This design comes from an exercise in tuning for small area and a short achievable clock period on the open sky130 flow, not from production work.
RTL that was checked went through simulation tests only; none was proved equivalent to the original.
Some runs may be left out. An edit can pass the tests and still lose a function that they never use.
The RTL of run 11 was laid out without a check of its function.
Power figures rest on the tool's default switching activity, not on a simulated workload.

**Run 1: the routed nets**

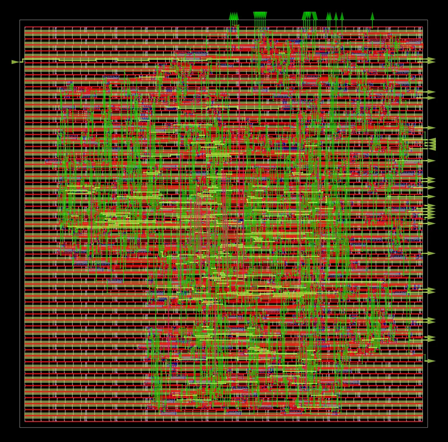
**Run 1: sequential cells colored by netlist name**

Scale bar: 50 um. Other sequential cells in the stronger gray, the rest of the logic in the fainter gray.
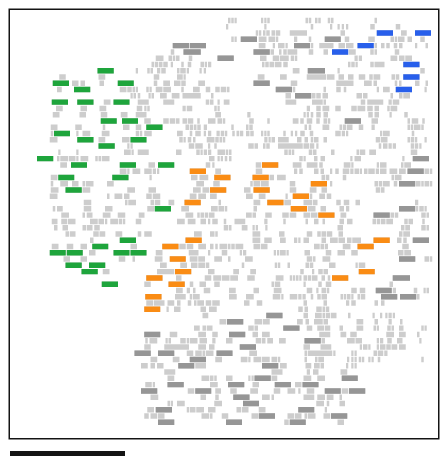
**Run 1: routed clock nets over the placement**

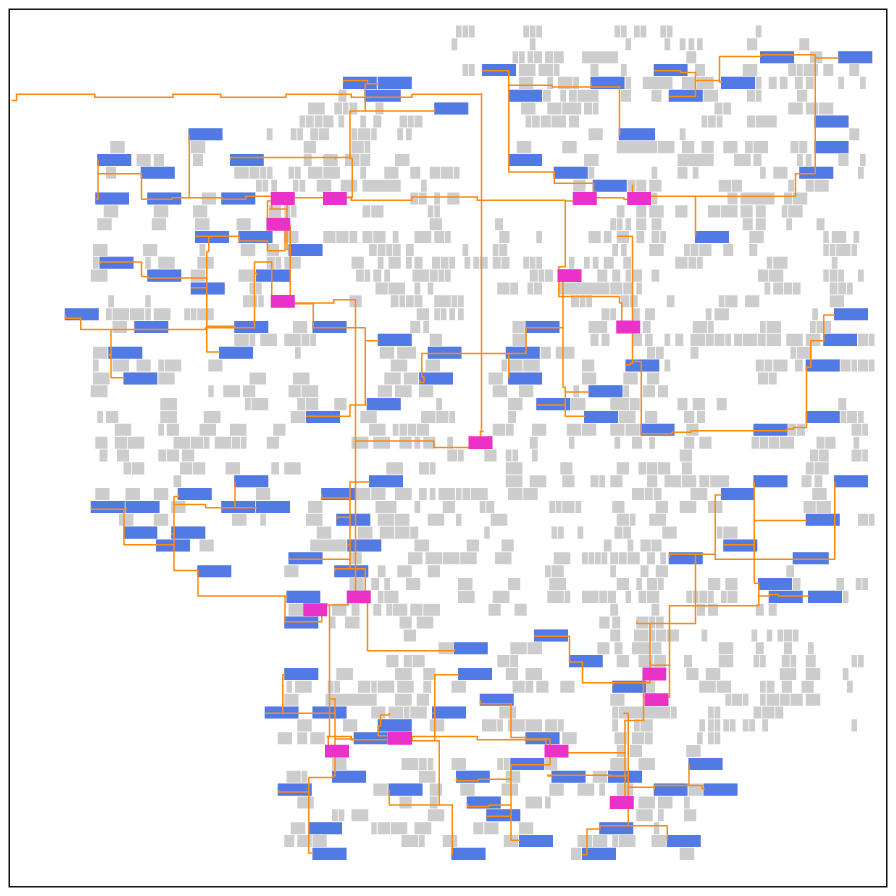
**flow/flow/run.sh**
```bash
#!/bin/bash
# Own layout flow: the standard layout (standard.sh) with these changes:
#  1. synthesis keeps lab4_2_core (pure combinational logic) apart from the
#     top module, so the command inputs only pass through the top's final
#     logic, and maps the logic with Yosys's default ABC script and without
#     the full-adder extraction (flow/synth.tcl); the registers are the same
#     as the standard synthesis's, all in the top module;
#  2. ORFS's timing repair aims for a setup slack margin (flow/margin.txt),
#     so the gates get sized for a short period.
# Each tool's output goes to a log file of its own in this folder.
set -euo pipefail
W=$PWD
MARGIN=$(cat "$W/flow/margin.txt")
make -C "$FLOW_HOME" DESIGN_CONFIG="$W/config.mk" WORK_HOME="$W/orfs" CLKGATE_MAP_FILE= \
  SYNTH_SCRIPT="$W/flow/synth.tcl" ADDER_MAP_FILE= SYNTH_HIERARCHICAL=1 SYNTH_MINIMUM_KEEP_SIZE=0 \
  synth > "$W/synth.log" 2>&1
BUFFER_PORTS_ARGS="-buffer_cell sky130_fd_sc_hd__buf_1" SETUP_SLACK_MARGIN=$MARGIN bash "$W/standard.sh" > "$W/layout.log" 2>&1
```
**flow/flow/margin.txt**
```
27
```
**flow/flow/synth.tcl**
```tcl
# The standard synthesis (synth_recipe.tcl), except that ABC maps the logic
# with Yosys's default ABC script instead of ORFS's speed script.
proc synth {args} { yosys synth -nofsm -noshare {*}$args }

proc abc {args} {
  set keep {}
  set skip 0
  foreach a $args {
    if { $skip } { set skip 0; continue }
    if { $a in {-script -constr -D} } { set skip 1; continue }
    lappend keep $a
  }
  puts "abc (default script) $keep"
  yosys abc {*}$keep
}
source $::env(SCRIPTS_DIR)/synth.tcl
# left out here: clear keep_hierarchy, flatten, clean up, hide names made inside functions, write 1_2_yosys.v
```
**flow/standard.sh**
```bash
#!/bin/bash
# synth_recipe.tcl (not shown) runs the flow's synth.tcl, then flattens the netlist and writes it again
# the make line also repeats each setting of config.mk as NAME=value (left out here)
make -C /OpenROAD-flow-scripts/flow DESIGN_CONFIG=/design/flow/config.mk WORK_HOME=/design/flow/orfs CLKGATE_MAP_FILE= SYNTH_SCRIPT=/design/flow/synth_recipe.tcl "${@:-finish}"
```
**flow/config.mk**
```make
export PLATFORM = sky130hd
export DESIGN_NAME = lab4_2
export DESIGN_NICKNAME = lab4_2
export VERILOG_FILES = /design/flow/design.v
export SDC_FILE = /design/flow/constraint.sdc
export NUM_CORES = 4
export LEC_CHECK = 0
export CAP_MARGIN = 20
export CORE_MARGIN = 2
export CORE_UTILIZATION = 25
export CTS_BUF_LIST = sky130_fd_sc_hd__clkbuf_4 sky130_fd_sc_hd__clkbuf_8
export PLACE_DENSITY = 0.4
export SLEW_MARGIN = 20
```
**flow/constraint.sdc**
```tcl
create_clock -name core_clock -period 36.0 [get_ports {CLK}]
set_input_delay 7.2000 -clock core_clock [delete_from_list [all_inputs] [get_ports {CLK}]]
set_output_delay 7.2000 -clock core_clock [all_outputs]
set_load 0.01 [all_outputs]
```
**flow/design.v**
```verilog
`timescale 1ns / 1ps
module lab4_2(
  input [1:0] mode,
  input [2:0] n_gasoline_pumps,
  input [2:0] n_diesel_pumps,
  input [3:0] fuel_amount,
  input fuel_type,
  input CLK,
  input rst,
  output [0:5] pump_status,
  output is_gasoline_queue_not_full,
  output is_diesel_queue_not_full,
  output [3:0] n_cars_in_gasoline_queue,
  output [3:0] n_cars_in_diesel_queue,
  output [7:0] total_gasoline_needed,
  output [7:0] total_diesel_needed,
  output reg invalid_gasoline_car,
  output reg invalid_diesel_car,
  output reg invalid_setup_params
);
reg [2:0] gc, ac;
reg [23:0] r;      
reg [31:0] gq;     
reg [31:0] dq;
reg [3:0] ncg, ncd;
reg [6:0] tg, td;
wire [23:0] r_keep;
wire [5:0]  newg, newd;
wire [31:0] gq_sh, dq_sh;
wire [7:0]  insg, insd;
wire [3:0]  ncg0, ncg1, ncd0, ncd1;
wire [6:0]  tg0, td0;
lab4_2_core core (
  .gc(gc), .ac(ac), .r(r), .gq(gq), .dq(dq), .ncg(ncg), .ncd(ncd), .tg(tg), .td(td),
  .pump_status(pump_status),
  .r_keep(r_keep), .newg(newg), .newd(newd),
  .gq_sh(gq_sh), .dq_sh(dq_sh), .insg(insg), .insd(insd),
  .ncg0(ncg0), .ncg1(ncg1), .ncd0(ncd0), .ncd1(ncd1),
  .tg0(tg0), .td0(td0));
wire nog = ncg[3] & ncg[2];      
wire nod = ncd[3] & ncd[2];
assign is_gasoline_queue_not_full = ~ncg[3];
assign is_diesel_queue_not_full   = ~ncd[3];
assign n_cars_in_gasoline_queue   = ncg;
assign n_cars_in_diesel_queue     = ncd;
assign total_gasoline_needed      = {nog, tg | {7{nog}}};
assign total_diesel_needed        = {nod, td | {7{nod}}};
wire setup  = mode[1];
wire addcmd = ~mode[1] & mode[0];
wire fa_ok  = ~fuel_amount[3] | (fuel_amount[2:0] == 3'd0);
wire add_g  = addcmd & ~fuel_type & fa_ok & ~ncg[3];
wire add_d  = addcmd &  fuel_type & fa_ok & ~ncd[3];
wire flag   = ac != 3'd0;
reg [3:0] enc;
always @* begin
  case (fuel_amount)
    4'd0: enc = 4'b0000;
    4'd1: enc = 4'b1000;
    4'd2: enc = 4'b0100;
    4'd3: enc = 4'b0010;
    4'd4: enc = 4'b1001;
    4'd5: enc = 4'b1100;
    4'd6: enc = 4'b0110;
    4'd7: enc = 4'b1011;
    4'd8: enc = 4'b1101;
    default: enc = 4'bxxxx;
  endcase
end
wire [3:0] lo_g = {1'b0, tg0[2:0]} + {1'b0, fuel_amount[2:0]};
wire [3:0] lo_d = {1'b0, td0[2:0]} + {1'b0, fuel_amount[2:0]};
wire [6:0] tga = fuel_amount[3] ? tg0 + 7'd8 : {tg0[6:3] + lo_g[3], lo_g[2:0]};
wire [6:0] tda = fuel_amount[3] ? td0 + 7'd8 : {td0[6:3] + lo_d[3], lo_d[2:0]};
wire [2:0] sum3 = n_gasoline_pumps + n_diesel_pumps;
wire [3:0] sum4 = {1'b0, n_gasoline_pumps} + {1'b0, n_diesel_pumps};
wire valid = (sum3 != 3'd0) && (sum3 != 3'd7);
wire g_on  = valid && (n_gasoline_pumps != 3'd0);
wire d_on  = valid && (n_diesel_pumps != 3'd0);
always @(posedge CLK) begin
  if (rst) begin
    gc <= 3'd0;
    ac <= 3'd0;
    ncg <= 4'hf;
    ncd <= 4'hf;
    tg <= 7'd0;
    td <= 7'd0;
    invalid_gasoline_car <= 1'b0;
    invalid_diesel_car <= 1'b0;
    invalid_setup_params <= 1'b0;
  end else if (setup) begin
    gc <= ~valid ? 3'd0 : (n_gasoline_pumps == 3'd7) ? 3'd6 : n_gasoline_pumps;
    ac <= ~valid ? 3'd0 : (sum4 > 4'd6) ? 3'd6 : sum4[2:0];
    ncg <= g_on ? 4'd0 : 4'hf;
    ncd <= d_on ? 4'd0 : 4'hf;
    tg <= 7'd0;
    td <= 7'd0;
    invalid_gasoline_car <= 1'b0;
    invalid_diesel_car <= 1'b0;
    invalid_setup_params <= ~valid;
  end else begin
    ncg <= add_g ? ncg1 : ncg0;
    ncd <= add_d ? ncd1 : ncd0;
    tg <= add_g ? tga : tg0;
    td <= add_d ? tda : td0;
    invalid_gasoline_car <= flag & addcmd & ~fuel_type & (~fa_ok | ncg[3]);
    invalid_diesel_car   <= flag & addcmd &  fuel_type & (~fa_ok | ncd[3]);
  end
end
integer i;
always @(posedge CLK) begin
  for (i = 0; i < 6; i = i + 1)
    r[4*i +: 4] <= (setup ? 4'd0 : r_keep[4*i +: 4]) |
                   (((add_g & newg[i]) | (add_d & newd[i])) ? enc : 4'd0);
  for (i = 0; i < 8; i = i + 1) begin
    gq[4*i +: 4] <= (setup ? 4'd0 : gq_sh[4*i +: 4]) | ((add_g & insg[i]) ? enc : 4'd0);
    dq[4*i +: 4] <= (setup ? 4'd0 : dq_sh[4*i +: 4]) | ((add_d & insd[i]) ? enc : 4'd0);
  end
end
endmodule
module lab4_2_core(
  input  [2:0]  gc, ac,
  input  [23:0] r,
  input  [31:0] gq, dq,
  input  [3:0]  ncg, ncd,
  input  [6:0]  tg, td,
  output [0:5]  pump_status,
  output reg [23:0] r_keep,      
  output reg [5:0]  newg, newd,  
  output reg [31:0] gq_sh, dq_sh,  
  output [7:0]  insg, insd,      
  output [3:0]  ncg0, ncg1, ncd0, ncd1,  
  output [6:0]  tg0, td0         
);
wire [5:0] gm = {gc[2] & gc[1], gc[2] & (gc[1] | gc[0]), gc[2], gc[2] | (gc[1] & gc[0]), gc[2] | gc[1], |gc};
wire [5:0] am = {ac[2] & ac[1], ac[2] & (ac[1] | ac[0]), ac[2], ac[2] | (ac[1] & ac[0]), ac[2] | ac[1], |ac};
wire [5:0] dm = am & ~gm;
reg  [5:0] free;
reg  [6:0] ohg, ohd;
reg  [5:0] tkg [0:5];      
reg  [5:0] tkd [0:5];
reg  [7:0] eqg, eqd;       
reg  [2:0] pfg, pfd;       
integer a, b, k;
genvar gi;
generate
  for (gi = 0; gi < 6; gi = gi + 1) begin : g_ps
    assign pump_status[gi] = am[gi] & free[gi];
  end
endgenerate
always @* begin
  for (a = 0; a < 6; a = a + 1)
    free[a] = (r[4*a +: 4] == 4'd0);
  ohg = 7'd1;
  ohd = 7'd1;
  for (a = 0; a < 6; a = a + 1) begin
    tkg[a] = (gm[a] & free[a]) ? ohg[5:0] : 6'd0;
    tkd[a] = (dm[a] & free[a]) ? ohd[5:0] : 6'd0;
    if (gm[a] & free[a]) ohg = {ohg[5:0], 1'b0};
    if (dm[a] & free[a]) ohd = {ohd[5:0], 1'b0};
  end
  pfg = 3'd0;
  pfd = 3'd0;
  for (a = 0; a < 7; a = a + 1) begin
    if (ohg[a]) pfg = pfg | a;
    if (ohd[a]) pfd = pfd | a;
  end
  for (a = 0; a < 8; a = a + 1) begin
    eqg[a] = (ncg == a);
    eqd[a] = (ncd == a);
  end
  for (b = 0; b < 6; b = b + 1) begin
    r_keep[4*b +: 4] = {r[4*b +: 3], r[4*b+3] & r[4*b+2]};
    newg[b] = 1'b0;
    newd[b] = 1'b0;
    for (k = 0; k <= b; k = k + 1) begin
      if (tkg[b][k]) r_keep[4*b +: 4] = r_keep[4*b +: 4] | gq[4*k +: 4];
      if (tkd[b][k]) r_keep[4*b +: 4] = r_keep[4*b +: 4] | dq[4*k +: 4];
      newg[b] = newg[b] | (tkg[b][k] & eqg[k]);
      newd[b] = newd[b] | (tkd[b][k] & eqd[k]);
    end
  end
  for (b = 0; b < 8; b = b + 1) begin
    gq_sh[4*b +: 4] = 4'd0;
    dq_sh[4*b +: 4] = 4'd0;
    for (k = 0; k <= 6; k = k + 1) begin
      if (b + k <= 7) begin
        if (ohg[k]) gq_sh[4*b +: 4] = gq_sh[4*b +: 4] | gq[4*(b+k) +: 4];
        if (ohd[k]) dq_sh[4*b +: 4] = dq_sh[4*b +: 4] | dq[4*(b+k) +: 4];
      end
    end
  end
end
wire [3:0] ncg_sub = ncg - {1'b0, pfg};
wire [3:0] ncd_sub = ncd - {1'b0, pfd};
wire neg_g = ncg_sub[3] & ~ncg[3];
wire neg_d = ncd_sub[3] & ~ncd[3];
assign ncg0 = neg_g ? 4'd0 : ncg_sub;
assign ncd0 = neg_d ? 4'd0 : ncd_sub;
assign ncg1 = neg_g ? 4'd0 : ncg_sub + 4'd1;
assign ncd1 = neg_d ? 4'd0 : ncd_sub + 4'd1;
genvar gb;
generate
  for (gb = 0; gb < 8; gb = gb + 1) begin : g_ins
    assign insg[gb] = ~neg_g & (ncg_sub[2:0] == gb);
    assign insd[gb] = ~neg_d & (ncd_sub[2:0] == gb);
  end
endgenerate
wire [5:0] bg = gm & ~free;
wire [5:0] bd = dm & ~free;
wire [2:0] nbg = bg[0] + bg[1] + bg[2] + bg[3] + bg[4] + bg[5];
wire [2:0] nbd = bd[0] + bd[1] + bd[2] + bd[3] + bd[4] + bd[5];
assign tg0 = tg + {4'b1111, ~nbg} + 7'd1;
assign td0 = td + {4'b1111, ~nbd} + 7'd1;
endmodule
```
==> flow_summary.ini, run 1 <==
[grt]
use_met3_pct = 3.87
grt-busiest-layer = met2
grt_overflow = 0
grt_usage_pct = 20.4
antenna_found_initial = 0
met2_usage_pct = 32.6
grt_max_degree = 101
grt_pass1_vias = 8901
grt_first_pass_wirelength_mm = 53.8
use_met1_pct = 27.5

[clock_tree]
cts-root-buf = clkbuf_8
cts_tree = done
htreeDepth = 4
clockBufferDepth = 2
clock_latency_ns = 0.48
cts_buffers = 17
cts.sinks = 119
clk_pin_slew_worst_paths_ns = 0.08

[worst_setup_path]
cp-start-kind = flip-flop
cp_data_required_time_ns = 28.80
crit_slowest_cell = or4_4
end_kind = output port
cpPeakStageDelay_ns = 0.60
critPathKind = flip-flop to output port
crit_chain = or4_4, nor2_2, buf_1
cp_data_arrival_time_ns = 1.73
path_delay_family = simple AND/OR/NAND/NOR gates
critPathBufInv = 1
cp_max_fo = 8

[floorplanning]
rows = 66
initial_utilization_pct = 25.4
die_h_um = 185
die_w_um = 185
core_um2 = 32500
die_area_um2 = 34400
ios = 50

[yosys]
ys.flop_type = dfxtp_1
async_reset_ff_share_pct = 0
synth_edf_count = 0
synthDistinctLibCells = 49
avgSynthCellArea_um2 = 8.01
syn-cell-area_um2 = 8230
yosysWarnings = 10
synthCells = 1028
synth-seq-cells = 119
syn_nets = 1043
ys_seq_area_share_pct = 28.9

[timing]
fmax_ghz = 0.112
setup_viol = 0
finalHoldViolCount = 0
whs_ns = 0.491
maxSlewHeadroom_pct = 22.7
finalSetupTns_ns = 0
fin_crit_ns = 8.93
rsz0062_at_grt = true
slew_violations = 0
skew_ns = 0.0144
fin_crit_sh_pct = 24.8
tightest_slew_ns = 1.16

[drt]
drtIter0Drc = 1332
drt_pass1_iterations = 10
wirelength_mm = 35.0
post_drt_via_cell_ratio = 5.94
num_vias = 9324
drc = 0
ant_nets = 0

[flow_run]
cap_viol_max_count = 0

[pwr]
power_leakage_nw = 3.27
power_density_nw_per_um2 = 44.7
ir_drop_v = 0.0000205
total_power_mw = 0.432

[place]
place.port_buffers = 49
gp_congestion = 0.889
postPlaceCellArea_um2 = 9150
dpl.hpwl_mm = 24.5

[status]
status = timing/DRC/antenna clean

[layout]
final_cell_mix = 136 x nand2_1, 116 x dfxtp_1, 92 x a222oi_1
seqCellArea_um2 = 2390
drive_above_1_share_pct = 7.26
fin_nets = 1131
area_delta_synth_final_pct = 17.5
antenna-diode-count = 0
multi_input_area_um2 = 5850
fillers = 3543
layout_commonest_cell = nand2_1
final_area_um2 = 9670

[worst_hold_path]
hold_path_class = flip-flop to flip-flop
Back to the opening pictures, 'the routed nets':
DR WL met3: 2.10 mm
DR WL/cell: 22.3 um

Back to the opening pictures, 'sequential cells colored by netlist name':
[gq] green | sequential cells: 32
[r] orange | sequential cells: 24
[tg] blue | sequential cells: 7 | where: upper right
not colored: 56

Back to the opening pictures, 'routed clock nets over the placement':
[flip-flops] blue | count: 119
[clock drivers] magenta | count: 17
[clock wires] orange | length: 2200 um
routed clock nets: 18

[run 1: worst paths after layout]
| path | startpoint | end | slack [ns] | cells past startpoint |
|---|---|---|---|---|
| worst max register to register | r[4] | dq[23] | 29.53 | 14 |
| worst min register to register | invalid_setup_params | invalid_setup_params | 0.49 | 2 |
| worst max-delay path | r[4] | pump_status[1] | 27.07 | 3 |
| worst min-delay path | invalid_setup_params | invalid_setup_params | 0.49 | 2 |
[run 1: cells in the mapped netlist, drive strengths merged, types with 2 or more instances]
cell type	number	area, um^2
nand3b	4	30.0
and2	21	131
nor2	94	353
or3	5	31.3
a221oi	20	175
o31ai	6	45.0
o21a	5	37.5
o2bb2ai	89	780
or4	8	60.1
nor3b	2	15.0
clkinv	28	105
a21oi	42	210
xor2	10	87.6
a221o	7	70.1
nand2b	17	106
a211oi	6	45.0
a41oi	2	17.5
o211ai	3	22.5
a222oi	92	921
nand2	136	510
dfxtp	119	2380
nor4	15	93.8
buf	2	15.0
o21ai	49	245
nor2b	7	43.8
a311oi	2	17.5
nor3	41	205
nand3	37	185
a21o	9	67.6
mux2i	2	20.0
or2	10	62.6
and3	12	75.1
a22oi	59	443
maj3	6	60.1
o22ai	3	18.8
a22o	14	123
xnor2	32	280
[run 1: worst reg2reg max path, delay by kind of cell (launching register included)]
family,cells,cell delay [ns]
AOI/OAI and AO/OA,6,2.58
xor gates and xnor gates,2,0.80
and+or+nand+nor,6,2.66
DFF,1,0.34
[run 1: per-stage QoR]
| stage | util [%] | std cells | setup slack (ns) |
|---|---|---|---|
| finish | 29.8 | 1571 | 27.07 |
| global route | 29.8 | 1571 | 26.99 |
| CTS | 29.6 | 1571 | 27.01 |
| detailed placement | 28.2 | 1537 | 26.26 |
| global placement | 28.2 | 1537 | 26.33 |
| floorplan | - | 1028 | 27.05 |
[run 1: flip-flops by register name, summed over array words and instances (netlist names)]
register,count
td,7
invalid_setup_params,1
invalid_gasoline_car,1
gq,32
ncd,4
dq,32
invalid_diesel_car,1
tg,7
gc,3
ncg,4
ac,3
r,24
[run 1: layout make-up]
| class | instances | share of cell area [%] |
|---|---|---|
| Multi-Input combinational cell | 879 | 60.5 |
| Sequential cell | 119 | 24.7 |
| Tap cell | 442 | 5.72 |
| Timing Repair Buffer | 71 | 3.65 |
| Clock buffer | 17 | 2.42 |
| Clock inverter | 15 | 1.85 |
| Inverter | 28 | 1.23 |
[run 1: per-module statistics from Yosys, one instance, submodules excluded]
module | cells | copies in the design | flip-flops and latches | cell area (um^2)
lab4_2 | 392 | 1 | 119 | 4180
lab4_2_core | 636 | 1 | 0 | 4050
[run 1: logic make-up (layout without fill, tap and decap cells)]
kind of cell | count (synthesis) | count (layout) | synth area share, %
AO/OA/AOI/OAI | 416 | 416 | 40.2
AND/OR/NAND/NOR | 410 | 410 | 23.2
flip-flops | 119 | 119 | 28.9
XOR/XNOR | 44 | 44 | 5.03
buffers and inverters | 30 | 131 | 1.46
adder cells (fa/ha/maj) | 6 | 6 | 0.730
multiplexers | 3 | 3 | 0.380
[run 1: where the power goes]
| part | internal (mW) | switching, mW |
|---|---|---|
| registers | 0.137 | 0.0134 |
| clock network | 0.0684 | 0.0654 |
| logic | 0.0454 | 0.102 |
[run 1: layer usage]
layer  up-vias  routed length [um]
met1      4504               16000
li1       4385                   -
met4         0                 843
met5         -                   0
met2       383               16000
met3        52                2100
[run 1: timing repair]
| item | CTS | global route |
|---|---|---|
| hold buffers | 0 | 0 |
| buffers inserted | 2 | 0 |
| gates cloned | 0 | 0 |
| resized for setup | 13 | 12 |
| pin swaps | 1 | 0 |
| setup endpoints to repair | 23 | 44 |
**Run 1: metal 2**

Scale bar: 50 um.
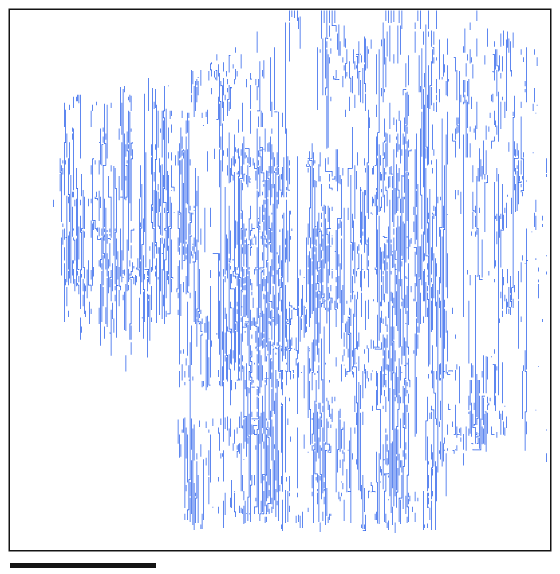

==> run 1 -> run 2 <==
==> flow/flow/margin.txt (replaced) <==
27.5
--- a/flow/config.mk
+++ b/flow/config.mk
@@ -8,6 +8,5 @@
 export CAP_MARGIN = 20
 export CORE_MARGIN = 2
 export CORE_UTILIZATION = 25
-export CTS_BUF_LIST = sky130_fd_sc_hd__clkbuf_4 sky130_fd_sc_hd__clkbuf_8
-export PLACE_DENSITY = 0.4
+export CTS_BUF_LIST = sky130_fd_sc_hd__clkbuf_4
 export SLEW_MARGIN = 20
**Run 2: metal 2**

Scale bar: 50 um.
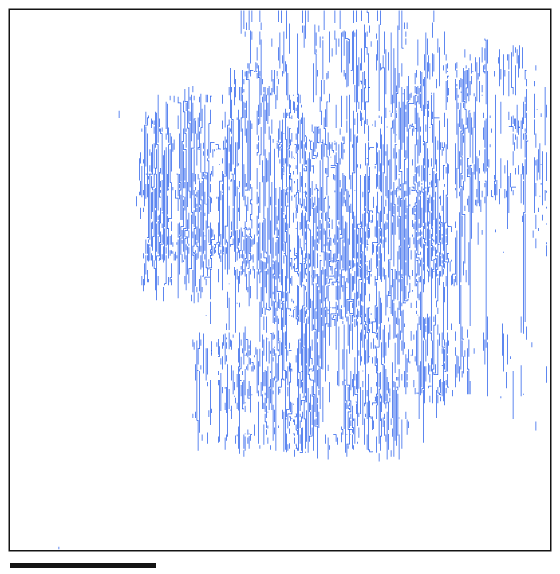
wire length on this layer: 14500 um
longest straight run: 58.5 um
share of all routed wire: 45%

**Run 2: routed metal, one color a layer**

Scale bar: 50 um.
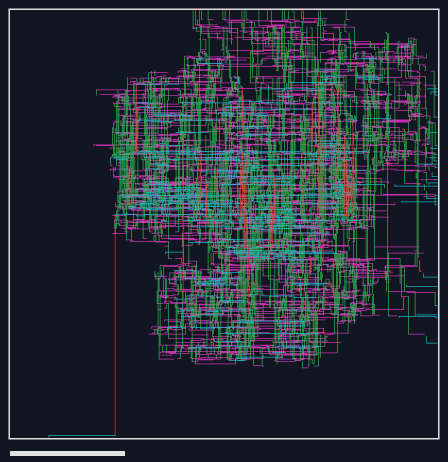
[metal 1] magenta | wire length: 13400 um
[metal 2] green | wire length: 14500 um
[metal 3] cyan | wire length: 3060 um
[metal 4] red | wire length: 1310 um

==> run 2 against run 1 <==
Against the previous run:
- largest cell class unchanged
- count of clock-buffer cells in the layout increased by 1
- sequential cell count stayed put
- area after synthesis did not move
- first-iteration DRC count up 25%
- routed wire length down 7.7%
- highest routed layer unchanged
- worst hold slack got worse by 0.0012 ns
- largest power group is now combinational cells
- total power fell by 7.1%
==> flow_summary.ini, run 2 <==
[clock_tree]
cts_tree = done
postCtsHoldBufs = 0
htreeDepth = 4
cts.sinks = 119
clockBufferDepth = 2
cts-root-buf = clkbuf_4
clock_latency_ns = 0.57
cts_buffers = 17
clk_pin_slew_worst_paths_ns = 0.12

[pwr]
p_switching_mw = 0.173
p_clk_share_pct = 21.5
total_power_mw = 0.401
power_leakage_nw = 3.46
swShare_pct = 43.2
combPwrFrac_pct = 41.1
seqPwrFrac_pct = 37.4
power_density_nw_per_um2 = 40.1
internal-power_mw = 0.228
ir_drop_v = 0.0000204

[yosys]
syn_nets = 1043
synth-simple-area-share_pct = 23.2
ys_seq_area_share_pct = 28.9
syn-cell-area_um2 = 8230
async_reset_ff_share_pct = 0
synth_common_cells = 136 x nand2_1, 119 x dfxtp_1, 94 x nor2_1
yosysTopAreaCell = dfxtp_1
synth_xor_area_share_pct = 5.03
yosysMostFrequentCell = nand2_1
synthCells = 1028
synth_compound_area_share_pct = 40.2
avgSynthCellArea_um2 = 8.01
muxShareOfSynthArea_pct = 0.380
synth_top_area_share_pct = 28.9
ys.flop_type = dfxtp_1
yosys-top-cells-area = dfxtp_1 29%, a222oi_1 11%, o2bb2ai_1 9.5%
synth_top_family_by_area = compound AO/OA/AOI/OAI gates
synth-seq-cells = 119
synth_edf_count = 0
synthDistinctLibCells = 49
yosysWarnings = 10
yosys.area_share.adder_pct = 0.730

[worst_setup_path]
cp_data_arrival_time_ns = 1.70
cp_max_fo = 2
cp-start-kind = flip-flop
reg2reg_depth = 15
end_kind = output port
cp_data_required_time_ns = 28.80
cp-startpoint = r[1]
worstReg2RegStart = r[1]
critPathKind = flip-flop to output port

[timing]
rsz0062_at_grt = true
finalHoldViolCount = 0
skew_ns = 0.0246
finalSetupTns_ns = 0
maxSlewHeadroom_pct = 28.3
fin_ws_ns = 27.10
whs_ns = 0.490
setup_viol = 0
fmax_ghz = 0.112
fin_crit_sh_pct = 24.7
slew_violations = 0
tightest_slew_ns = 1.07
fin_crit_ns = 8.90

[place]
gp_congestion = 0.943
dpl.hpwl_mm = 22.0
place.port_buffers = 49
dp_slack_ns = 26.74

[layout]
fin_nets = 1150
area_delta_synth_final_pct = 21.6
drive_above_1_share_pct = 14.6
layout_commonest_cell = nand2_1
reg_top3 = dq: 32 flops, gq: 32 flops, r: 24 flops
final_cell_mix = 134 x nand2_1, 93 x dfxtp_1, 92 x a222oi_1
finish.utilization_pct = 30.8

[floorplanning]
rows = 66
ios = 50
die_w_um = 185
die_h_um = 185
initial_utilization_pct = 25.4
die_area_um2 = 34400
core_um2 = 32500

[flow_run]
cap_viol_max_count = 0

[drt]
drt_pass1_iterations = 14
drc = 0
post_drt_via_cell_ratio = 6.12
ant_nets = 0
drtIter0Drc = 1669

[status]
status = timing/DRC/antenna clean

[grt]
grt_usage_pct = 18.4
grt_max_degree = 101
antenna_found_initial = 1
grt_overflow = 0
grt_pass1_vias = 8963
grt_first_pass_wirelength_mm = 49.9

[worst_hold_path]
hold_depth = 2
hold_path_class = flip-flop to flip-flop
hp-start = invalid_setup_params
**Run 2: the routed nets**

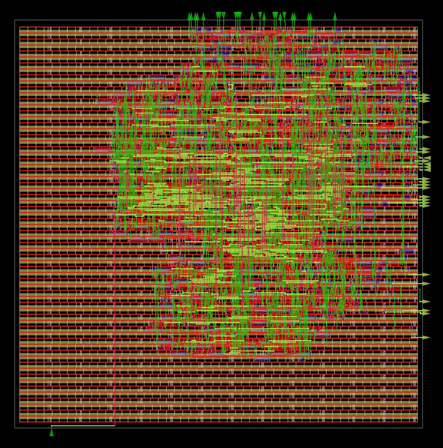
length of routed met2 wiring: 14.5 mm
DR WL/cell: 20.3 um
total number of vias: 9725
top routing layer in use: met4
final WL: 32.3 mm

## run 2: final cells by class
type,count,area (um^2)
Antenna cell,1,2.50
Clock buffer,18,135
Clock inverter,13,90.1
Fill cell,3499,22500
Inverter,28,131
Multi-Input combinational cell,880,6040
Sequential cell,119,2420
Tap cell,442,553
Timing Repair Buffer,89,629
## run 2: layer usage
layer | share of wire [%] | GRT usage [%] | vias up
met2 | 45 | 28.9 | 606
met3 | 9.5 | 3.81 | 97
met5 | 0 | 0 | -
met4 | 4.1 | 8.54 | 0
met1 | 42 | 24.1 | 4586
li1 | - | - | 4436
## run 2: what timing repair did
action / CTS / global route
endpoints found under the setup margin: 35 / 47
cloned: 0 / 1
pin swaps: 7 / 5
resized for setup: 58 / 72
buffers inserted: 20 / 7
## run 2: critical path, cell delays in order, from the launching register on
cell     delay [ns]
dfxtp_2        0.35
or4_4          0.54
nor2_2         0.10
buf_2          0.15
## run 2: logic make-up (layout without fill, tap and decap cells)
kind of cell / count (synthesis) / after routing
muxes: 3 / 3
AOI/OAI and AO/OA: 416 / 416
and+or+nand+nor: 410 / 411
DFF: 119 / 119
other: 0 / 1
adders and majority gates: 6 / 6
buffers and inverters: 30 / 148
xor gates and xnor gates: 44 / 44
## run 2: modules after synthesis (local to each module, per instance)
module | flops+latches | cells
lab4_2_core | 0 | 636
lab4_2 | 119 | 392
## run 2: power groups by stage
| stage | sequential [mW] | clock (mW) | combinational, mW |
|---|---|---|---|
| after global placement | 0.153 | 0 | 0.141 |
| after global routing | 0.151 | 0.0939 | 0.182 |
| final | 0.150 | 0.0862 | 0.165 |
| after detailed placement | 0.153 | 0 | 0.143 |
| after floorplan | 0.149 | 0 | 0.101 |
| after CTS | 0.149 | 0.0877 | 0.152 |
## run 2: worst paths after layout
check	to	slack [ns]
setup / recovery	pump_status[0]	27.10
hold / removal	invalid_setup_params	0.49
setup reg to reg	dq[19]	29.33
hold reg to reg	invalid_setup_params	0.49
## run 2: metrics by stage
step	cell area, um^2	std cells
global placement	9190	1530
CTS	9730	1581
global route	10000	1590
finish	10000	1590
detailed placement	9190	1530
floorplan	8360	1028
**Run 2: routed clock nets over the placement**

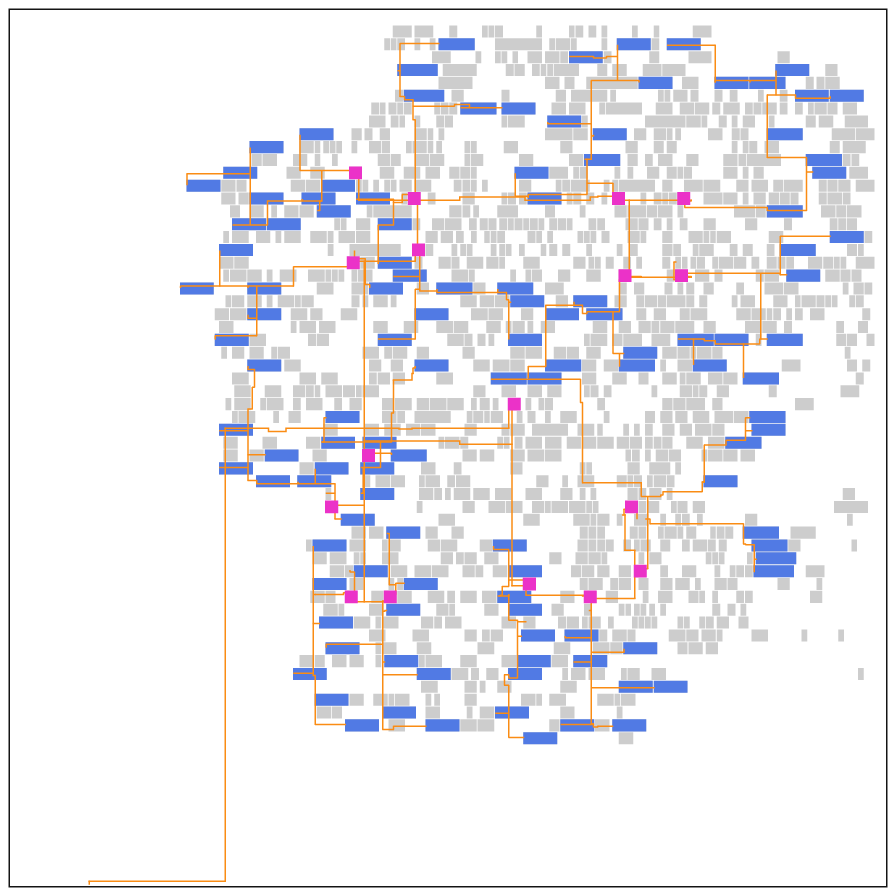

==> run 2 -> run 3 <==
--- a/flow/flow/run.sh
+++ b/flow/flow/run.sh
@@ -14,4 +14,4 @@
 make -C "$FLOW_HOME" DESIGN_CONFIG="$W/config.mk" WORK_HOME="$W/orfs" CLKGATE_MAP_FILE= \
   SYNTH_SCRIPT="$W/flow/synth.tcl" ADDER_MAP_FILE= SYNTH_HIERARCHICAL=1 SYNTH_MINIMUM_KEEP_SIZE=0 \
   synth > "$W/synth.log" 2>&1
-BUFFER_PORTS_ARGS="-buffer_cell sky130_fd_sc_hd__buf_1" SETUP_SLACK_MARGIN=$MARGIN bash "$W/standard.sh" > "$W/layout.log" 2>&1
+SETUP_SLACK_MARGIN=$MARGIN bash "$W/standard.sh" > "$W/layout.log" 2>&1
==> flow/flow/margin.txt (replaced) <==
27
--- a/flow/config.mk
+++ b/flow/config.mk
@@ -8,5 +8,4 @@
 export CAP_MARGIN = 20
 export CORE_MARGIN = 2
 export CORE_UTILIZATION = 25
-export CTS_BUF_LIST = sky130_fd_sc_hd__clkbuf_4
 export SLEW_MARGIN = 20
**Run 3: routed clock nets over the placement**

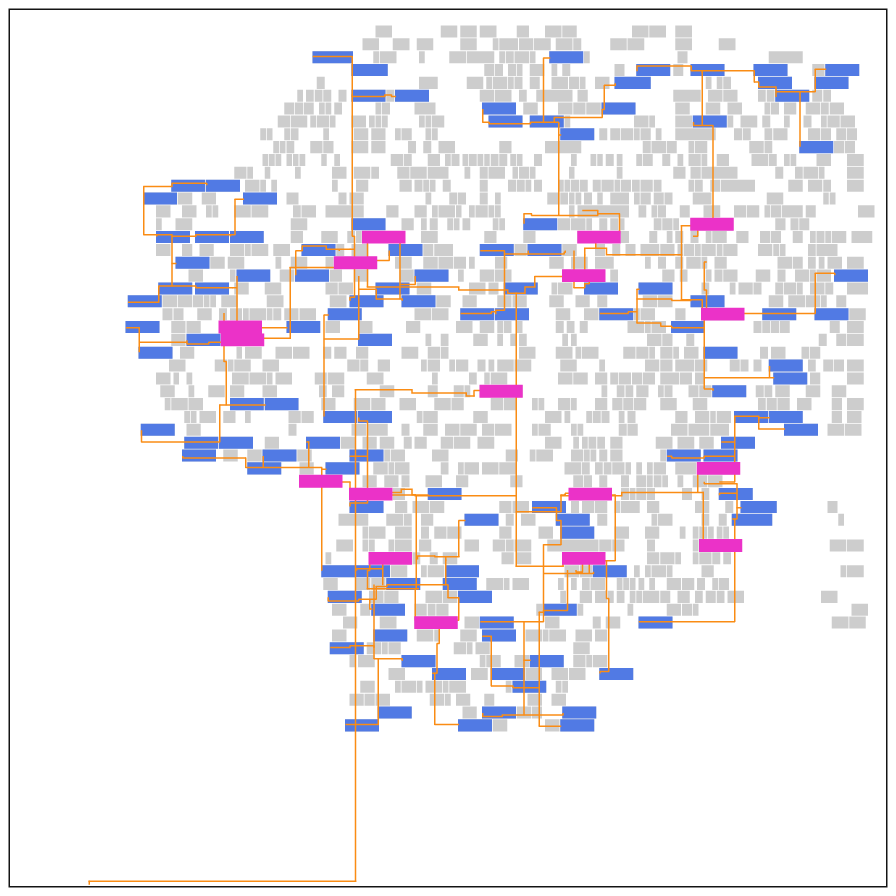
[flip-flops] blue | count: 119
[clock drivers] magenta | count: 17
[clock wires] orange | length: 1970 um
flops lie: widely spread

**Run 3: sequential cells colored by netlist name**

Scale bar: 50 um. Other sequential cells in the stronger gray, the rest of the logic in the fainter gray.
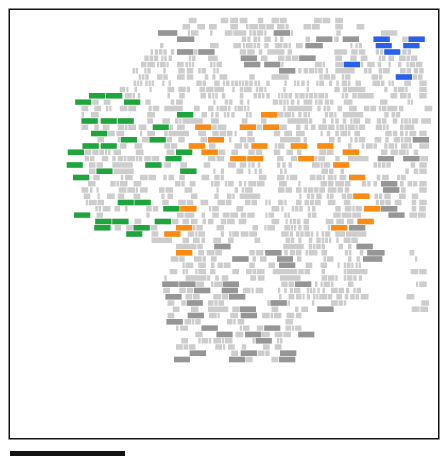
[gq] green | sequential cells: 32
[tg] blue | sequential cells: 7 | where: upper right
[r] orange | sequential cells: 24
not colored: 56

==> run 3 against run 2 <==
Against the previous run:
- clock power increased by 98%
- first-iteration DRC count rose by 6.3%
- still clean on timing, DRC and antenna
- largest power group is now the clock network
- sequential cell count unchanged
- critical endpoint is now r[23]
- die area is the same
- worst hold slack worse by 0.0014 ns
- synthesized cell count unchanged
- non-clock buffer count down 17
==> flow_summary.ini, run 3 <==
[worst_hold_path]
hp-start = invalid_setup_params
hold_depth = 2
hold_path_class = flip-flop to flip-flop

[place]
gp_congestion = 0.919
place.port_buffers = 49
dpl.hpwl_mm = 22.0

[timing]
fmax_ghz = 0.112
maxSlewHeadroom_pct = 29.5
tightest_slew_ns = 1.06
fin_crit_sh_pct = 24.9
setup_viol = 0
slew_violations = 0
finalHoldViolCount = 0
skew_ns = 0.0142
rsz0062_at_grt = true
fin_crit_ns = 8.96
finalSetupTns_ns = 0

[yosys]
synth_top_family_by_area = compound AO/OA/AOI/OAI gates
syn-cell-area_um2 = 8230
avgSynthCellArea_um2 = 8.01
synth_top_area_share_pct = 28.9
synth-seq-cells = 119
synth_compound_area_share_pct = 40.2
yosysTopAreaCell = dfxtp_1
async_reset_ff_share_pct = 0
synth_xor_area_share_pct = 5.03
synthCells = 1028
syn_nets = 1043
ys.flop_type = dfxtp_1
yosysWarnings = 10
synth_edf_count = 0
yosys-top-cells-area = dfxtp_1 29%, a222oi_1 11%, o2bb2ai_1 9.5%
yosysMostFrequentCell = nand2_1
synthDistinctLibCells = 49
muxShareOfSynthArea_pct = 0.380
ys_seq_area_share_pct = 28.9
synth_common_cells = 136 x nand2_1, 119 x dfxtp_1, 94 x nor2_1
synth-simple-area-share_pct = 23.2
yosys.area_share.adder_pct = 0.730

[drt]
post_drt_via_cell_ratio = 6.18
wire_per_inst_um = 20.7
num_vias = 9728
drc = 0
wirelength_mm = 32.6
drt_pass1_iterations = 9
drtIter0Drc = 1774
ant_nets = 0

[worst_setup_path]
cp-startpoint = fuel_amount[3]
end_kind = flip-flop
cp_max_fo = 11
cpPeakStageDelay_ns = 0.73
critPathKind = primary input to flip-flop
cp_data_required_time_ns = 36.30
reg2reg_depth = 15
crit_slowest_cell = clkdlybuf4s50_1
worstReg2RegStart = r[3]
crit_chain = clkdlybuf4s50_1, o31a_1, nor2_2, and3_4, buf_12, a22oi_1, o2bb2ai_1
cp-start-kind = primary input
cp_data_arrival_time_ns = 9.26

[grt]
grt_usage_pct = 18.6
grt_first_pass_wirelength_mm = 50.2
grt_max_degree = 51
grt_overflow = 0
grt_pass1_vias = 8853
antenna_found_initial = 0

[floorplanning]
ios = 50
core_um2 = 32500
initial_utilization_pct = 25.4
die_area_um2 = 34400
die_w_um = 185
rows = 66
die_h_um = 185

[layout]
area_delta_synth_final_pct = 24.4
drive_above_1_share_pct = 8.48
layout_commonest_cell = nand2_1
finish.utilization_pct = 31.6
antenna-diode-count = 0
final_cell_mix = 134 x nand2_1, 114 x dfxtp_1, 92 x a222oi_1
fin_nets = 1134
reg_top3 = dq: 32 flops, gq: 32 flops, r: 24 flops

[pwr]
power_leakage_nw = 3.54
ir_drop_v = 0.0000307
power_density_nw_per_um2 = 47.1

[status]
status = timing/DRC/antenna clean

[clock_tree]
clk_pin_slew_worst_paths_ns = 0.06
cts-root-buf = clkbuf_16
postCtsHoldBufs = 0
clockBufferDepth = 2
cts_buffers = 17
cts_tree = done
cts.sinks = 119
htreeDepth = 4
clock_latency_ns = 0.44

[flow_run]
cap_viol_max_count = 0
**Run 3: metal 2**

Scale bar: 50 um.
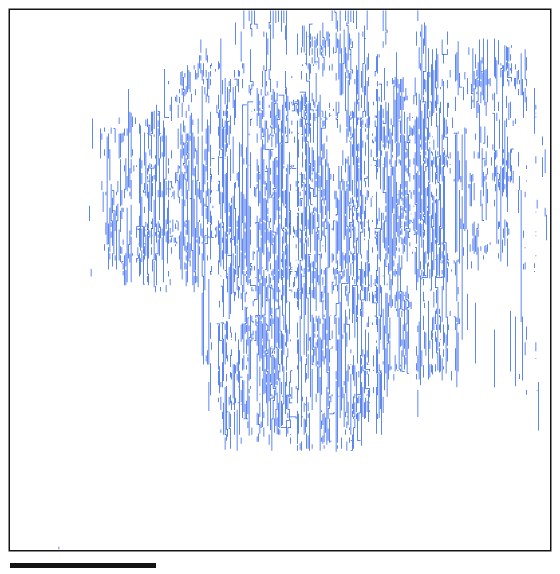
share of all routed wire: 45%
longest straight run: 62.9 um
main direction: vertical
nets with wire on the layer: 955
wire length on this layer: 14700 um

-- run 3: path summary, 6_finish.rpt --
path / slack, ns / end
setup / recovery: 27.04 / r[23]
hold / removal: 0.49 / invalid_setup_params
setup reg to reg: 29.32 / dq[21]
hold reg to reg: 0.49 / invalid_setup_params
-- run 3: cells by family after synthesis --
kind of cell / Yosys count
xor+xnor: 44
mux: 3
simple gates: 410
fa+ha+maj: 6
flops: 119
buf+inv: 30
compound gates: 416
-- run 3: through the flow --
step | power [mW] | cells | cell area, um^2 | setup WS [ns] | hold slack [ns]
after floorplan | 0.249 | 1028 | 8250 | 27.05 | 0.467
after global placement | 0.305 | 1530 | 9390 | 26.03 | 0.470
after detailed placement | 0.306 | 1530 | 9390 | 25.94 | 0.481
after CTS | 0.480 | 1569 | 10100 | 26.95 | 0.497
after global routing | 0.507 | 1574 | 10200 | 26.99 | 0.537
final | 0.482 | 1574 | 10200 | 27.04 | 0.488
-- run 3: area by class of cell --
class | count | area (um^2)
Multi-Input combinational cell | 880 | 5920
Fill cell | 3435 | 22200
Sequential cell | 119 | 2390
Tap cell | 442 | 553
Timing Repair Buffer | 72 | 669
Timing Repair inverter | 1 | 8.76
Clock buffer | 18 | 429
Clock inverter | 14 | 150
Inverter | 28 | 118
-- run 3: routing by layer --
| layer | track usage (%) | vias to the layer above | part of all wire, % |
|---|---|---|---|
| met4 | 7.81 | 0 | 3.5 |
| li1 | - | 4406 | - |
| met5 | 0 | - | 0 |
| met1 | 24.6 | 4675 | 43 |
| met2 | 29.3 | 556 | 45 |
| met3 | 3.58 | 91 | 8.2 |
-- run 3: what timing repair did --
| item | CTS | global route |
|---|---|---|
| buffers inserted | 6 | 4 |
| cloned | 1 | 1 |
| pin swaps | 3 | 3 |
| endpoints found under the hold margin | 0 | 0 |
| endpoints found under the setup margin | 133 | 36 |
| resized for setup | 42 | 16 |
-- run 3: critical path, delay by kind of cell --
family / cells / cell delay, ns
AO/OA/AOI/OAI: 3 / 0.86
buffers and inverters: 2 / 0.88
AND/OR/NAND/NOR: 2 / 0.31
-- run 3: per-module statistics from Yosys (local to each module, per instance) --
module,times used,cells inside,flops+latches
lab4_2,1,392,119
lab4_2_core,1,636,0
-- run 3: where the power goes --
| group | internal [mW] | switching, mW |
|---|---|---|
| clock network | 0.102 | 0.0687 |
| logic | 0.0582 | 0.101 |
| registers | 0.138 | 0.0142 |
| total | 0.298 | 0.184 |
**Run 3: the routed nets**

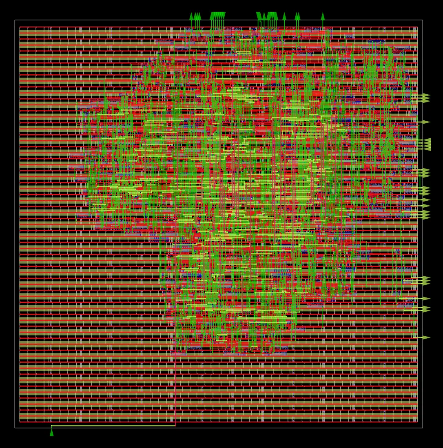

==> run 3 -> run 4 <==
--- a/flow/flow/run.sh
+++ b/flow/flow/run.sh
@@ -14,4 +14,4 @@
 make -C "$FLOW_HOME" DESIGN_CONFIG="$W/config.mk" WORK_HOME="$W/orfs" CLKGATE_MAP_FILE= \
   SYNTH_SCRIPT="$W/flow/synth.tcl" ADDER_MAP_FILE= SYNTH_HIERARCHICAL=1 SYNTH_MINIMUM_KEEP_SIZE=0 \
   synth > "$W/synth.log" 2>&1
-SETUP_SLACK_MARGIN=$MARGIN bash "$W/standard.sh" > "$W/layout.log" 2>&1
+BUFFER_PORTS_ARGS="-buffer_cell sky130_fd_sc_hd__buf_2" SETUP_SLACK_MARGIN=$MARGIN bash "$W/standard.sh" > "$W/layout.log" 2>&1
==> flow/flow/margin.txt (replaced) <==
27.5
**Run 4: the routed nets**

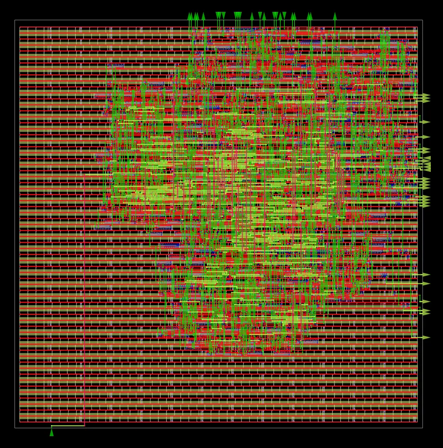
DRT met1 WL: 13.9 mm
length of routed met2 wiring: 14.8 mm
total number of vias: 9832

**Run 4: metal 2**

Scale bar: 50 um.
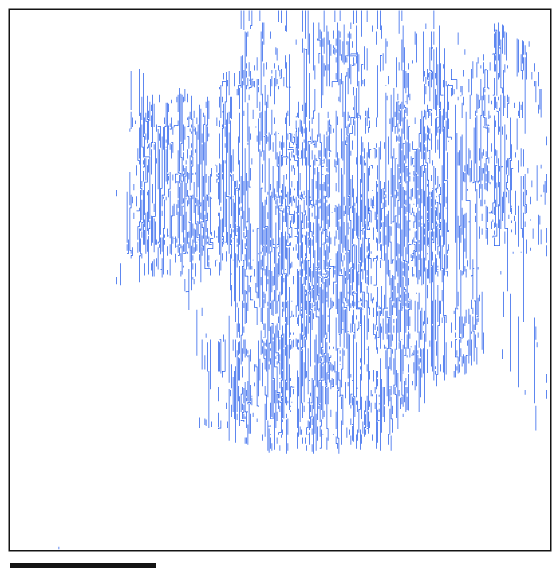
nets with wire on the layer: 974
longest straight run: 60.3 um

==> run 4 against run 3 <==
Against the previous run:
- die area is the same
- clock skew shrank 0.0055 ns
- worst hold slack lost 0.0046 ns
- global-route usage grew 0.23 points
- routed wire length grew 0.61%
- highest routed layer unchanged
- non-clock buffer count grew 16
- via count grew 1.1%
- sequential cell count is the same
==> flow_summary.ini, run 4 <==
[status]
status = timing/DRC/antenna clean

[drt]
ant_nets = 0
post_drt_via_cell_ratio = 6.20
wire_per_inst_um = 20.7
drt_pass1_iterations = 14
wirelength_mm = 32.8
drc = 0
drtIter0Drc = 1714

[floorplanning]
initial_utilization_pct = 25.4
rows = 66
die_w_um = 185
core_um2 = 32500
die_area_um2 = 34400
die_h_um = 185
ios = 50

[grt]
grt_pass1_vias = 9107
grt_max_degree = 101
grt_usage_pct = 18.8
antenna_found_initial = 0
grt_first_pass_wirelength_mm = 50.9
grt_overflow = 0

[timing]
finalSetupTns_ns = 0
fin_crit_ns = 8.77
fin_crit_sh_pct = 24.3
setup_viol = 0
fin_ws_ns = 27.23
fmax_ghz = 0.114
maxSlewHeadroom_pct = 22.3
skew_ns = 0.00870
rsz0062_at_grt = true
tightest_slew_ns = 1.15
slew_violations = 0
finalHoldViolCount = 0

[flow_run]
cap_viol_max_count = 0

[yosys]
yosysTopAreaCell = dfxtp_1
yosys-top-cells-area = dfxtp_1 29%, a222oi_1 11%, o2bb2ai_1 9.5%
syn-cell-area_um2 = 8230
avgSynthCellArea_um2 = 8.01
yosysMostFrequentCell = nand2_1
syn_nets = 1043
ys_seq_area_share_pct = 28.9
ys.flop_type = dfxtp_1
yosysWarnings = 10
synthCells = 1028
async_reset_ff_share_pct = 0
synth_common_cells = 136 x nand2_1, 119 x dfxtp_1, 94 x nor2_1
synth_top_area_share_pct = 28.9
synth-seq-cells = 119
synthDistinctLibCells = 49
synth_edf_count = 0

[worst_setup_path]
reg2reg_to = dq[23]
worstReg2RegStart = r[3]
cp_data_required_time_ns = 28.80
cp-start-kind = flip-flop
end_kind = output port
cpPeakStageDelay_ns = 0.56
r2r_slack_ns = 29.25
crit_chain = or4_4, nor2_4, buf_6
cp_data_arrival_time_ns = 1.57
reg2reg_depth = 15
cp_max_fo = 2
crit_slowest_cell = or4_4
critPathKind = flip-flop to output port

[layout]
layout_commonest_cell = nand2_1
antenna-diode-count = 0
area_delta_synth_final_pct = 25.1
finish.utilization_pct = 31.7
fin_nets = 1149
drive_above_1_share_pct = 15.2
reg_top3 = dq: 32 flops, gq: 32 flops, r: 24 flops
final_cell_mix = 133 x nand2_1, 106 x dfxtp_1, 92 x a222oi_1
stdcell_count = 1587

[place]
dp_slack_ns = 26.94
place.port_buffers = 49
dpl.hpwl_mm = 22.0
dp_cells = 1529
gp_congestion = 0.927

[clock_tree]
clock_latency_ns = 0.43
cts-root-buf = clkbuf_16
clk_pin_slew_worst_paths_ns = 0.05
cts_buffers = 17
clockBufferDepth = 2
postCtsHoldBufs = 0
cts_tree = done
cts.sinks = 119
htreeDepth = 4

[worst_hold_path]
hold_path_class = flip-flop to flip-flop
hp-start = invalid_setup_params
hold_depth = 2
min_to = invalid_setup_params

[pwr]
total_power_mw = 0.478
ir_drop_v = 0.0000258
power_density_nw_per_um2 = 46.4
power_leakage_nw = 3.62
**Run 4: routed metal, one color a layer**

Scale bar: 50 um.
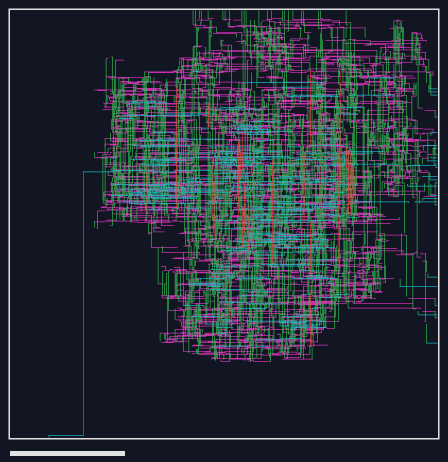
[metal 1] magenta | wire length: 13900 um
[metal 4] red | wire length: 1130 um
[metal 3] cyan | wire length: 3040 um
[metal 2] green | wire length: 14800 um

run 4: cell count changes in the layout (fill, tap and decap cells not counted), sizes merged, moves of 3 or more:
| cell | previous run | this run |
|---|---|---|
| buf | 23 | 88 |
| dlygate4sd2 | 3 | 0 |
| dlymetal6s2s | 3 | 0 |
| clkinv | 39 | 32 |
| clkdlybuf4s50 | 39 | 0 |
run 4: cell families (layout without fill, tap and decap cells):
group	after synthesis	in the layout	synth area share [%]
adders and majority gates	6	6	0.730
DFF	119	119	28.9
and+or+nand+nor	410	411	23.2
xor gates and xnor gates	44	44	5.03
AOI/OAI and AO/OA	416	416	40.2
muxes	3	3	0.380
buffers and inverters	30	146	1.46
run 4: where the power goes:
group	switching [mW]	total, mW	internal [mW]
clock network	0.0632	0.169	0.106
logic	0.106	0.158	0.0525
registers	0.0123	0.150	0.138
run 4: cell type report:
type                       count  area, um^2
clock inverter                 8        98.8
inverter                      28         131
clock buffer                  22         474
sequential                   119        2400
tap                          442         553
multi-input combinational    880        6020
timing repair buffer          88         619
fill                        3402       22200
run 4: through the flow:
step,hold WS (ns),area [um^2]
3_3_place_gp,0.465,9240
4_1_cts,0.478,10100
6_report,0.484,10300
2_1_floorplan,0.467,8360
5_1_grt,0.547,10300
3_5_place_dp,0.467,9250
run 4: timing repair:
| action | CTS | global route |
|---|---|---|
| endpoints found under the setup margin | 32 | 39 |
| resized for setup | 45 | 29 |
| setup buffers | 14 | 13 |
| pin swaps | 9 | 11 |
| cloned | 1 | 0 |
run 4: layer usage:
layer | part of all wire (%) | vias up | track usage (%)
li1 | - | 4447 | -
met1 | 42 | 4715 | 25.0
met2 | 45 | 582 | 29.3
met3 | 9.2 | 88 | 3.72
met4 | 3.4 | 0 | 8.29
met5 | 0 | - | 0
run 4: worst max-delay path by stage:
stage,start,slack (ns),end,cells after the start
after global routing,r[5],27.20,pump_status[1],3
final,r[19],27.23,pump_status[4],3
after floorplan,fuel_amount[1],27.41,tg[2],5
after detailed placement,fuel_amount[1],26.94,tg[5],7
after global placement,fuel_amount[1],26.97,tg[5],7
after CTS,r[19],27.23,pump_status[4],3
run 4: critical path, delay by kind of cell, from the launching register on:
kind | cells | cell delay [ns]
buffers and inverters | 1 | 0.12
flip-flops | 1 | 0.32
AND/OR/NAND/NOR | 2 | 0.70
run 4: modules after synthesis, one instance, submodules excluded:
module	cells inside	flip-flops and latches	times used	cell area, um^2
lab4_2	392	119	1	4180
lab4_2_core	636	0	1	4050
**Run 4: sequential cells colored by netlist name**

Scale bar: 50 um. Other sequential cells in the stronger gray, the rest of the logic in the fainter gray.
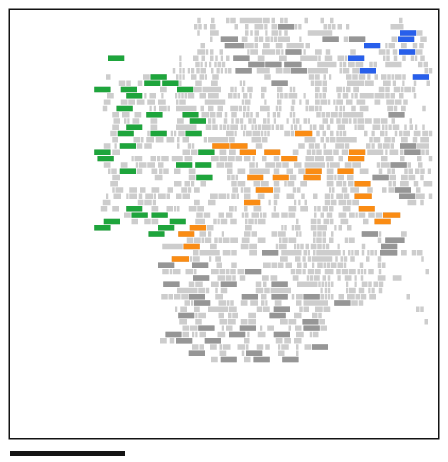

==> run 4 -> run 5 <==
--- a/flow/flow/run.sh
+++ b/flow/flow/run.sh
@@ -14,4 +14,4 @@
 make -C "$FLOW_HOME" DESIGN_CONFIG="$W/config.mk" WORK_HOME="$W/orfs" CLKGATE_MAP_FILE= \
   SYNTH_SCRIPT="$W/flow/synth.tcl" ADDER_MAP_FILE= SYNTH_HIERARCHICAL=1 SYNTH_MINIMUM_KEEP_SIZE=0 \
   synth > "$W/synth.log" 2>&1
-BUFFER_PORTS_ARGS="-buffer_cell sky130_fd_sc_hd__buf_2" SETUP_SLACK_MARGIN=$MARGIN bash "$W/standard.sh" > "$W/layout.log" 2>&1
+BUFFER_PORTS_ARGS="-buffer_cell sky130_fd_sc_hd__buf_1" SETUP_SLACK_MARGIN=$MARGIN bash "$W/standard.sh" > "$W/layout.log" 2>&1
==> flow/flow/margin.txt (replaced) <==
27
--- a/flow/config.mk
+++ b/flow/config.mk
@@ -7,5 +7,7 @@
 export LEC_CHECK = 0
 export CAP_MARGIN = 20
 export CORE_MARGIN = 2
-export CORE_UTILIZATION = 25
+export CORE_UTILIZATION = 35
+export CTS_BUF_LIST = sky130_fd_sc_hd__clkbuf_8
+export PLACE_DENSITY = 0.45
 export SLEW_MARGIN = 20
**Run 5: sequential cells colored by netlist name**

Scale bar: 50 um. Other sequential cells in the stronger gray, the rest of the logic in the fainter gray.
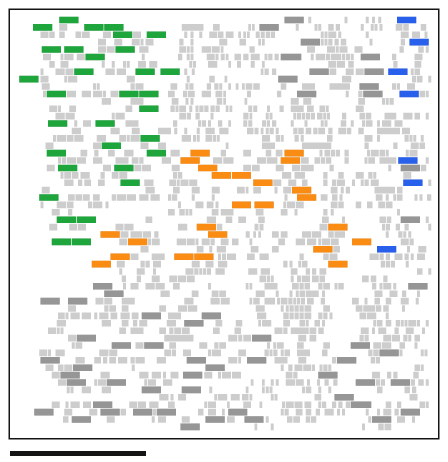
[tg] blue | sequential cells: 7 | where: upper right
[r] orange | sequential cells: 24
[gq] green | sequential cells: 32
not colored: 56

**Run 5: routed clock nets over the placement**

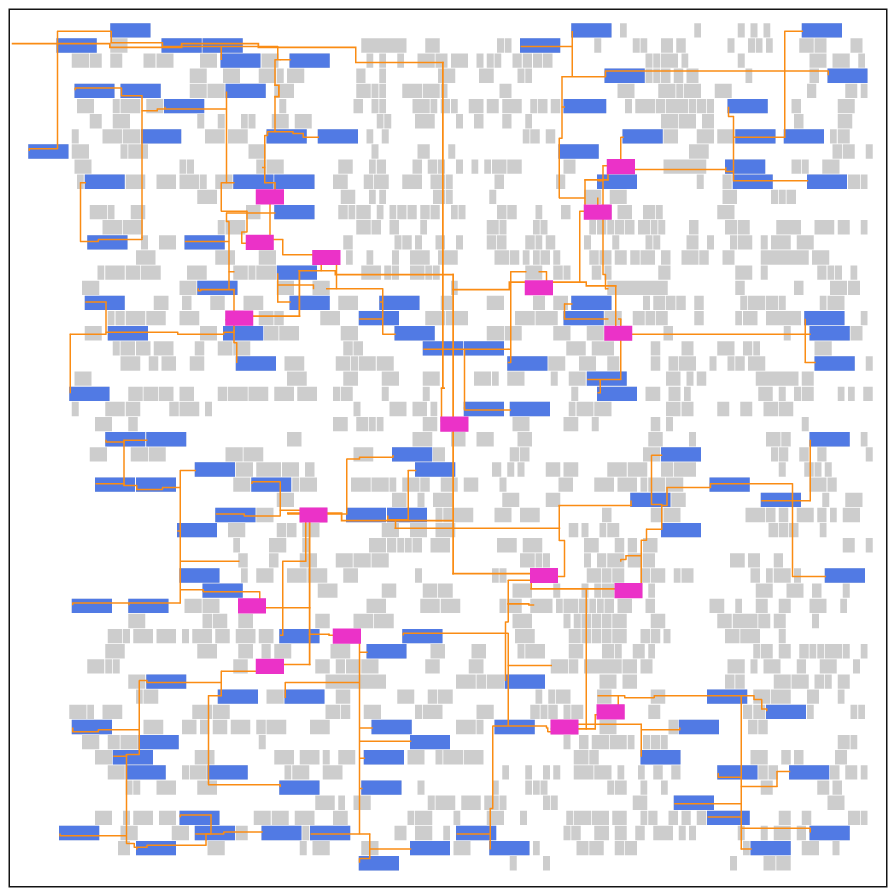
[clock drivers] magenta | count: 17
[clock wires] orange | length: 2120 um
[flip-flops] blue | count: 119
flops lie: widely spread

==> run 5 against run 4 <==
Against the previous run:
- sequential cell count stayed put
- clock skew is 0.016 ns higher
- still clean on timing, DRC and antenna
- critical endpoint is now pump_status[0]
- global-route usage is 8.8 points higher
==> flow_summary.ini, run 5 <==
[worst_setup_path]
cp-start-kind = flip-flop
end_kind = output port
cp_data_arrival_time_ns = 1.73
worstReg2RegStart = r[4]
crit_slowest_cell = or4_4
critPathKind = flip-flop to output port
cp_data_required_time_ns = 28.80
reg2reg_to = dq[19]
cpPeakStageDelay_ns = 0.60
reg2reg_depth = 14
crit_chain = or4_4, nor2_1, clkbuf_2
r2r_slack_ns = 29.64
cp_max_fo = 8

[clock_tree]
clk_pin_slew_worst_paths_ns = 0.09
clock_latency_ns = 0.47
htreeDepth = 4
cts_buffers = 17
cts.sinks = 119
cts-root-buf = clkbuf_8
clockBufferDepth = 2
cts_tree = done
postCtsHoldBufs = 0

[flow_run]
cap_viol_max_count = 0

[layout]
reg_top3 = dq: 32 flops, gq: 32 flops, r: 24 flops
fin_nets = 1130
final_cell_mix = 136 x nand2_1, 117 x dfxtp_1, 92 x a222oi_1
antenna-diode-count = 0
layout_commonest_cell = nand2_1
final_area_um2 = 9460
area_delta_synth_final_pct = 15.0
drive_above_1_share_pct = 6.83
fillers = 2518

[yosys]
synth_edf_count = 0
async_reset_ff_share_pct = 0
yosysWarnings = 10
synthCells = 1028
synth_common_cells = 136 x nand2_1, 119 x dfxtp_1, 94 x nor2_1
synth_top_area_share_pct = 28.9
syn-cell-area_um2 = 8230
avgSynthCellArea_um2 = 8.01
synth-seq-cells = 119
yosysMostFrequentCell = nand2_1
synthDistinctLibCells = 49
yosys-top-cells-area = dfxtp_1 29%, a222oi_1 11%, o2bb2ai_1 9.5%
ys_seq_area_share_pct = 28.9
yosysTopAreaCell = dfxtp_1
syn_nets = 1043
ys.flop_type = dfxtp_1

[timing]
finalHoldViolCount = 0
fin_ws_ns = 27.07
fin_crit_ns = 8.93
maxSlewHeadroom_pct = 21.7
setup_viol = 0
fmax_ghz = 0.112
rsz0062_at_grt = true
fin_crit_sh_pct = 24.8
tightest_slew_ns = 1.17
skew_ns = 0.0251
finalSetupTns_ns = 0
slew_violations = 0

[place]
dp_slack_ns = 26.37
dpl.hpwl_mm = 24.1
postPlaceCellArea_um2 = 8980
gp_congestion = 0.866
place.port_buffers = 49

[worst_hold_path]
hp-start = ac[0]
min_to = ac[0]
hold_path_class = flip-flop to flip-flop
hold_depth = 2

[drt]
drt_pass1_iterations = 13
drtIter0Drc = 1386
post_drt_via_cell_ratio = 6.49
wirelength_mm = 34.5
num_vias = 9393
wire_per_inst_um = 23.9
drc = 0
ant_nets = 0

[floorplanning]
ios = 50
rows = 56
initial_utilization_pct = 35.4
die_w_um = 157
die_area_um2 = 24800
core_um2 = 23300
die_h_um = 157

[grt]
grt_first_pass_wirelength_mm = 52.7
grt_pass1_vias = 8681
antenna_found_initial = 0
grt_usage_pct = 27.6
grt_overflow = 0
grt_max_degree = 101

[pwr]
ir_drop_v = 0.0000159
power_density_nw_per_um2 = 45.3
power_leakage_nw = 3.27

[status]
status = timing/DRC/antenna clean
**Run 5: routed metal, one color a layer**

Scale bar: 50 um.
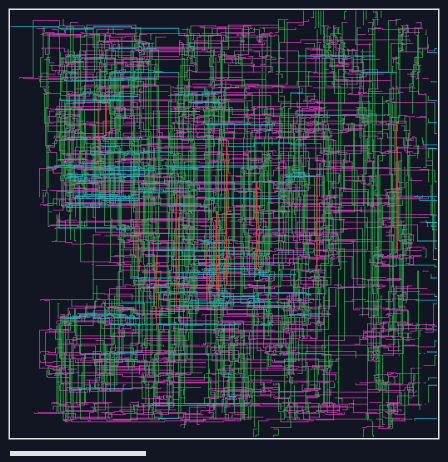
[metal 2] green | wire length: 16000 um
[metal 1] magenta | wire length: 15400 um
[metal 4] red | wire length: 717 um
[metal 3] cyan | wire length: 2350 um

run 5: cell counts after synthesis:
No cell type changed its count.
run 5: logic make-up after synthesis:
group	share of synthesized area, %
adder cells (fa/ha/maj)	0.730
AND/OR/NAND/NOR	23.2
AO/OA/AOI/OAI	40.2
XOR/XNOR	5.03
buffers and inverters	1.46
multiplexers	0.380
flip-flops	28.9
run 5: power breakdown:
part / switching (mW) / internal [mW]
sequential: 0.0137 / 0.137
clock: 0.0687 / 0.0630
combinational: 0.101 / 0.0451
total: 0.184 / 0.245
run 5: cell type report:
cell class | count | area [um^2] | share of cell area, %
well taps | 319 | 399 | 4.22
clock buffers | 17 | 234 | 2.47
clock inverters | 15 | 165 | 1.75
inverters | 28 | 119 | 1.26
multi-input cells | 879 | 5820 | 61.5
repair buffers | 70 | 344 | 3.64
flip-flops and latches | 119 | 2380 | 25.2
run 5: per-module statistics from Yosys, one instance, submodules excluded:
module / flip-flops and latches / times used
lab4_2: 119 / 1
lab4_2_core: 0 / 1
run 5: repair_timing:
| action | in CTS | in global routing |
|---|---|---|
| gates resized for setup | 7 | 12 |
| endpoints found under the setup margin | 17 | 23 |
| setup buffers | 0 | 1 |
run 5: metrics by stage:
step                hold WS (ns)  std cells  power [mW]  util, %
floorplan                  0.467       1028       0.249        -
global placement           0.546       1413       0.298     38.6
detailed placement         0.553       1414       0.297     38.6
CTS                        0.569       1446       0.429     40.4
global route               0.596       1447       0.453     40.7
finish                     0.561       1447       0.429     40.7
run 5: worst max path at each step:
stage,startpoint,depth (start not counted),slack (ns),endpoint
2_1_floorplan,fuel_amount[0],3,27.05,dq[10]
3_3_place_gp,n_gasoline_pumps[1],7,26.44,ncd[3]
3_5_place_dp,n_gasoline_pumps[1],7,26.37,ncd[0]
4_1_cts,r[16],3,27.01,pump_status[4]
5_1_grt,n_gasoline_pumps[1],7,27.00,ncg[1]
6_report,r[0],3,27.07,pump_status[0]
run 5: routing by layer:
| metal | track usage, % | wire length (um) | up-vias |
|---|---|---|---|
| met1 | 37.2 | 15400 | 4527 |
| met4 | 8.53 | 716 | 0 |
| li1 | - | - | 4386 |
| met2 | 44.5 | 16000 | 419 |
| met5 | 0 | 0 | - |
| met3 | 5.51 | 2350 | 61 |
run 5: worst max-delay path, delay by kind of cell, from the launching register on:
family,cells,cell delay (ns)
and+or+nand+nor,2,0.76
DFF,1,0.34
buffers and inverters,1,0.16
**Run 5: metal 2**

Scale bar: 50 um.
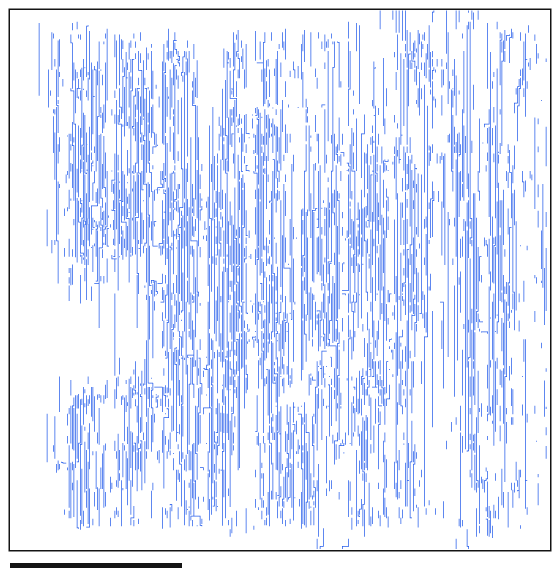

==> run 5 -> run 6 <==
==> flow/flow/margin.txt (replaced) <==
27.5
**Run 6: metal 2**

Scale bar: 50 um.
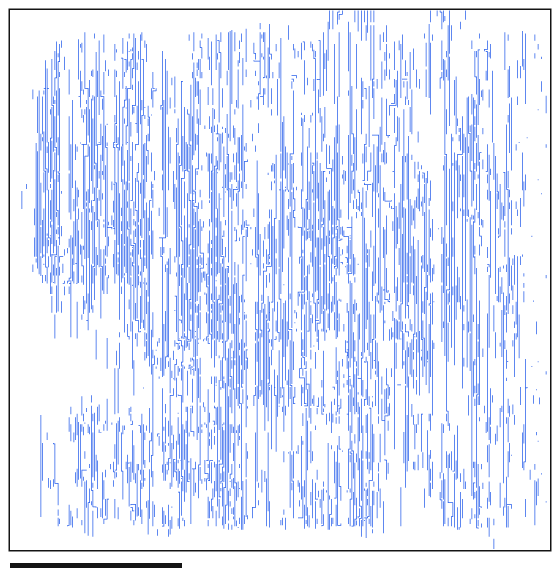
nets with wire on the layer: 924
main direction: vertical
longest straight run: 78.9 um
share of all routed wire: 46%
wire length on this layer: 16200 um

**Run 6: the routed nets**

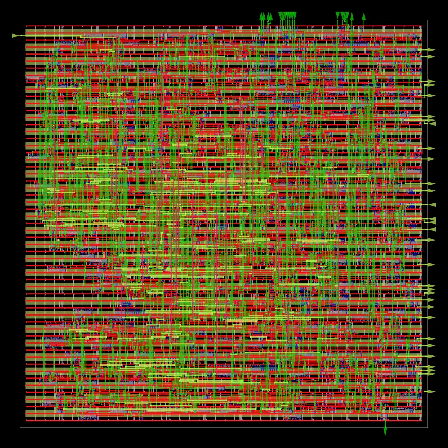
total number of vias: 9573
final WL: 35.3 mm
DR WL met3: 2.53 mm
DRT met1 WL: 15.6 mm

==> run 6 against run 5 <==
Against the previous run:
- global-route usage rose by 0.75 points
- via count up 1.9%
- sequential share of layout area down 1.0 points
- area after synthesis is the same
- routed wire length increased by 2.2%
- first-iteration DRC count is 5.1% lower
- register-to-register slack lost 0.52 ns
- largest power group is now combinational cells
- die area did not move
==> flow_summary.ini, run 6 <==
[flow_run]
cap_viol_max_count = 0

[worst_setup_path]
cp_data_arrival_time_ns = 1.59
critPathKind = flip-flop to output port
reg2reg_depth = 15
cp_max_fo = 3
end_kind = output port
cp-start-kind = flip-flop
cp_data_required_time_ns = 28.80

[yosys]
yosys-top-cells-area = dfxtp_1 29%, a222oi_1 11%, o2bb2ai_1 9.5%
synth_common_cells = 136 x nand2_1, 119 x dfxtp_1, 94 x nor2_1
yosysTopAreaCell = dfxtp_1
avgSynthCellArea_um2 = 8.01
yosysWarnings = 10
ys.flop_type = dfxtp_1
ys_seq_area_share_pct = 28.9
yosysMostFrequentCell = nand2_1
synthDistinctLibCells = 49
synth_top_area_share_pct = 28.9
syn_nets = 1043
synth-seq-cells = 119
synth_edf_count = 0
synthCells = 1028
async_reset_ff_share_pct = 0
syn-cell-area_um2 = 8230

[place]
dpl.hpwl_mm = 24.0
dp_slack_ns = 26.76
place.port_buffers = 49
gp_congestion = 0.903

[clock_tree]
htreeDepth = 4
cts_tree = done
cts.sinks = 119
cts_buffers = 17
clockBufferDepth = 2
postCtsHoldBufs = 0
clk_pin_slew_worst_paths_ns = 0.09
cts-root-buf = clkbuf_8
clock_latency_ns = 0.45

[layout]
final_cell_mix = 134 x nand2_1, 105 x dfxtp_1, 92 x a222oi_1
antenna-diode-count = 0
multi_input_area_um2 = 6020
fin_nets = 1150
fillers = 2442
drive_above_1_share_pct = 12.5
reg_top3 = dq: 32 flops, gq: 32 flops, r: 24 flops
seqCellArea_um2 = 2410
area_delta_synth_final_pct = 21.1
layout_commonest_cell = nand2_1
finish.utilization_pct = 42.8

[timing]
skew_ns = 0.0165
rsz0062_at_grt = true
tightest_slew_ns = 1.10
fmax_ghz = 0.114
fin_ws_ns = 27.21
finalSetupTns_ns = 0
fin_crit_ns = 8.79
whs_ns = 0.478
finalHoldViolCount = 0
setup_viol = 0
maxSlewHeadroom_pct = 26.4
fin_crit_sh_pct = 24.4
slew_violations = 0

[drt]
ant_nets = 0
drc = 0
post_drt_via_cell_ratio = 6.53
wire_per_inst_um = 24.1
drt_pass1_iterations = 13
drtIter0Drc = 1316

[floorplanning]
die_h_um = 157
die_area_um2 = 24800
die_w_um = 157
initial_utilization_pct = 35.4
core_um2 = 23300
rows = 56
ios = 50

[pwr]
ir_drop_v = 0.0000219
power_density_nw_per_um2 = 44.6
power_leakage_nw = 3.47

[grt]
grt_usage_pct = 28.4
antenna_found_initial = 0
grt_max_degree = 101
grt_first_pass_wirelength_mm = 54.0
grt_pass1_vias = 9006
grt_overflow = 0

[status]
status = timing/DRC/antenna clean

[worst_hold_path]
hold_path_class = flip-flop to flip-flop
hold_depth = 2
**Run 6: sequential cells colored by netlist name**

Scale bar: 50 um. Other sequential cells in the stronger gray, the rest of the logic in the fainter gray.
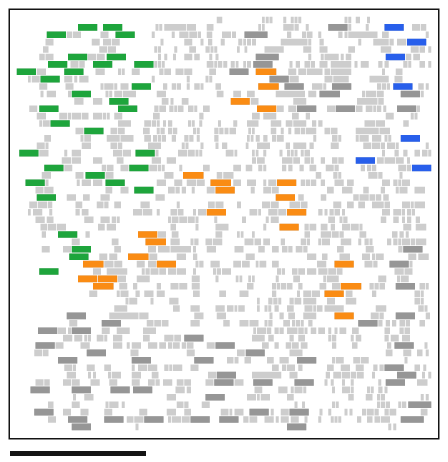
[gq] green | sequential cells: 32
[r] orange | sequential cells: 24
[tg] blue | sequential cells: 7 | where: upper right

==> run 6: cell counts after synthesis <==
Identical to the previous run, type by type.
==> run 6: repair_timing <==
item	in CTS	in global routing
pin swaps	9	7
buffers inserted	19	3
gates resized for setup	55	32
setup endpoints to repair	99	91
hold endpoints to repair	0	0
gates cloned	1	0
==> run 6: power breakdown <==
part / switching [mW] / internal (mW) / total, mW
Clock: 0.0642 / 0.0729 / 0.137
Sequential: 0.0125 / 0.138 / 0.150
Combinational: 0.106 / 0.0507 / 0.157
Total: 0.183 / 0.261 / 0.444
==> run 6: cells by family (layout without fill, tap and decap cells) <==
| family | after synthesis | after routing | share of synthesized area (%) |
|---|---|---|---|
| simple gates | 410 | 411 | 23.2 |
| buf+inv | 30 | 149 | 1.46 |
| mux | 3 | 3 | 0.380 |
| xor+xnor | 44 | 44 | 5.03 |
| fa+ha+maj | 6 | 6 | 0.730 |
| compound gates | 416 | 416 | 40.2 |
| flops | 119 | 119 | 28.9 |
==> run 6: final cells by class <==
class	count	share of cell area, %
Inverter	28	1.32
Clock buffer	19	2.62
Multi-Input combinational cell	880	60.4
Tap cell	319	4.00
Timing Repair Buffer	89	5.82
Sequential cell	119	24.2
Clock inverter	13	1.69
==> run 6: metal layers <==
layer	global-route usage [%]	wire, um	share of wire [%]	vias to the layer above
met1	38.8	15600	44	4620
met5	0	0	0	-
met2	45.6	16200	46	462
met3	4.19	2530	7.2	68
met4	9.74	1010	2.9	0
li1	-	-	-	4423
==> run 6: worst paths after layout <==
check | startpoint | end | slack (ns)
max reg2reg | r[3] | dq[16] | 29.12
max | r[17] | pump_status[4] | 27.21
min reg2reg | invalid_setup_params | invalid_setup_params | 0.48
min | invalid_setup_params | invalid_setup_params | 0.48
==> run 6: Yosys stat by module, one instance, submodules excluded <==
module | cells inside | times used | flip-flops and latches | area (um^2)
lab4_2 | 392 | 1 | 119 | 4180
lab4_2_core | 636 | 1 | 0 | 4050
==> run 6: stage by stage <==
stage                     instance area (um^2)  std cells  total power, mW
final                                     9970       1467            0.444
after detailed placement                  9070       1412            0.298
after global placement                    9070       1412            0.299
after floorplan                           8360       1028            0.250
after global routing                      9970       1467            0.471
after CTS                                 9840       1464            0.443
==> run 6: critical path: stages (launching register included) <==
cell	delay, ns
dfxtp_2	0.34
or4_4	0.54
nor2_4	0.14
buf_6	0.12
**Run 6: routed clock nets over the placement**

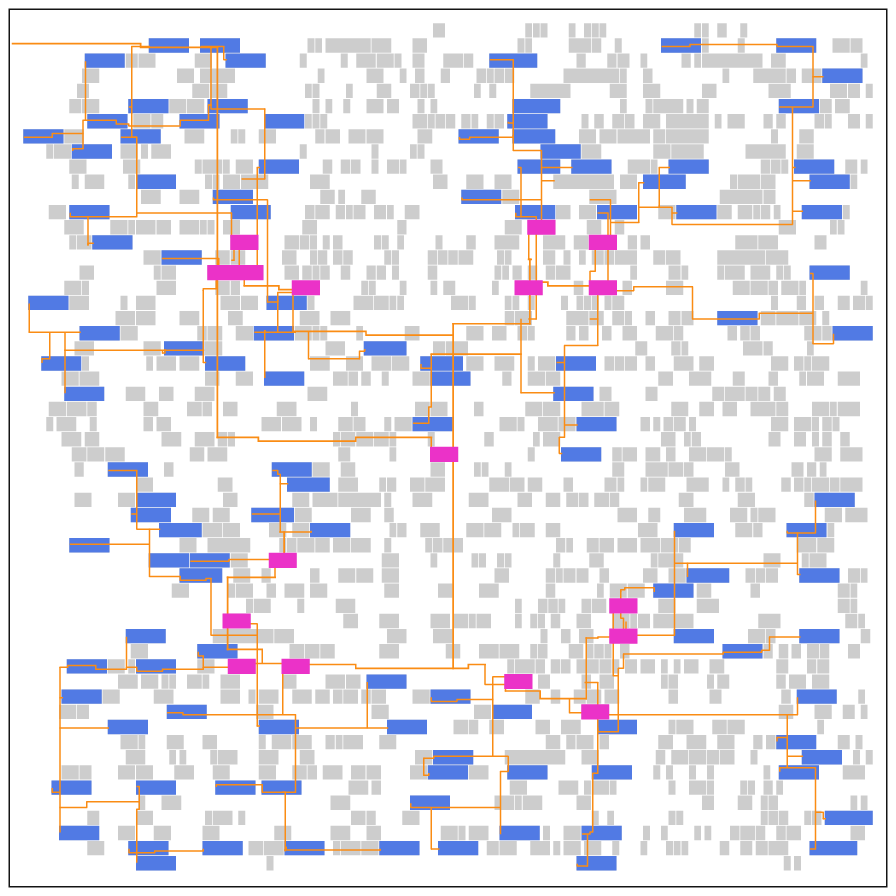

==> run 6 -> run 7 <==
==> flow/flow/run.sh (replaced) <==
#!/bin/bash
# Own layout flow: the standard layout (standard.sh) with these changes:
#  1. synthesis keeps lab4_2_core (pure combinational logic) apart from the
#     top module, so the command inputs only pass through the top's final
#     logic, and maps the logic with an area-minded ABC script (flow/abc.script)
#     and without the full-adder extraction (flow/synth.tcl); the registers
#     are the same as the standard synthesis's, all in the top module;
#  2. ports get sky130_fd_sc_hd__buf_1 buffers (the resizer sizes them up
#     where timing needs it);
#  3. ORFS's timing repair aims for a setup slack margin (flow/margin.txt),
#     so the gates get sized for a short period.
# Each tool's output goes to a log file of its own in this folder.
set -euo pipefail
W=$PWD
MARGIN=$(cat "$W/flow/margin.txt")
make -C "$FLOW_HOME" DESIGN_CONFIG="$W/config.mk" WORK_HOME="$W/orfs" CLKGATE_MAP_FILE= \
  SYNTH_SCRIPT="$W/flow/synth.tcl" MY_ABC_SCRIPT="$W/flow/abc.script" ADDER_MAP_FILE= \
  SYNTH_HIERARCHICAL=1 SYNTH_MINIMUM_KEEP_SIZE=0 \
  synth > "$W/synth.log" 2>&1
BUFFER_PORTS_ARGS="-buffer_cell sky130_fd_sc_hd__buf_1" SETUP_SLACK_MARGIN=$MARGIN \
  bash "$W/standard.sh" > "$W/layout.log" 2>&1
==> flow/flow/abc.script (new file) <==
strash
&get -n
&st
&dch -x
&nf -R 200
&st
&dch -x
&nf -R 200
&st
&dch -x
&nf -R 200
&put
==> flow/flow/margin.txt (replaced) <==
27
==> flow/flow/synth.tcl (replaced) <==
proc synth {args} { yosys synth -nofsm -noshare {*}$args }
proc abc {args} {
  set keep {}
  set skip 0
  foreach a $args {
    if { $skip } { set skip 0; continue }
    if { $a in {-script -constr -D} } { set skip 1; continue }
    lappend keep $a
  }
  if { [info exists ::env(MY_ABC_SCRIPT)] } { lappend keep -script $::env(MY_ABC_SCRIPT) }
  puts "abc (custom) $keep"
  yosys abc {*}$keep
}
source $::env(SCRIPTS_DIR)/synth.tcl
# left out here: clear keep_hierarchy, flatten, clean up, hide names made inside functions, write 1_2_yosys.v
--- a/flow/config.mk
+++ b/flow/config.mk
@@ -5,9 +5,9 @@
 export SDC_FILE = /design/flow/constraint.sdc
 export NUM_CORES = 4
 export LEC_CHECK = 0
-export CAP_MARGIN = 20
+export CAP_MARGIN = 0
 export CORE_MARGIN = 2
 export CORE_UTILIZATION = 35
 export CTS_BUF_LIST = sky130_fd_sc_hd__clkbuf_8
 export PLACE_DENSITY = 0.45
-export SLEW_MARGIN = 20
+export SLEW_MARGIN = 0
**Run 7: routed clock nets over the placement**

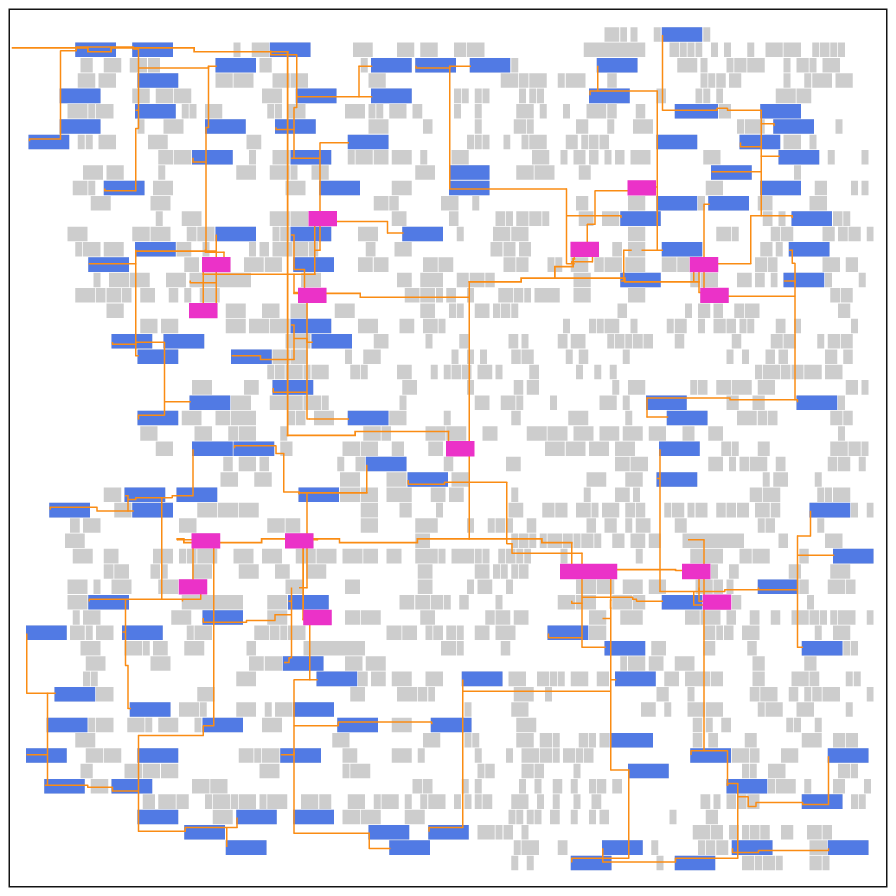
[flip-flops] blue | count: 119
[clock wires] orange | length: 2090 um
[clock drivers] magenta | count: 17
routed clock nets: 18
flops lie: widely spread

**Run 7: sequential cells colored by netlist name**

Scale bar: 50 um. Other sequential cells in the stronger gray, the rest of the logic in the fainter gray.
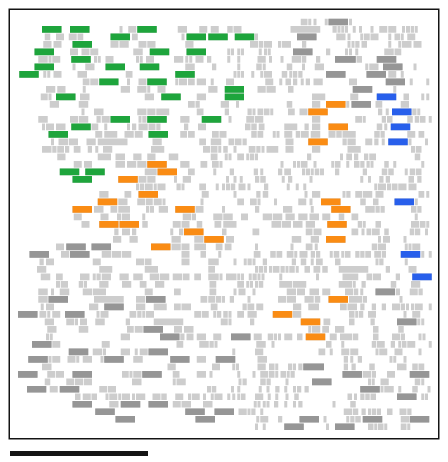
[gq] green | sequential cells: 32
[tg] blue | sequential cells: 7
[r] orange | sequential cells: 24

==> run 7 against run 6 <==
Against the previous run:
- critical path type unchanged
- sequential share of layout area up 1.5 points
- synthesized cell count down 3.1%
- area after synthesis down 2.6%
- highest routed layer unchanged
==> flow_summary.ini, run 7 <==
[status]
status = timing/DRC/antenna clean

[yosys]
yosysMostFrequentCell = nand2_1
async_reset_ff_share_pct = 0
synth_edf_count = 0
synth-seq-cells = 119
syn-cell-area_um2 = 8010
yosys.area_share.adder_pct = 0.500
yosysTopAreaCell = dfxtp_1
synth_top_area_share_pct = 29.7
synth_common_cells = 124 x nand2_1, 119 x dfxtp_1, 114 x nor2_1
synthDistinctLibCells = 45
synthCells = 996
synth_xor_area_share_pct = 4.70
synth_top_family_by_area = compound AO/OA/AOI/OAI gates
synth_compound_area_share_pct = 39.0
muxShareOfSynthArea_pct = 0.890
synth-simple-area-share_pct = 24.0
avgSynthCellArea_um2 = 8.04
ys_seq_area_share_pct = 29.7
syn_nets = 1011
ys.flop_type = dfxtp_1
yosys-top-cells-area = dfxtp_1 30%, a222oi_1 11%, o2bb2ai_1 9.6%
yosysWarnings = 10

[clock_tree]
cts_tree = done
cts-root-buf = clkbuf_8
postCtsHoldBufs = 0
cts_buffers = 17
htreeDepth = 4
clk_pin_slew_worst_paths_ns = 0.08
clockBufferDepth = 2
clock_latency_ns = 0.46
cts.sinks = 119

[worst_setup_path]
worstReg2RegStart = gc[2]
r2r_slack_ns = 29.60
cpPeakStageDelay_ns = 0.33
cp-startpoint = r[16]
crit_chain = nor4_2, buf_4, o211a_1, buf_1
end_kind = output port
cp_data_required_time_ns = 28.80
cp-endpoint = pump_status[4]
cp-start-kind = flip-flop
cp_data_arrival_time_ns = 1.72
reg2reg_depth = 21
reg2reg_to = dq[11]
critPathKind = flip-flop to output port
cp_max_fo = 7
crit_slowest_cell = dfxtp_1

[place]
postPlaceCellArea_um2 = 8790
dpl.hpwl_mm = 22.7
gp_congestion = 0.911
place.port_buffers = 49

[drt]
wire_per_inst_um = 23.3
post_drt_via_cell_ratio = 6.52
num_vias = 9041
drt_pass1_iterations = 9
drc = 0
wirelength_mm = 32.3
ant_nets = 0
drtIter0Drc = 1621

[timing]
fin_crit_sh_pct = 24.8
tightest_slew_ns = 1.17
setup_viol = 0
skew_ns = 0.0162
fin_crit_ns = 8.92
whs_ns = 0.488
rsz0062_at_grt = true
finalHoldViolCount = 0
finalSetupTns_ns = 0
maxSlewHeadroom_pct = 21.6
fmax_ghz = 0.112
slew_violations = 0

[layout]
final_cell_mix = 124 x nand2_1, 117 x dfxtp_1, 109 x nor2_1
area_delta_synth_final_pct = 15.8
layout_commonest_cell = nand2_1
antenna-diode-count = 0
finish.utilization_pct = 41.1
fin_nets = 1103
reg_top3 = dq: 32 flops, gq: 32 flops, r: 24 flops
final_area_um2 = 9280
drive_above_1_share_pct = 7.18

[pwr]
p_switching_mw = 0.169
ir_drop_v = 0.0000206
p_clk_share_pct = 33.3
swShare_pct = 40.2
combPwrFrac_pct = 31.5
seqPwrFrac_pct = 35.2
total_power_mw = 0.420
internal-power_mw = 0.251
power_density_nw_per_um2 = 45.2
power_leakage_nw = 3.23

[grt]
grt_usage_pct = 26.6
antenna_found_initial = 0
grt_pass1_vias = 8502
grt_overflow = 0
grt_first_pass_wirelength_mm = 50.4
grt_max_degree = 99

[flow_run]
cap_viol_max_count = 0

[floorplanning]
die_area_um2 = 24100
die_w_um = 155
ios = 50
initial_utilization_pct = 35.5
die_h_um = 155
core_um2 = 22600
rows = 55

[worst_hold_path]
hold_path_class = flip-flop to flip-flop
**Run 7: metal 2**

Scale bar: 50 um.
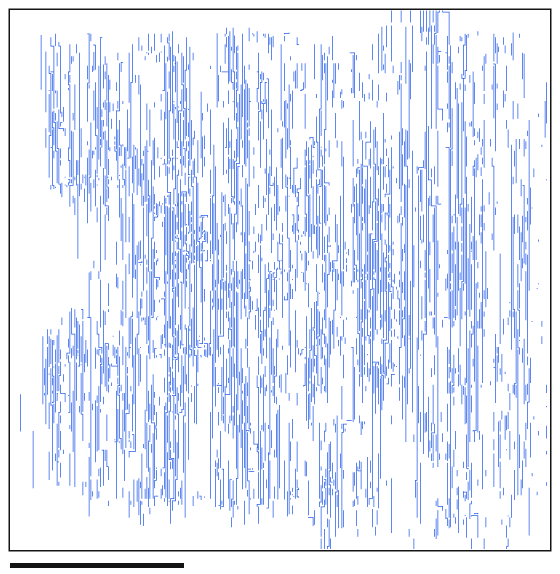
nets with wire on the layer: 882
longest straight run: 81.2 um
wire length on this layer: 14600 um

==> run 7: cell count changes in the layout (fill, tap and decap cells not counted), moves of 7 or more <==
cell and delta:
a21o_1 -7, a221o_1 +11, buf_1 +12, buf_4 -11, buf_6 -9, dfxtp_1 +12
dfxtp_2 -8, nand2_1 -10, nand2b_1 +9, nand4_1 +7, nor2_1 +23, o21ai_0 -9
xor2_1 +7
==> run 7: cell families after synthesis <==
logic type / after synthesis
simple gates: 415
xor+xnor: 43
mux: 7
flops: 119
fa+ha+maj: 4
buf+inv: 24
compound gates: 384
==> run 7: area by class of cell <==
class                           count  area [um^2]
Tap cell                          285          357
Sequential cell                   119         2380
Clock buffer                       17          234
Inverter                           22          109
Multi-Input combinational cell    853         5610
Fill cell                        2371        13300
Clock inverter                     15          203
Timing Repair Buffer               75          382
==> run 7: worst max-delay path, delay by kind of cell (launching register included) <==
kind                   cells  cell delay [ns]
AOI/OAI and AO/OA          1             0.27
buffers and inverters      2             0.40
DFF                        1             0.33
and+or+nand+nor            1             0.28
==> run 7: worst min path at each step <==
stage                               from                    to  cells past startpoint
floorplan                          gc[0]                 gc[0]                      1
global placement    invalid_setup_params  invalid_setup_params                      1
detailed placement  invalid_setup_params  invalid_setup_params                      1
CTS                 invalid_setup_params  invalid_setup_params                      1
global route        invalid_setup_params  invalid_setup_params                      1
finish              invalid_setup_params  invalid_setup_params                      1
==> run 7: per-module statistics from Yosys (local to each module, per instance) <==
module / cells inside / times used
lab4_2_core: 610 / 1
lab4_2: 386 / 1
==> run 7: power by group through the flow <==
| stage | Clock [mW] | Combinational (mW) | Sequential, mW |
|---|---|---|---|
| after floorplan | 0 | 0.0897 | 0.147 |
| after global placement | 0 | 0.131 | 0.151 |
| after detailed placement | 0 | 0.130 | 0.151 |
| after CTS | 0.143 | 0.130 | 0.148 |
| after global routing | 0.150 | 0.148 | 0.149 |
| final | 0.140 | 0.132 | 0.148 |
==> run 7: through the flow <==
stage / cells / setup slack [ns]
6_report: 1386 / 27.08
5_1_grt: 1386 / 26.99
4_1_cts: 1386 / 27.00
3_5_place_dp: 1352 / 26.08
3_3_place_gp: 1352 / 26.15
2_1_floorplan: 996 / 27.05
==> run 7: routing by layer <==
layer  vias up  part of all wire [%]  GRT usage (%)  routed length, um
met3        59                   7.4           4.01               2380
met5         -                     0              0                  0
li1       4256                     -              -                  -
met2       433                    45           41.8              14600
met4         0                   2.4           7.86                772
met1      4293                    45           37.7              14600
==> run 7: repair_timing <==
action                                  in CTS  in global routing
buffers inserted                             2                  0
resized for setup                            3                  9
endpoints found under the hold margin        0                  0
endpoints found under the setup margin      68                 47
pin swaps                                    1                  0
**Run 7: routed metal, one color a layer**

Scale bar: 50 um.
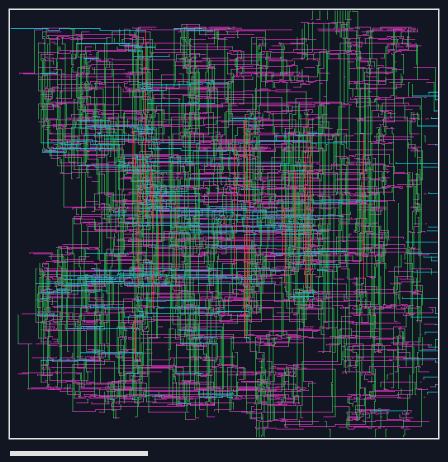

==> run 7 -> run 8 <==
==> flow/flow/margin.txt (replaced) <==
26.7
--- a/flow/config.mk
+++ b/flow/config.mk
@@ -5,9 +5,9 @@
 export SDC_FILE = /design/flow/constraint.sdc
 export NUM_CORES = 4
 export LEC_CHECK = 0
-export CAP_MARGIN = 0
+export CAP_MARGIN = 20
 export CORE_MARGIN = 2
 export CORE_UTILIZATION = 35
 export CTS_BUF_LIST = sky130_fd_sc_hd__clkbuf_8
 export PLACE_DENSITY = 0.45
-export SLEW_MARGIN = 0
+export SLEW_MARGIN = 20
**Run 8: routed metal, one color a layer**

Scale bar: 50 um.
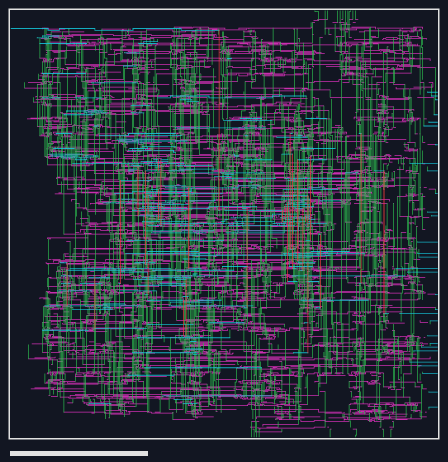
[metal 4] red | wire length: 736 um
[metal 2] green | wire length: 14700 um
[metal 1] magenta | wire length: 14500 um
[metal 3] cyan | wire length: 2500 um

**Run 8: sequential cells colored by netlist name**

Scale bar: 50 um. Other sequential cells in the stronger gray, the rest of the logic in the fainter gray.
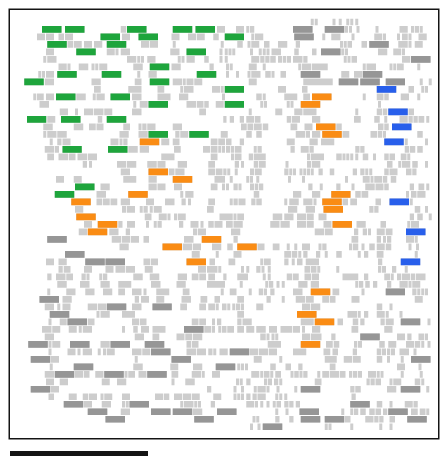
[tg] blue | sequential cells: 7
[gq] green | sequential cells: 32
[r] orange | sequential cells: 24

==> run 8 against run 7 <==
Against the previous run:
- die area is the same
- total power fell by 4.0%
- sequential share of layout area up 0.28 points
- critical endpoint is now pump_status[0]
- cell count fell by 0.14%
- sequential cell count unchanged
- non-clock buffer count fell by 2
- still clean on timing, DRC and antenna
- core utilization shrank 0.48 points
- count of clock-buffer cells in the layout unchanged
- clock power decreased by 11%
- worst hold slack worse by 0.00059 ns
==> flow_summary.ini, run 8 <==
[worst_setup_path]
cp_data_arrival_time_ns = 1.94
cp_max_fo = 9
cpPeakStageDelay_ns = 0.71
critPathKind = flip-flop to output port
cp-start-kind = flip-flop
crit_chain = or4_1, nor2_1, buf_1
end_kind = output port
crit_slowest_cell = or4_1
cp_data_required_time_ns = 28.80

[layout]
fin_nets = 1101
stdcell_count = 1384
fillers = 2367
area_delta_synth_final_pct = 14.5
final_cell_mix = 124 x nand2_1, 119 x dfxtp_1, 112 x nor2_1
drive_above_1_share_pct = 6.10
layout_commonest_cell = nand2_1
reg_top3 = dq: 32 flops, gq: 32 flops, r: 24 flops
antenna-diode-count = 0

[yosys]
ys_seq_area_share_pct = 29.7
synth_edf_count = 0
yosysWarnings = 10
synthCells = 996
yosysMostFrequentCell = nand2_1
synth-seq-cells = 119
yosys-top-cells-area = dfxtp_1 30%, a222oi_1 11%, o2bb2ai_1 9.6%
synth_common_cells = 124 x nand2_1, 119 x dfxtp_1, 114 x nor2_1
yosysTopAreaCell = dfxtp_1
ys.flop_type = dfxtp_1
syn-cell-area_um2 = 8010
avgSynthCellArea_um2 = 8.04
syn_nets = 1011
synth_top_area_share_pct = 29.7
synthDistinctLibCells = 45
async_reset_ff_share_pct = 0

[clock_tree]
cts_tree = done
cts-root-buf = clkbuf_8
clk_pin_slew_worst_paths_ns = 0.08
cts.sinks = 119
cts_buffers = 17
htreeDepth = 4
clockBufferDepth = 2
postCtsHoldBufs = 0
clock_latency_ns = 0.47

[drt]
drc = 0
drt_pass1_iterations = 7
ant_nets = 0
drtIter0Drc = 1306
post_drt_via_cell_ratio = 6.55
wire_per_inst_um = 23.5

[floorplanning]
die_area_um2 = 24100
die_w_um = 155
core_um2 = 22600
ios = 50
initial_utilization_pct = 35.5
die_h_um = 155
rows = 55

[grt]
grt_first_pass_wirelength_mm = 50.9
antenna_found_initial = 0
grt_pass1_vias = 8666
grt_max_degree = 99
grt_overflow = 0

[timing]
finalHoldViolCount = 0
fin_crit_sh_pct = 25.4
skew_ns = 0.0205
maxSlewHeadroom_pct = 31.3
fmax_ghz = 0.109
rsz0062_at_grt = false
tightest_slew_ns = 1.02
finalSetupTns_ns = 0
setup_viol = 0
fin_crit_ns = 9.14
slew_violations = 0

[pwr]
power_density_nw_per_um2 = 43.9
power_leakage_nw = 3.17
total_power_mw = 0.403
ir_drop_v = 0.0000188

[place]
dp_cells = 1351
dpl.hpwl_mm = 22.8
gp_congestion = 0.915
place.port_buffers = 49

[worst_hold_path]
hold_path_class = flip-flop to flip-flop

[status]
status = timing/DRC/antenna clean

[flow_run]
cap_viol_max_count = 0
**Run 8: the routed nets**

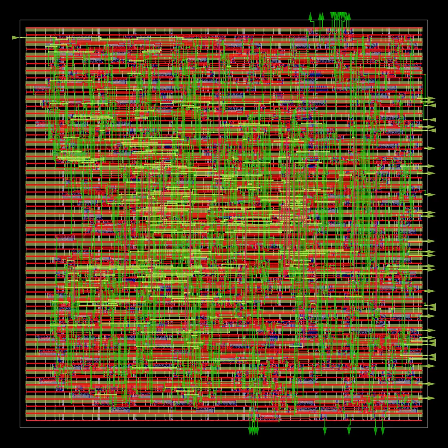
length of routed met2 wiring: 14.7 mm
gr usage total: 26.8%
total number of vias: 9062
DR WL met3: 2.50 mm
final WL: 32.5 mm

run 8: changes by cell type in the layout (fill, tap and decap cells not counted), moves of 3 or more:
| cell | previous run | this run |
|---|---|---|
| nor2_1 | 109 | 112 |
| nor2_2 | 5 | 2 |
| bufinv_16 | 4 | 1 |
| clkinvlp_4 | 1 | 5 |
| clkinv_4 | 5 | 1 |
| inv_6 | 2 | 6 |
run 8: critical path: cells and delay by family, from the launching register on:
family | cells | cell delay, ns
flip-flops | 1 | 0.34
buffers and inverters | 1 | 0.19
AND/OR/NAND/NOR | 2 | 0.95
run 8: where the power goes:
group	switching (mW)	leakage, nW	internal [mW]
logic	0.0923	2.03	0.0387
clock network	0.0682	0.180	0.0560
registers	0.0118	0.962	0.136
total	0.172	3.17	0.231
run 8: worst paths after layout:
| kind | startpoint | endpoint | slack (ns) | depth (start not counted) |
|---|---|---|---|---|
| worst min register to register | invalid_setup_params | invalid_setup_params | 0.49 | 1 |
| worst max-delay path | r[0] | pump_status[0] | 26.86 | 3 |
| worst max register to register | gc[2] | dq[11] | 29.67 | 21 |
| worst min-delay path | invalid_setup_params | invalid_setup_params | 0.49 | 1 |
run 8: routing by layer:
layer / vias to the layer above / track usage, % / wire (um)
li1: 4254 / - / -
met1: 4309 / 36.7 / 14500
met2: 435 / 43.1 / 14700
met3: 64 / 3.84 / 2500
met4: 0 / 9.83 / 735
met5: - / 0 / 0
run 8: modules after synthesis (local to each module, per instance):
module | cells inside | flops+latches | cell area [um^2] | copies in the design
lab4_2 | 386 | 119 | 4160 | 1
lab4_2_core | 610 | 0 | 3850 | 1
run 8: kinds of logic (layout without fill, tap and decap cells):
| family | count (synthesis) | count (layout) | share of synthesized area (%) |
|---|---|---|---|
| AO/OA/AOI/OAI | 384 | 384 | 39.0 |
| multiplexers | 7 | 7 | 0.890 |
| buffers and inverters | 24 | 127 | 1.22 |
| XOR/XNOR | 43 | 43 | 4.70 |
| AND/OR/NAND/NOR | 415 | 415 | 24.0 |
| adder cells (fa/ha/maj) | 4 | 4 | 0.500 |
| flip-flops | 119 | 119 | 29.7 |
run 8: layout make-up:
type / count / area, um^2 / area share, %
multi-input combinational: 853 / 5600 / 61.0
sequential: 119 / 2380 / 26.0
timing repair buffer: 73 / 364 / 3.97
tap: 285 / 357 / 3.89
clock buffer: 17 / 234 / 2.55
clock inverter: 15 / 144 / 1.57
inverter: 22 / 95.1 / 1.04
run 8: per-stage QoR:
step / utilization [%] / setup slack [ns] / area, um^2 / hold WS (ns)
floorplan: - / 26.79 / 8030 / 0.503
global placement: 38.8 / 25.86 / 8760 / 0.467
detailed placement: 38.9 / 25.80 / 8770 / 0.470
CTS: 40.6 / 26.81 / 9160 / 0.491
global route: 40.6 / 26.76 / 9170 / 0.510
finish: 40.6 / 26.86 / 9170 / 0.488
run 8: repair_timing:
action                                  4_1_cts  5_1_grt
pin swaps                                     1        0
buffers inserted                              1        0
endpoints found under the setup margin       16       13
cloned                                        0        0
gates resized for setup                       0        2
**Run 8: routed clock nets over the placement**

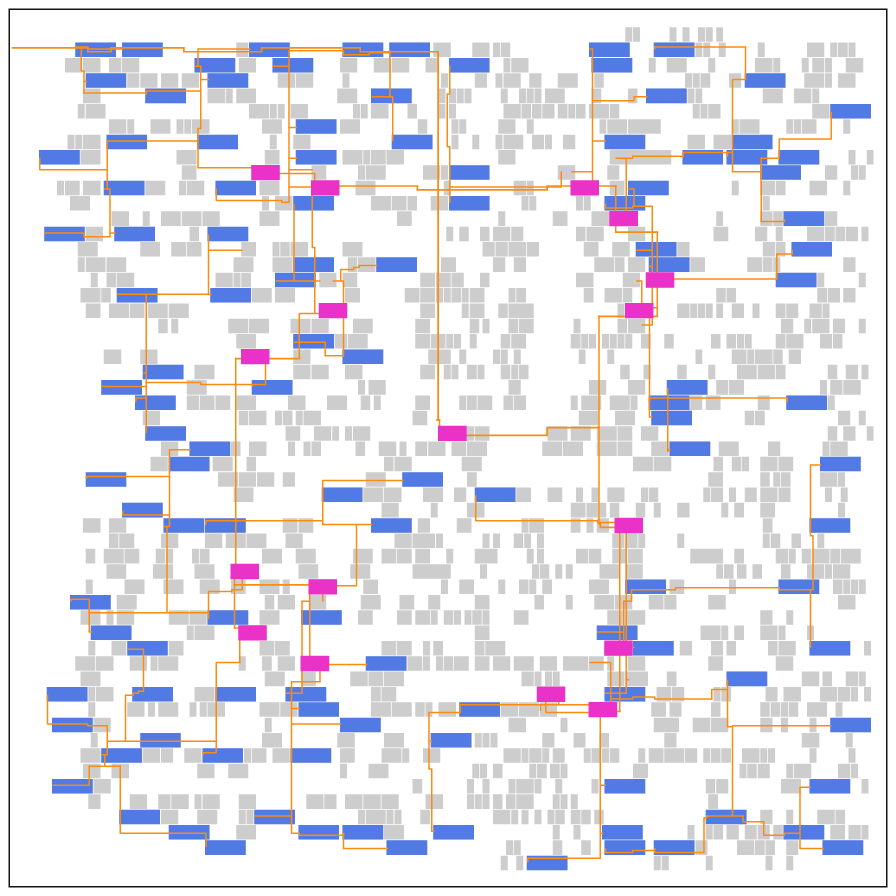

==> run 8 -> run 9 <==
==> flow/flow/margin.txt (replaced) <==
27.2
**Run 9: routed clock nets over the placement**

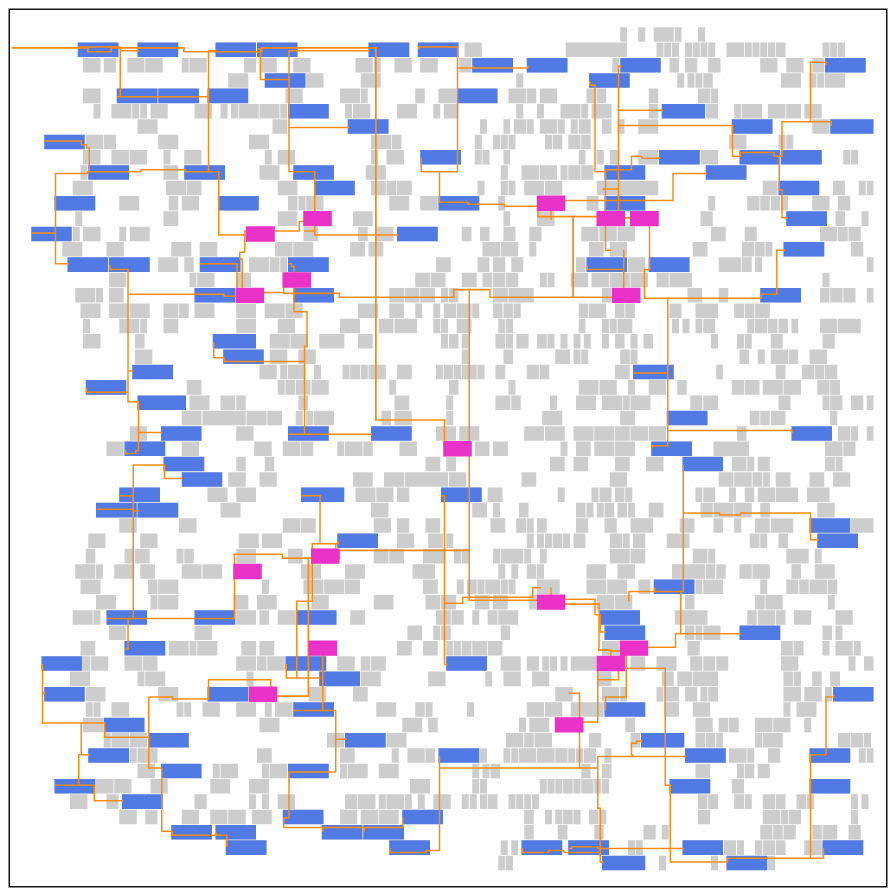
[clock wires] orange | length: 2060 um
[flip-flops] blue | count: 119
[clock drivers] magenta | count: 17
routed clock nets: 18
flops lie: widely spread

**Run 9: metal 2**

Scale bar: 50 um.
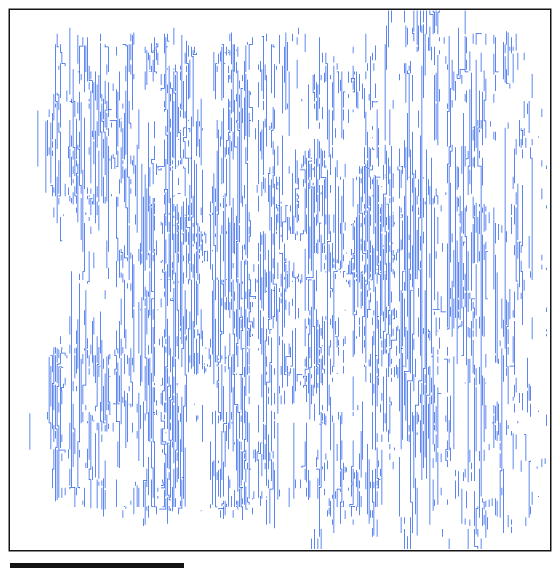
longest straight run: 94.9 um
wire length on this layer: 15200 um

**Run 9: routed metal, one color a layer**

Scale bar: 50 um.
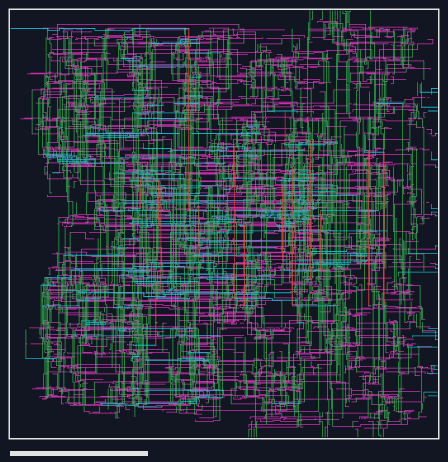
[metal 3] cyan | wire length: 2510 um
[metal 4] red | wire length: 682 um
[metal 1] magenta | wire length: 14700 um
[metal 2] green | wire length: 15200 um

==> run 9 against run 8 <==
Against the previous run:
- total power is 1.1% higher
- sequential share of layout area decreased by 0.65 points
- core utilization up 1.2 points
- sequential power barely moved
- largest power group unchanged
- sequential cell count is the same
- global-route usage increased by 0.37 points
- largest cell class unchanged
- die area unchanged
- via count increased by 1.8%
- register-to-register slack lost 0.17 ns
- area after synthesis unchanged
- critical path depth is the same
==> flow_summary.ini, run 9 <==
[grt]
use_met1_pct = 38.1
grt_pass1_vias = 8641
antenna_found_initial = 0
grt_first_pass_wirelength_mm = 51.5
met2_usage_pct = 42.8
grt-busiest-layer = met2
grt_overflow = 0
grt_usage_pct = 27.2
grt_max_degree = 99
use_met3_pct = 4.46

[worst_setup_path]
cp_max_fo = 3
critPathBufInv = 1
crit_chain = or4_4, nor2_4, buf_6
cp_data_required_time_ns = 28.80
cp_data_arrival_time_ns = 1.58
cp-start-kind = flip-flop
worstReg2RegStart = gc[2]
path_delay_family = simple AND/OR/NAND/NOR gates
cpPeakStageDelay_ns = 0.56
cp-endpoint = pump_status[0]
critPathKind = flip-flop to output port
r2r_slack_ns = 29.50
end_kind = output port
reg2reg_to = dq[11]
cp-startpoint = r[1]
critical_path_depth = 3
crit_slowest_cell = or4_4
reg2reg_depth = 21

[timing]
skew_ns = 0.0171
fin_ws_ns = 27.22
fin_crit_ns = 8.78
fin_crit_sh_pct = 24.4
rsz0062_at_grt = true
slew_violations = 0
fmax_ghz = 0.114
setup_viol = 0
tightest_slew_ns = 1.11
maxSlewHeadroom_pct = 25.1
finalHoldViolCount = 0
finalSetupTns_ns = 0

[drt]
drc = 0
num_vias = 9224
post_drt_via_cell_ratio = 6.60
drtIter0Drc = 1408
wirelength_mm = 33.1
ant_nets = 0
wire_per_inst_um = 23.7
drt_pass1_iterations = 9

[yosys]
yosysMostFrequentCell = nand2_1
avgSynthCellArea_um2 = 8.04
synth_edf_count = 0
yosysTopAreaCell = dfxtp_1
ys_seq_area_share_pct = 29.7
synth_common_cells = 124 x nand2_1, 119 x dfxtp_1, 114 x nor2_1
synthDistinctLibCells = 45
syn_nets = 1011
syn-cell-area_um2 = 8010
synthCells = 996
ys.flop_type = dfxtp_1
synth-seq-cells = 119
yosysWarnings = 10
yosys-top-cells-area = dfxtp_1 30%, a222oi_1 11%, o2bb2ai_1 9.6%
synth_top_area_share_pct = 29.7
async_reset_ff_share_pct = 0

[place]
gp_congestion = 0.963
dp_cells = 1350
place.port_buffers = 49
dpl.hpwl_mm = 22.8
postPlaceCellArea_um2 = 8800
dp_slack_ns = 26.22

[layout]
fin_nets = 1115
antenna-diode-count = 0
stdcell_count = 1398
reg_top3 = dq: 32 flops, gq: 32 flops, r: 24 flops
drive_above_1_share_pct = 10.2
layout_commonest_cell = nand2_1
finish.utilization_pct = 41.9
final_cell_mix = 122 x nand2_1, 112 x dfxtp_1, 108 x nor2_1
final_area_um2 = 9450
area_delta_synth_final_pct = 17.9

[floorplanning]
initial_utilization_pct = 35.5
die_w_um = 155
core_um2 = 22600
ios = 50
die_h_um = 155
die_area_um2 = 24100
rows = 55

[worst_hold_path]
hold_path_class = flip-flop to flip-flop
hold_depth = 1

[flow_run]
cap_viol_max_count = 0

[clock_tree]
cts_tree = done
cts_buffers = 17
clockBufferDepth = 2
htreeDepth = 4
cts-root-buf = clkbuf_8
postCtsHoldBufs = 0
clock_latency_ns = 0.45
cts.sinks = 119
clk_pin_slew_worst_paths_ns = 0.08

[pwr]
ir_drop_v = 0.0000191
power_leakage_nw = 3.29
power_density_nw_per_um2 = 43.1

[status]
status = timing/DRC/antenna clean
==> run 9: per-stage QoR <==
step	power [mW]	hold WS (ns)
after floorplan	0.237	0.503
after global placement	0.282	0.469
after detailed placement	0.281	0.477
after CTS	0.408	0.498
after global routing	0.432	0.523
final	0.407	0.490
==> run 9: how the worst min path moves through the flow <==
stage | startpoint | end
after global placement | invalid_setup_params | invalid_setup_params
final | invalid_setup_params | invalid_setup_params
after CTS | invalid_setup_params | invalid_setup_params
after global routing | invalid_setup_params | invalid_setup_params
after floorplan | gc[0] | gc[0]
after detailed placement | invalid_setup_params | invalid_setup_params
==> run 9: routing by layer <==
metal | share of wire [%] | up-vias
met5 | 0 | -
met4 | 2.1 | 0
met3 | 7.6 | 56
met2 | 46 | 436
met1 | 44 | 4444
li1 | - | 4288
==> run 9: where the power goes <==
group          internal [mW]  switching [mW]
clock network         0.0560          0.0670
logic                 0.0417          0.0941
registers              0.136          0.0125
==> run 9: cell type report <==
type	count	area [um^2]
flip-flops and latches	119	2390
repair buffers	86	504
clock buffers	17	234
well taps	285	357
inverters	22	109
multi-input cells	854	5710
fillers	2335	13100
clock inverters	15	145
==> run 9: cells by family (layout without fill, tap and decap cells) <==
group	count (synthesis)	after routing	share of synthesized area, %
simple gates	415	416	24.0
compound gates	384	384	39.0
flops	119	119	29.7
xor+xnor	43	43	4.70
buf+inv	24	140	1.22
mux	7	7	0.890
fa+ha+maj	4	4	0.500
==> run 9: repair_timing <==
item,CTS,global route
hold endpoints to repair,0,0
endpoints found under the setup margin,124,41
cloned,1,0
setup buffers,10,5
pin swaps,6,4
resized for setup,25,20
==> run 9: Yosys stat by module, one instance, submodules excluded <==
module,cell area (um^2),flops+latches,cells inside,copies in the design
lab4_2_core,3850,0,610,1
lab4_2,4160,119,386,1
**Run 9: sequential cells colored by netlist name**

Scale bar: 50 um. Other sequential cells in the stronger gray, the rest of the logic in the fainter gray.
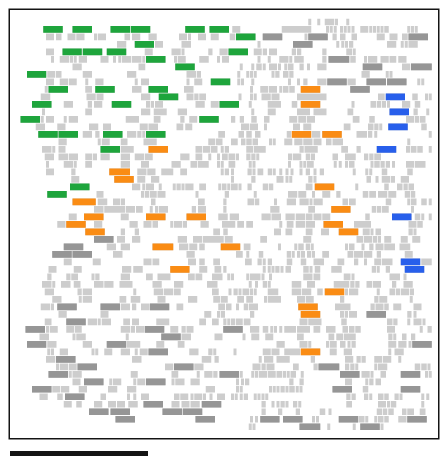

==> run 9 -> run 10 <==
==> flow/flow/margin.txt (replaced) <==
27
**Run 10: sequential cells colored by netlist name**

Scale bar: 50 um. Other sequential cells in the stronger gray, the rest of the logic in the fainter gray.
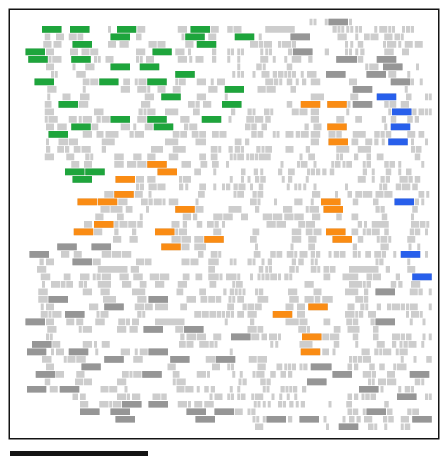
[tg] blue | sequential cells: 7
[gq] green | sequential cells: 32
[r] orange | sequential cells: 24

**Run 10: metal 2**

Scale bar: 50 um.
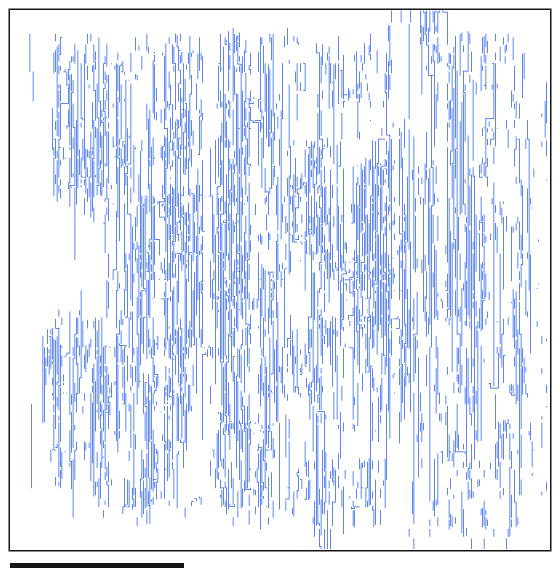
longest straight run: 81.6 um
nets with wire on the layer: 899

==> run 10 against run 9 <==
Against the previous run:
- register-to-register slack gained 0.08 ns
- cell count shrank 0.86%
- clock skew is 0.0053 ns higher
- setup slack worse by 0.15 ns
- combinational power about the same
- via count is 2.2% lower
- largest cell class unchanged
==> flow_summary.ini, run 10 <==
[yosys]
yosysWarnings = 10
synth-seq-cells = 119
yosysMostFrequentCell = nand2_1
yosysTopAreaCell = dfxtp_1
synth_top_area_share_pct = 29.7
syn-cell-area_um2 = 8010
synth_common_cells = 124 x nand2_1, 119 x dfxtp_1, 114 x nor2_1
synthCells = 996
synthDistinctLibCells = 45
synth_edf_count = 0

[pwr]
combPwrFrac_pct = 31.9
p_clk_share_pct = 32.6
ir_drop_v = 0.0000190
power_density_nw_per_um2 = 44.8
internal-power_mw = 0.246
p_switching_mw = 0.170
power_leakage_nw = 3.21
seqPwrFrac_pct = 35.5

[timing]
fmax_ghz = 0.112
setup_viol = 0
tightest_slew_ns = 1.06
maxSlewHeadroom_pct = 28.1
rsz0062_at_grt = false
finalHoldViolCount = 0
fin_crit_sh_pct = 24.8

[worst_setup_path]
path_delay_family = simple AND/OR/NAND/NOR gates
crit_slowest_cell = or4_1
worstReg2RegStart = gc[2]
cp-startpoint = r[8]
cp-start-kind = flip-flop
critPathBufInv = 1
end_kind = output port
cpPeakStageDelay_ns = 0.58
cp_max_fo = 3
cp_data_required_time_ns = 28.80

[status]
status = timing/DRC/antenna clean

[grt]
grt_first_pass_wirelength_mm = 50.3
antenna_found_initial = 0
grt_pass1_vias = 8584
grt_overflow = 0
grt_usage_pct = 26.5

[drt]
wirelength_mm = 32.2
highest-signal-layer = met4
drt_pass1_iterations = 9
post_drt_via_cell_ratio = 6.51
route.met2.wl_mm = 14.7
wl_met3_mm = 2.44
drt-met1-wl_mm = 14.4
drtIter0Drc = 1420
ant_nets = 0
num_vias = 9019

[layout]
layout_commonest_cell = nand2_1
stdcell_count = 1386
reg_top3 = dq: 32 flops, gq: 32 flops, r: 24 flops
antenna-diode-count = 0
area_delta_synth_final_pct = 15.8
drive_above_1_share_pct = 7.27
fin_nets = 1104
final_cell_mix = 124 x nand2_1, 117 x dfxtp_1, 110 x nor2_1

[clock_tree]
clk_pin_slew_worst_paths_ns = 0.07
cts-root-buf = clkbuf_8
postCtsHoldBufs = 0
clockBufferDepth = 2
clock_latency_ns = 0.46
cts_tree = done
cts_buffers = 17
htreeDepth = 4

[flow_run]
cap_viol_max_count = 0

[worst_hold_path]
hp-start = invalid_setup_params

[place]
gp_congestion = 0.911
place.port_buffers = 49
dpl.hpwl_mm = 22.8

[floorplanning]
rows = 55
ios = 50
die_area_um2 = 24100
initial_utilization_pct = 35.5
core_um2 = 22600
**Run 10: routed clock nets over the placement**

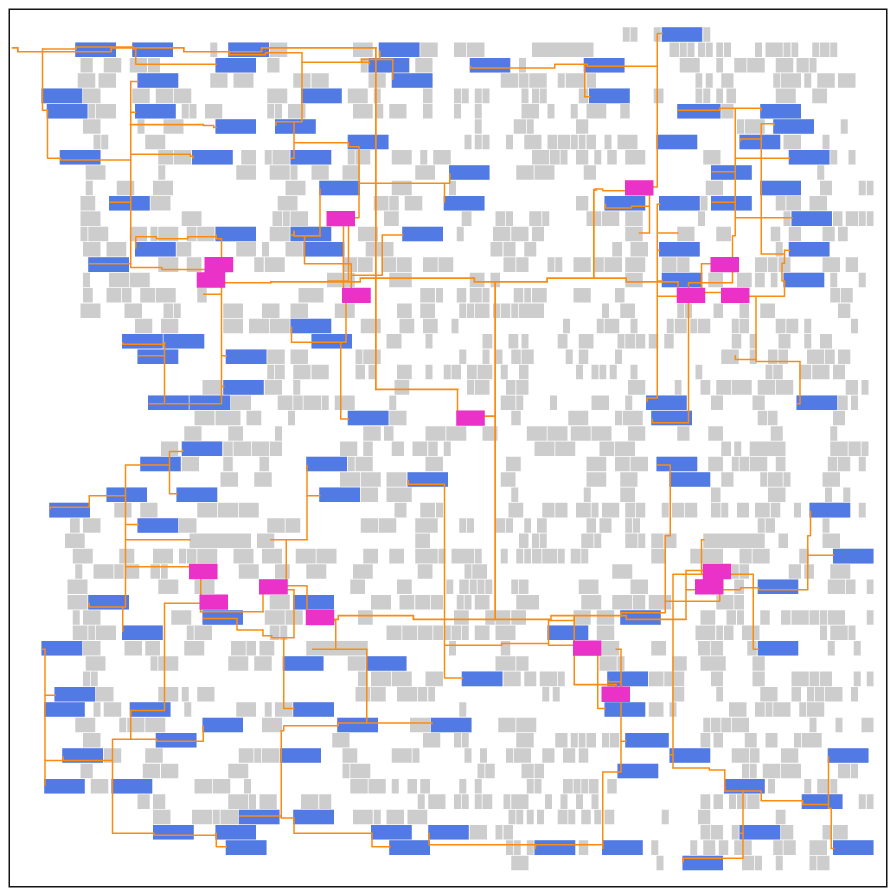
[clock drivers] magenta | count: 17
[clock wires] orange | length: 2120 um
[flip-flops] blue | count: 119
flops lie: widely spread
routed clock nets: 18

run 10: cell counts after synthesis:
Identical to the previous run, type by type.
run 10: Yosys stat by module (local to each module, per instance):
| module | copies in the design | flops+latches | cell area (um^2) |
|---|---|---|---|
| lab4_2 | 1 | 119 | 4160 |
| lab4_2_core | 1 | 0 | 3850 |
run 10: cell type report:
cell class,count,area (um^2)
fill,2401,13300
multi-input combinational,853,5620
sequential,119,2380
timing repair buffer,76,393
tap,285,357
clock buffer,18,248
clock inverter,13,171
inverter,22,109
run 10: worst register-to-register path, stage by stage (launching register included):
cell and delay (ns):
dfxtp_1 0.48, nor3_1 0.66, nand2b_1 0.24, nor3_1 0.58
a21oi_1 0.16, nor3_1 0.63, a21oi_1 0.16, nor2_1 0.45
a21oi_1 0.11, nor2_1 0.40, a21o_1 0.45, nor3_1 0.16
nor2_1 0.18, o21ai_0 0.23, maj3_1 0.44, or2_0 0.26
nand2_1 0.14, clkinv_1 0.10, nand2_1 0.12, nor2_1 0.06
nand2_1 0.21, o2bb2ai_1 0.10
run 10: logic make-up (layout without fill, tap and decap cells):
| kind of cell | count (synthesis) | in the layout | synth area share [%] |
|---|---|---|---|
| AOI/OAI and AO/OA | 384 | 384 | 39.0 |
| xor gates and xnor gates | 43 | 43 | 4.70 |
| adders and majority gates | 4 | 4 | 0.500 |
| buffers and inverters | 24 | 129 | 1.22 |
| DFF | 119 | 119 | 29.7 |
| muxes | 7 | 7 | 0.890 |
| and+or+nand+nor | 415 | 415 | 24.0 |
run 10: metal layers:
layer | vias up | global-route usage, %
met2 | 422 | 41.9
met4 | 0 | 8.61
met3 | 53 | 4.90
met5 | - | 0
met1 | 4293 | 36.6
li1 | 4251 | -
run 10: per-stage QoR:
stage	total power, mW	utilization [%]	hold slack [ns]	area (um^2)	worst slack, ns
floorplan	0.237	-	0.503	8060	27.05
global placement	0.282	39.0	0.468	8790	26.15
detailed placement	0.280	39.0	0.474	8800	26.07
CTS	0.417	41.0	0.493	9250	27.01
global route	0.443	41.1	0.517	9280	27.00
finish	0.416	41.1	0.489	9280	27.06
run 10: final timing paths:
path	end	slack, ns	cells after the start
setup / recovery	pump_status[2]	27.06	3
hold / removal	invalid_setup_params	0.49	1
setup reg to reg	dq[11]	29.58	21
hold reg to reg	invalid_setup_params	0.49	1
run 10: what timing repair did:
action,4_1_cts,5_1_grt
setup endpoints to repair,68,25
endpoints found under the hold margin,0,0
setup buffers,2,0
pin swaps,1,0
resized for setup,4,8
run 10: power groups by stage:
| stage | clock network [mW] | logic, mW | registers (mW) |
|---|---|---|---|
| after global placement | 0 | 0.131 | 0.151 |
| after floorplan | 0 | 0.0897 | 0.147 |
| after CTS | 0.139 | 0.131 | 0.147 |
| after detailed placement | 0 | 0.130 | 0.150 |
| final | 0.136 | 0.133 | 0.148 |
| after global routing | 0.145 | 0.148 | 0.149 |
**Run 10: routed metal, one color a layer**

Scale bar: 50 um.
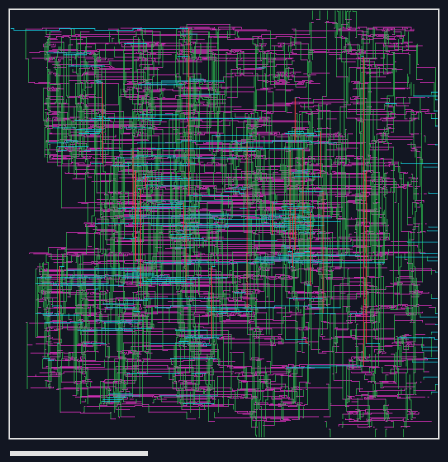

==> run 10 -> run 11 <==
--- a/flow/design.v
+++ b/flow/design.v
@@ -18,7 +18,8 @@
   output reg invalid_diesel_car,
   output reg invalid_setup_params
 );
-reg [2:0] gc, ac;
+reg [2:0] gc;
+reg [5:0] am;
 reg [23:0] r;      
 reg [31:0] gq;     
 reg [31:0] dq;
@@ -31,7 +32,7 @@
 wire [3:0]  ncg0, ncg1, ncd0, ncd1;
 wire [6:0]  tg0, td0;
 lab4_2_core core (
-  .gc(gc), .ac(ac), .r(r), .gq(gq), .dq(dq), .ncg(ncg), .ncd(ncd), .tg(tg), .td(td),
+  .gc(gc), .am(am), .r(r), .gq(gq), .dq(dq), .ncg(ncg), .ncd(ncd), .tg(tg), .td(td),
   .pump_status(pump_status),
   .r_keep(r_keep), .newg(newg), .newd(newd),
   .gq_sh(gq_sh), .dq_sh(dq_sh), .insg(insg), .insd(insd),
@@ -50,19 +51,19 @@
 wire fa_ok  = ~fuel_amount[3] | (fuel_amount[2:0] == 3'd0);
 wire add_g  = addcmd & ~fuel_type & fa_ok & ~ncg[3];
 wire add_d  = addcmd &  fuel_type & fa_ok & ~ncd[3];
-wire flag   = ac != 3'd0;
+wire flag   = am[0];
 reg [3:0] enc;
 always @* begin
   case (fuel_amount)
     4'd0: enc = 4'b0000;
     4'd1: enc = 4'b1000;
-    4'd2: enc = 4'b0100;
-    4'd3: enc = 4'b0010;
-    4'd4: enc = 4'b1001;
-    4'd5: enc = 4'b1100;
-    4'd6: enc = 4'b0110;
-    4'd7: enc = 4'b1011;
-    4'd8: enc = 4'b1101;
+    4'd2: enc = 4'b1100;
+    4'd3: enc = 4'b0110;
+    4'd4: enc = 4'b1011;
+    4'd5: enc = 4'b0101;
+    4'd6: enc = 4'b1010;
+    4'd7: enc = 4'b1101;
+    4'd8: enc = 4'b1110;
     default: enc = 4'bxxxx;
   endcase
 end
@@ -75,10 +76,11 @@
 wire valid = (sum3 != 3'd0) && (sum3 != 3'd7);
 wire g_on  = valid && (n_gasoline_pumps != 3'd0);
 wire d_on  = valid && (n_diesel_pumps != 3'd0);
+integer i;
 always @(posedge CLK) begin
   if (rst) begin
     gc <= 3'd0;
-    ac <= 3'd0;
+    am <= 6'd0;
     ncg <= 4'hf;
     ncd <= 4'hf;
     tg <= 7'd0;
@@ -88,7 +90,8 @@
     invalid_setup_params <= 1'b0;
   end else if (setup) begin
     gc <= ~valid ? 3'd0 : (n_gasoline_pumps == 3'd7) ? 3'd6 : n_gasoline_pumps;
-    ac <= ~valid ? 3'd0 : (sum4 > 4'd6) ? 3'd6 : sum4[2:0];
+    for (i = 0; i < 6; i = i + 1)
+      am[i] <= valid && (sum4 > i);
     ncg <= g_on ? 4'd0 : 4'hf;
     ncd <= d_on ? 4'd0 : 4'hf;
     tg <= 7'd0;
@@ -105,7 +108,6 @@
     invalid_diesel_car   <= flag & addcmd &  fuel_type & (~fa_ok | ncd[3]);
   end
 end
-integer i;
 always @(posedge CLK) begin
   for (i = 0; i < 6; i = i + 1)
     r[4*i +: 4] <= (setup ? 4'd0 : r_keep[4*i +: 4]) |
@@ -117,7 +119,8 @@
 end
 endmodule
 module lab4_2_core(
-  input  [2:0]  gc, ac,
+  input  [2:0]  gc,
+  input  [5:0]  am,
   input  [23:0] r,
   input  [31:0] gq, dq,
   input  [3:0]  ncg, ncd,
@@ -131,7 +134,6 @@
   output [6:0]  tg0, td0         
 );
 wire [5:0] gm = {gc[2] & gc[1], gc[2] & (gc[1] | gc[0]), gc[2], gc[2] | (gc[1] & gc[0]), gc[2] | gc[1], |gc};
-wire [5:0] am = {ac[2] & ac[1], ac[2] & (ac[1] | ac[0]), ac[2], ac[2] | (ac[1] & ac[0]), ac[2] | ac[1], |ac};
 wire [5:0] dm = am & ~gm;
 reg  [5:0] free;
 reg  [6:0] ohg, ohd;
@@ -148,7 +150,7 @@
 endgenerate
 always @* begin
   for (a = 0; a < 6; a = a + 1)
-    free[a] = (r[4*a +: 4] == 4'd0);
+    free[a] = ~(r[4*a+3] | r[4*a+2]);
   ohg = 7'd1;
   ohd = 7'd1;
   for (a = 0; a < 6; a = a + 1) begin
@@ -168,7 +170,7 @@
     eqd[a] = (ncd == a);
   end
   for (b = 0; b < 6; b = b + 1) begin
-    r_keep[4*b +: 4] = {r[4*b +: 3], r[4*b+3] & r[4*b+2]};
+    r_keep[4*b +: 4] = {r[4*b +: 3], (~r[4*b] & r[4*b+1] & r[4*b+3]) | (r[4*b] & ~r[4*b+1] & ~r[4*b+3])};
     newg[b] = 1'b0;
     newd[b] = 1'b0;
     for (k = 0; k <= b; k = k + 1) begin
==> flow/flow/margin.txt (replaced) <==
27.3
**Run 11: routed metal, one color a layer**

Scale bar: 50 um.
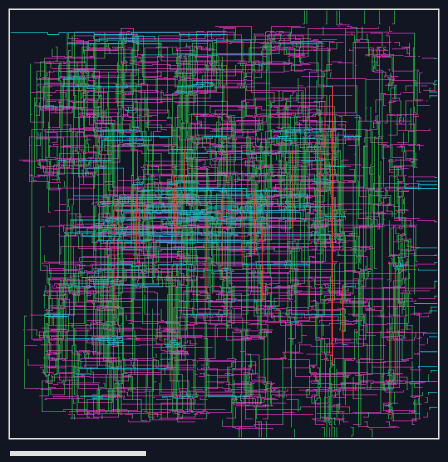
[metal 4] red | wire length: 888 um
[metal 1] magenta | wire length: 14800 um
[metal 2] green | wire length: 15400 um
[metal 3] cyan | wire length: 2680 um

**Run 11: the routed nets**

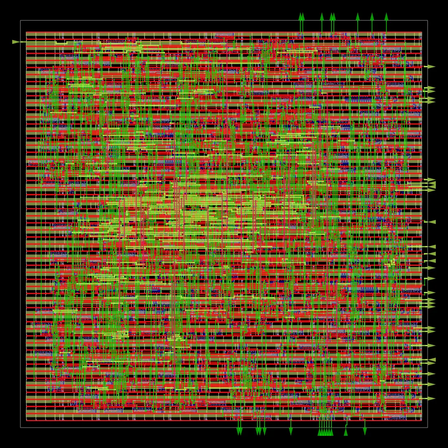
total number of vias: 9247
gr usage total: 27.4%

**Run 11: routed clock nets over the placement**

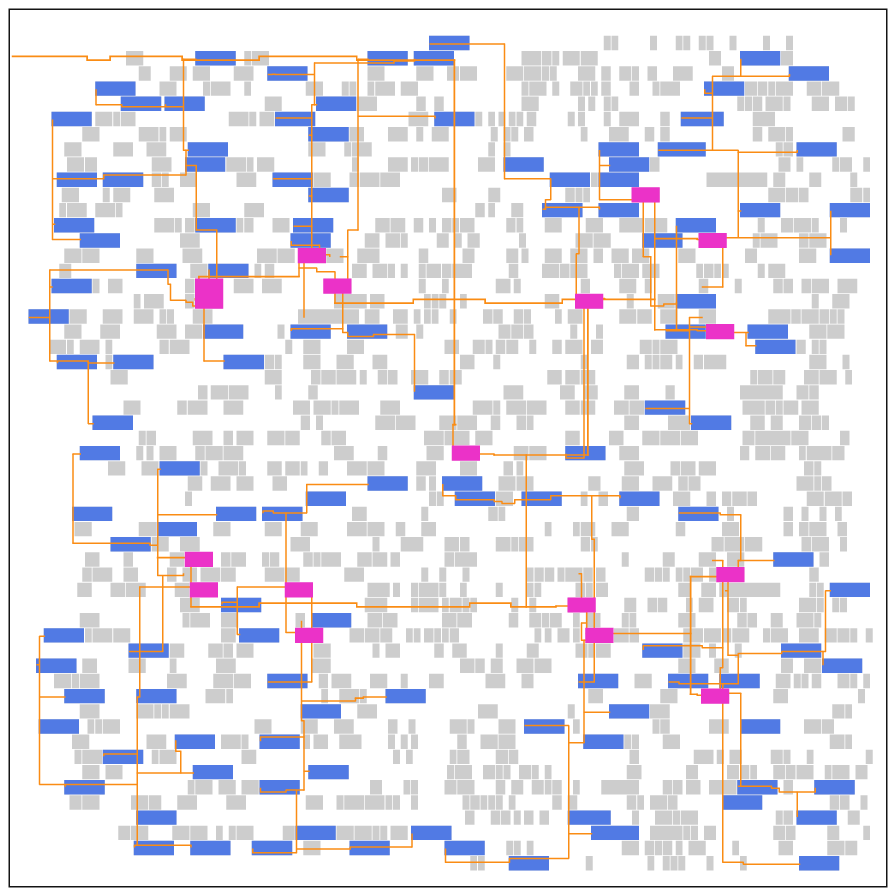
[flip-flops] blue | count: 122
[clock drivers] magenta | count: 17
[clock wires] orange | length: 2140 um
flops lie: widely spread
routed clock nets: 18

==> run 11 against run 10 <==
Against the previous run:
- still clean on timing, DRC and antenna
- cell count grew 4.0%
- critical path depth did not move
- synthesized cell count increased by 3.3%
- total power rose by 4.8%
- critical path type unchanged
- critical endpoint is now pump_status[4]
==> flow_summary.ini, run 11 <==
[status]
status = timing/DRC/antenna clean

[place]
dpl.hpwl_mm = 23.4

[clock_tree]
cts_buffers = 17

[grt]
grt_first_pass_wirelength_mm = 51.9

[floorplanning]
initial_utilization_pct = 35.9
core_um2 = 22800

[layout]
inverters_excl_clock = 23
top_area_cell_class = multi-input combinational cells
multi_input_area_share_pct = 61.1

[worst_setup_path]
cp-startpoint = r[18]

[yosys]
synth-seq-cells = 122
[run 11: cell types whose count changed in the layout (fill, tap and decap cells not counted), moves of 5 or more]
cell,before,now
a21oi_1,39,34
a21oi_2,0,5
a221o_1,18,11
a221oi_1,16,23
a222oi_1,90,85
a22oi_1,51,56
and3_1,13,7
buf_4,26,19
nand2_1,124,145
nor2_1,110,105
nor2_4,0,5
nor3_1,33,38
xnor2_1,26,32
[run 11: metal layers]
metal / routed length (um) / up-vias / GRT usage (%)
met3: 2680 / 72 / 6.06
met4: 888 / 0 / 8.56
met1: 14800 / 4430 / 36.1
li1: - / 4302 / -
met2: 15400 / 443 / 44.5
met5: 0 / - / 0

Check on run 11: ideal ports give 27.354 ns setup slack; a clkbuf_16 on the clock port and buf_2 on the inputs give 27.311 ns; moving port delays by the midpoint clock arrival (0.502 ns) as well gives 26.911 ns.
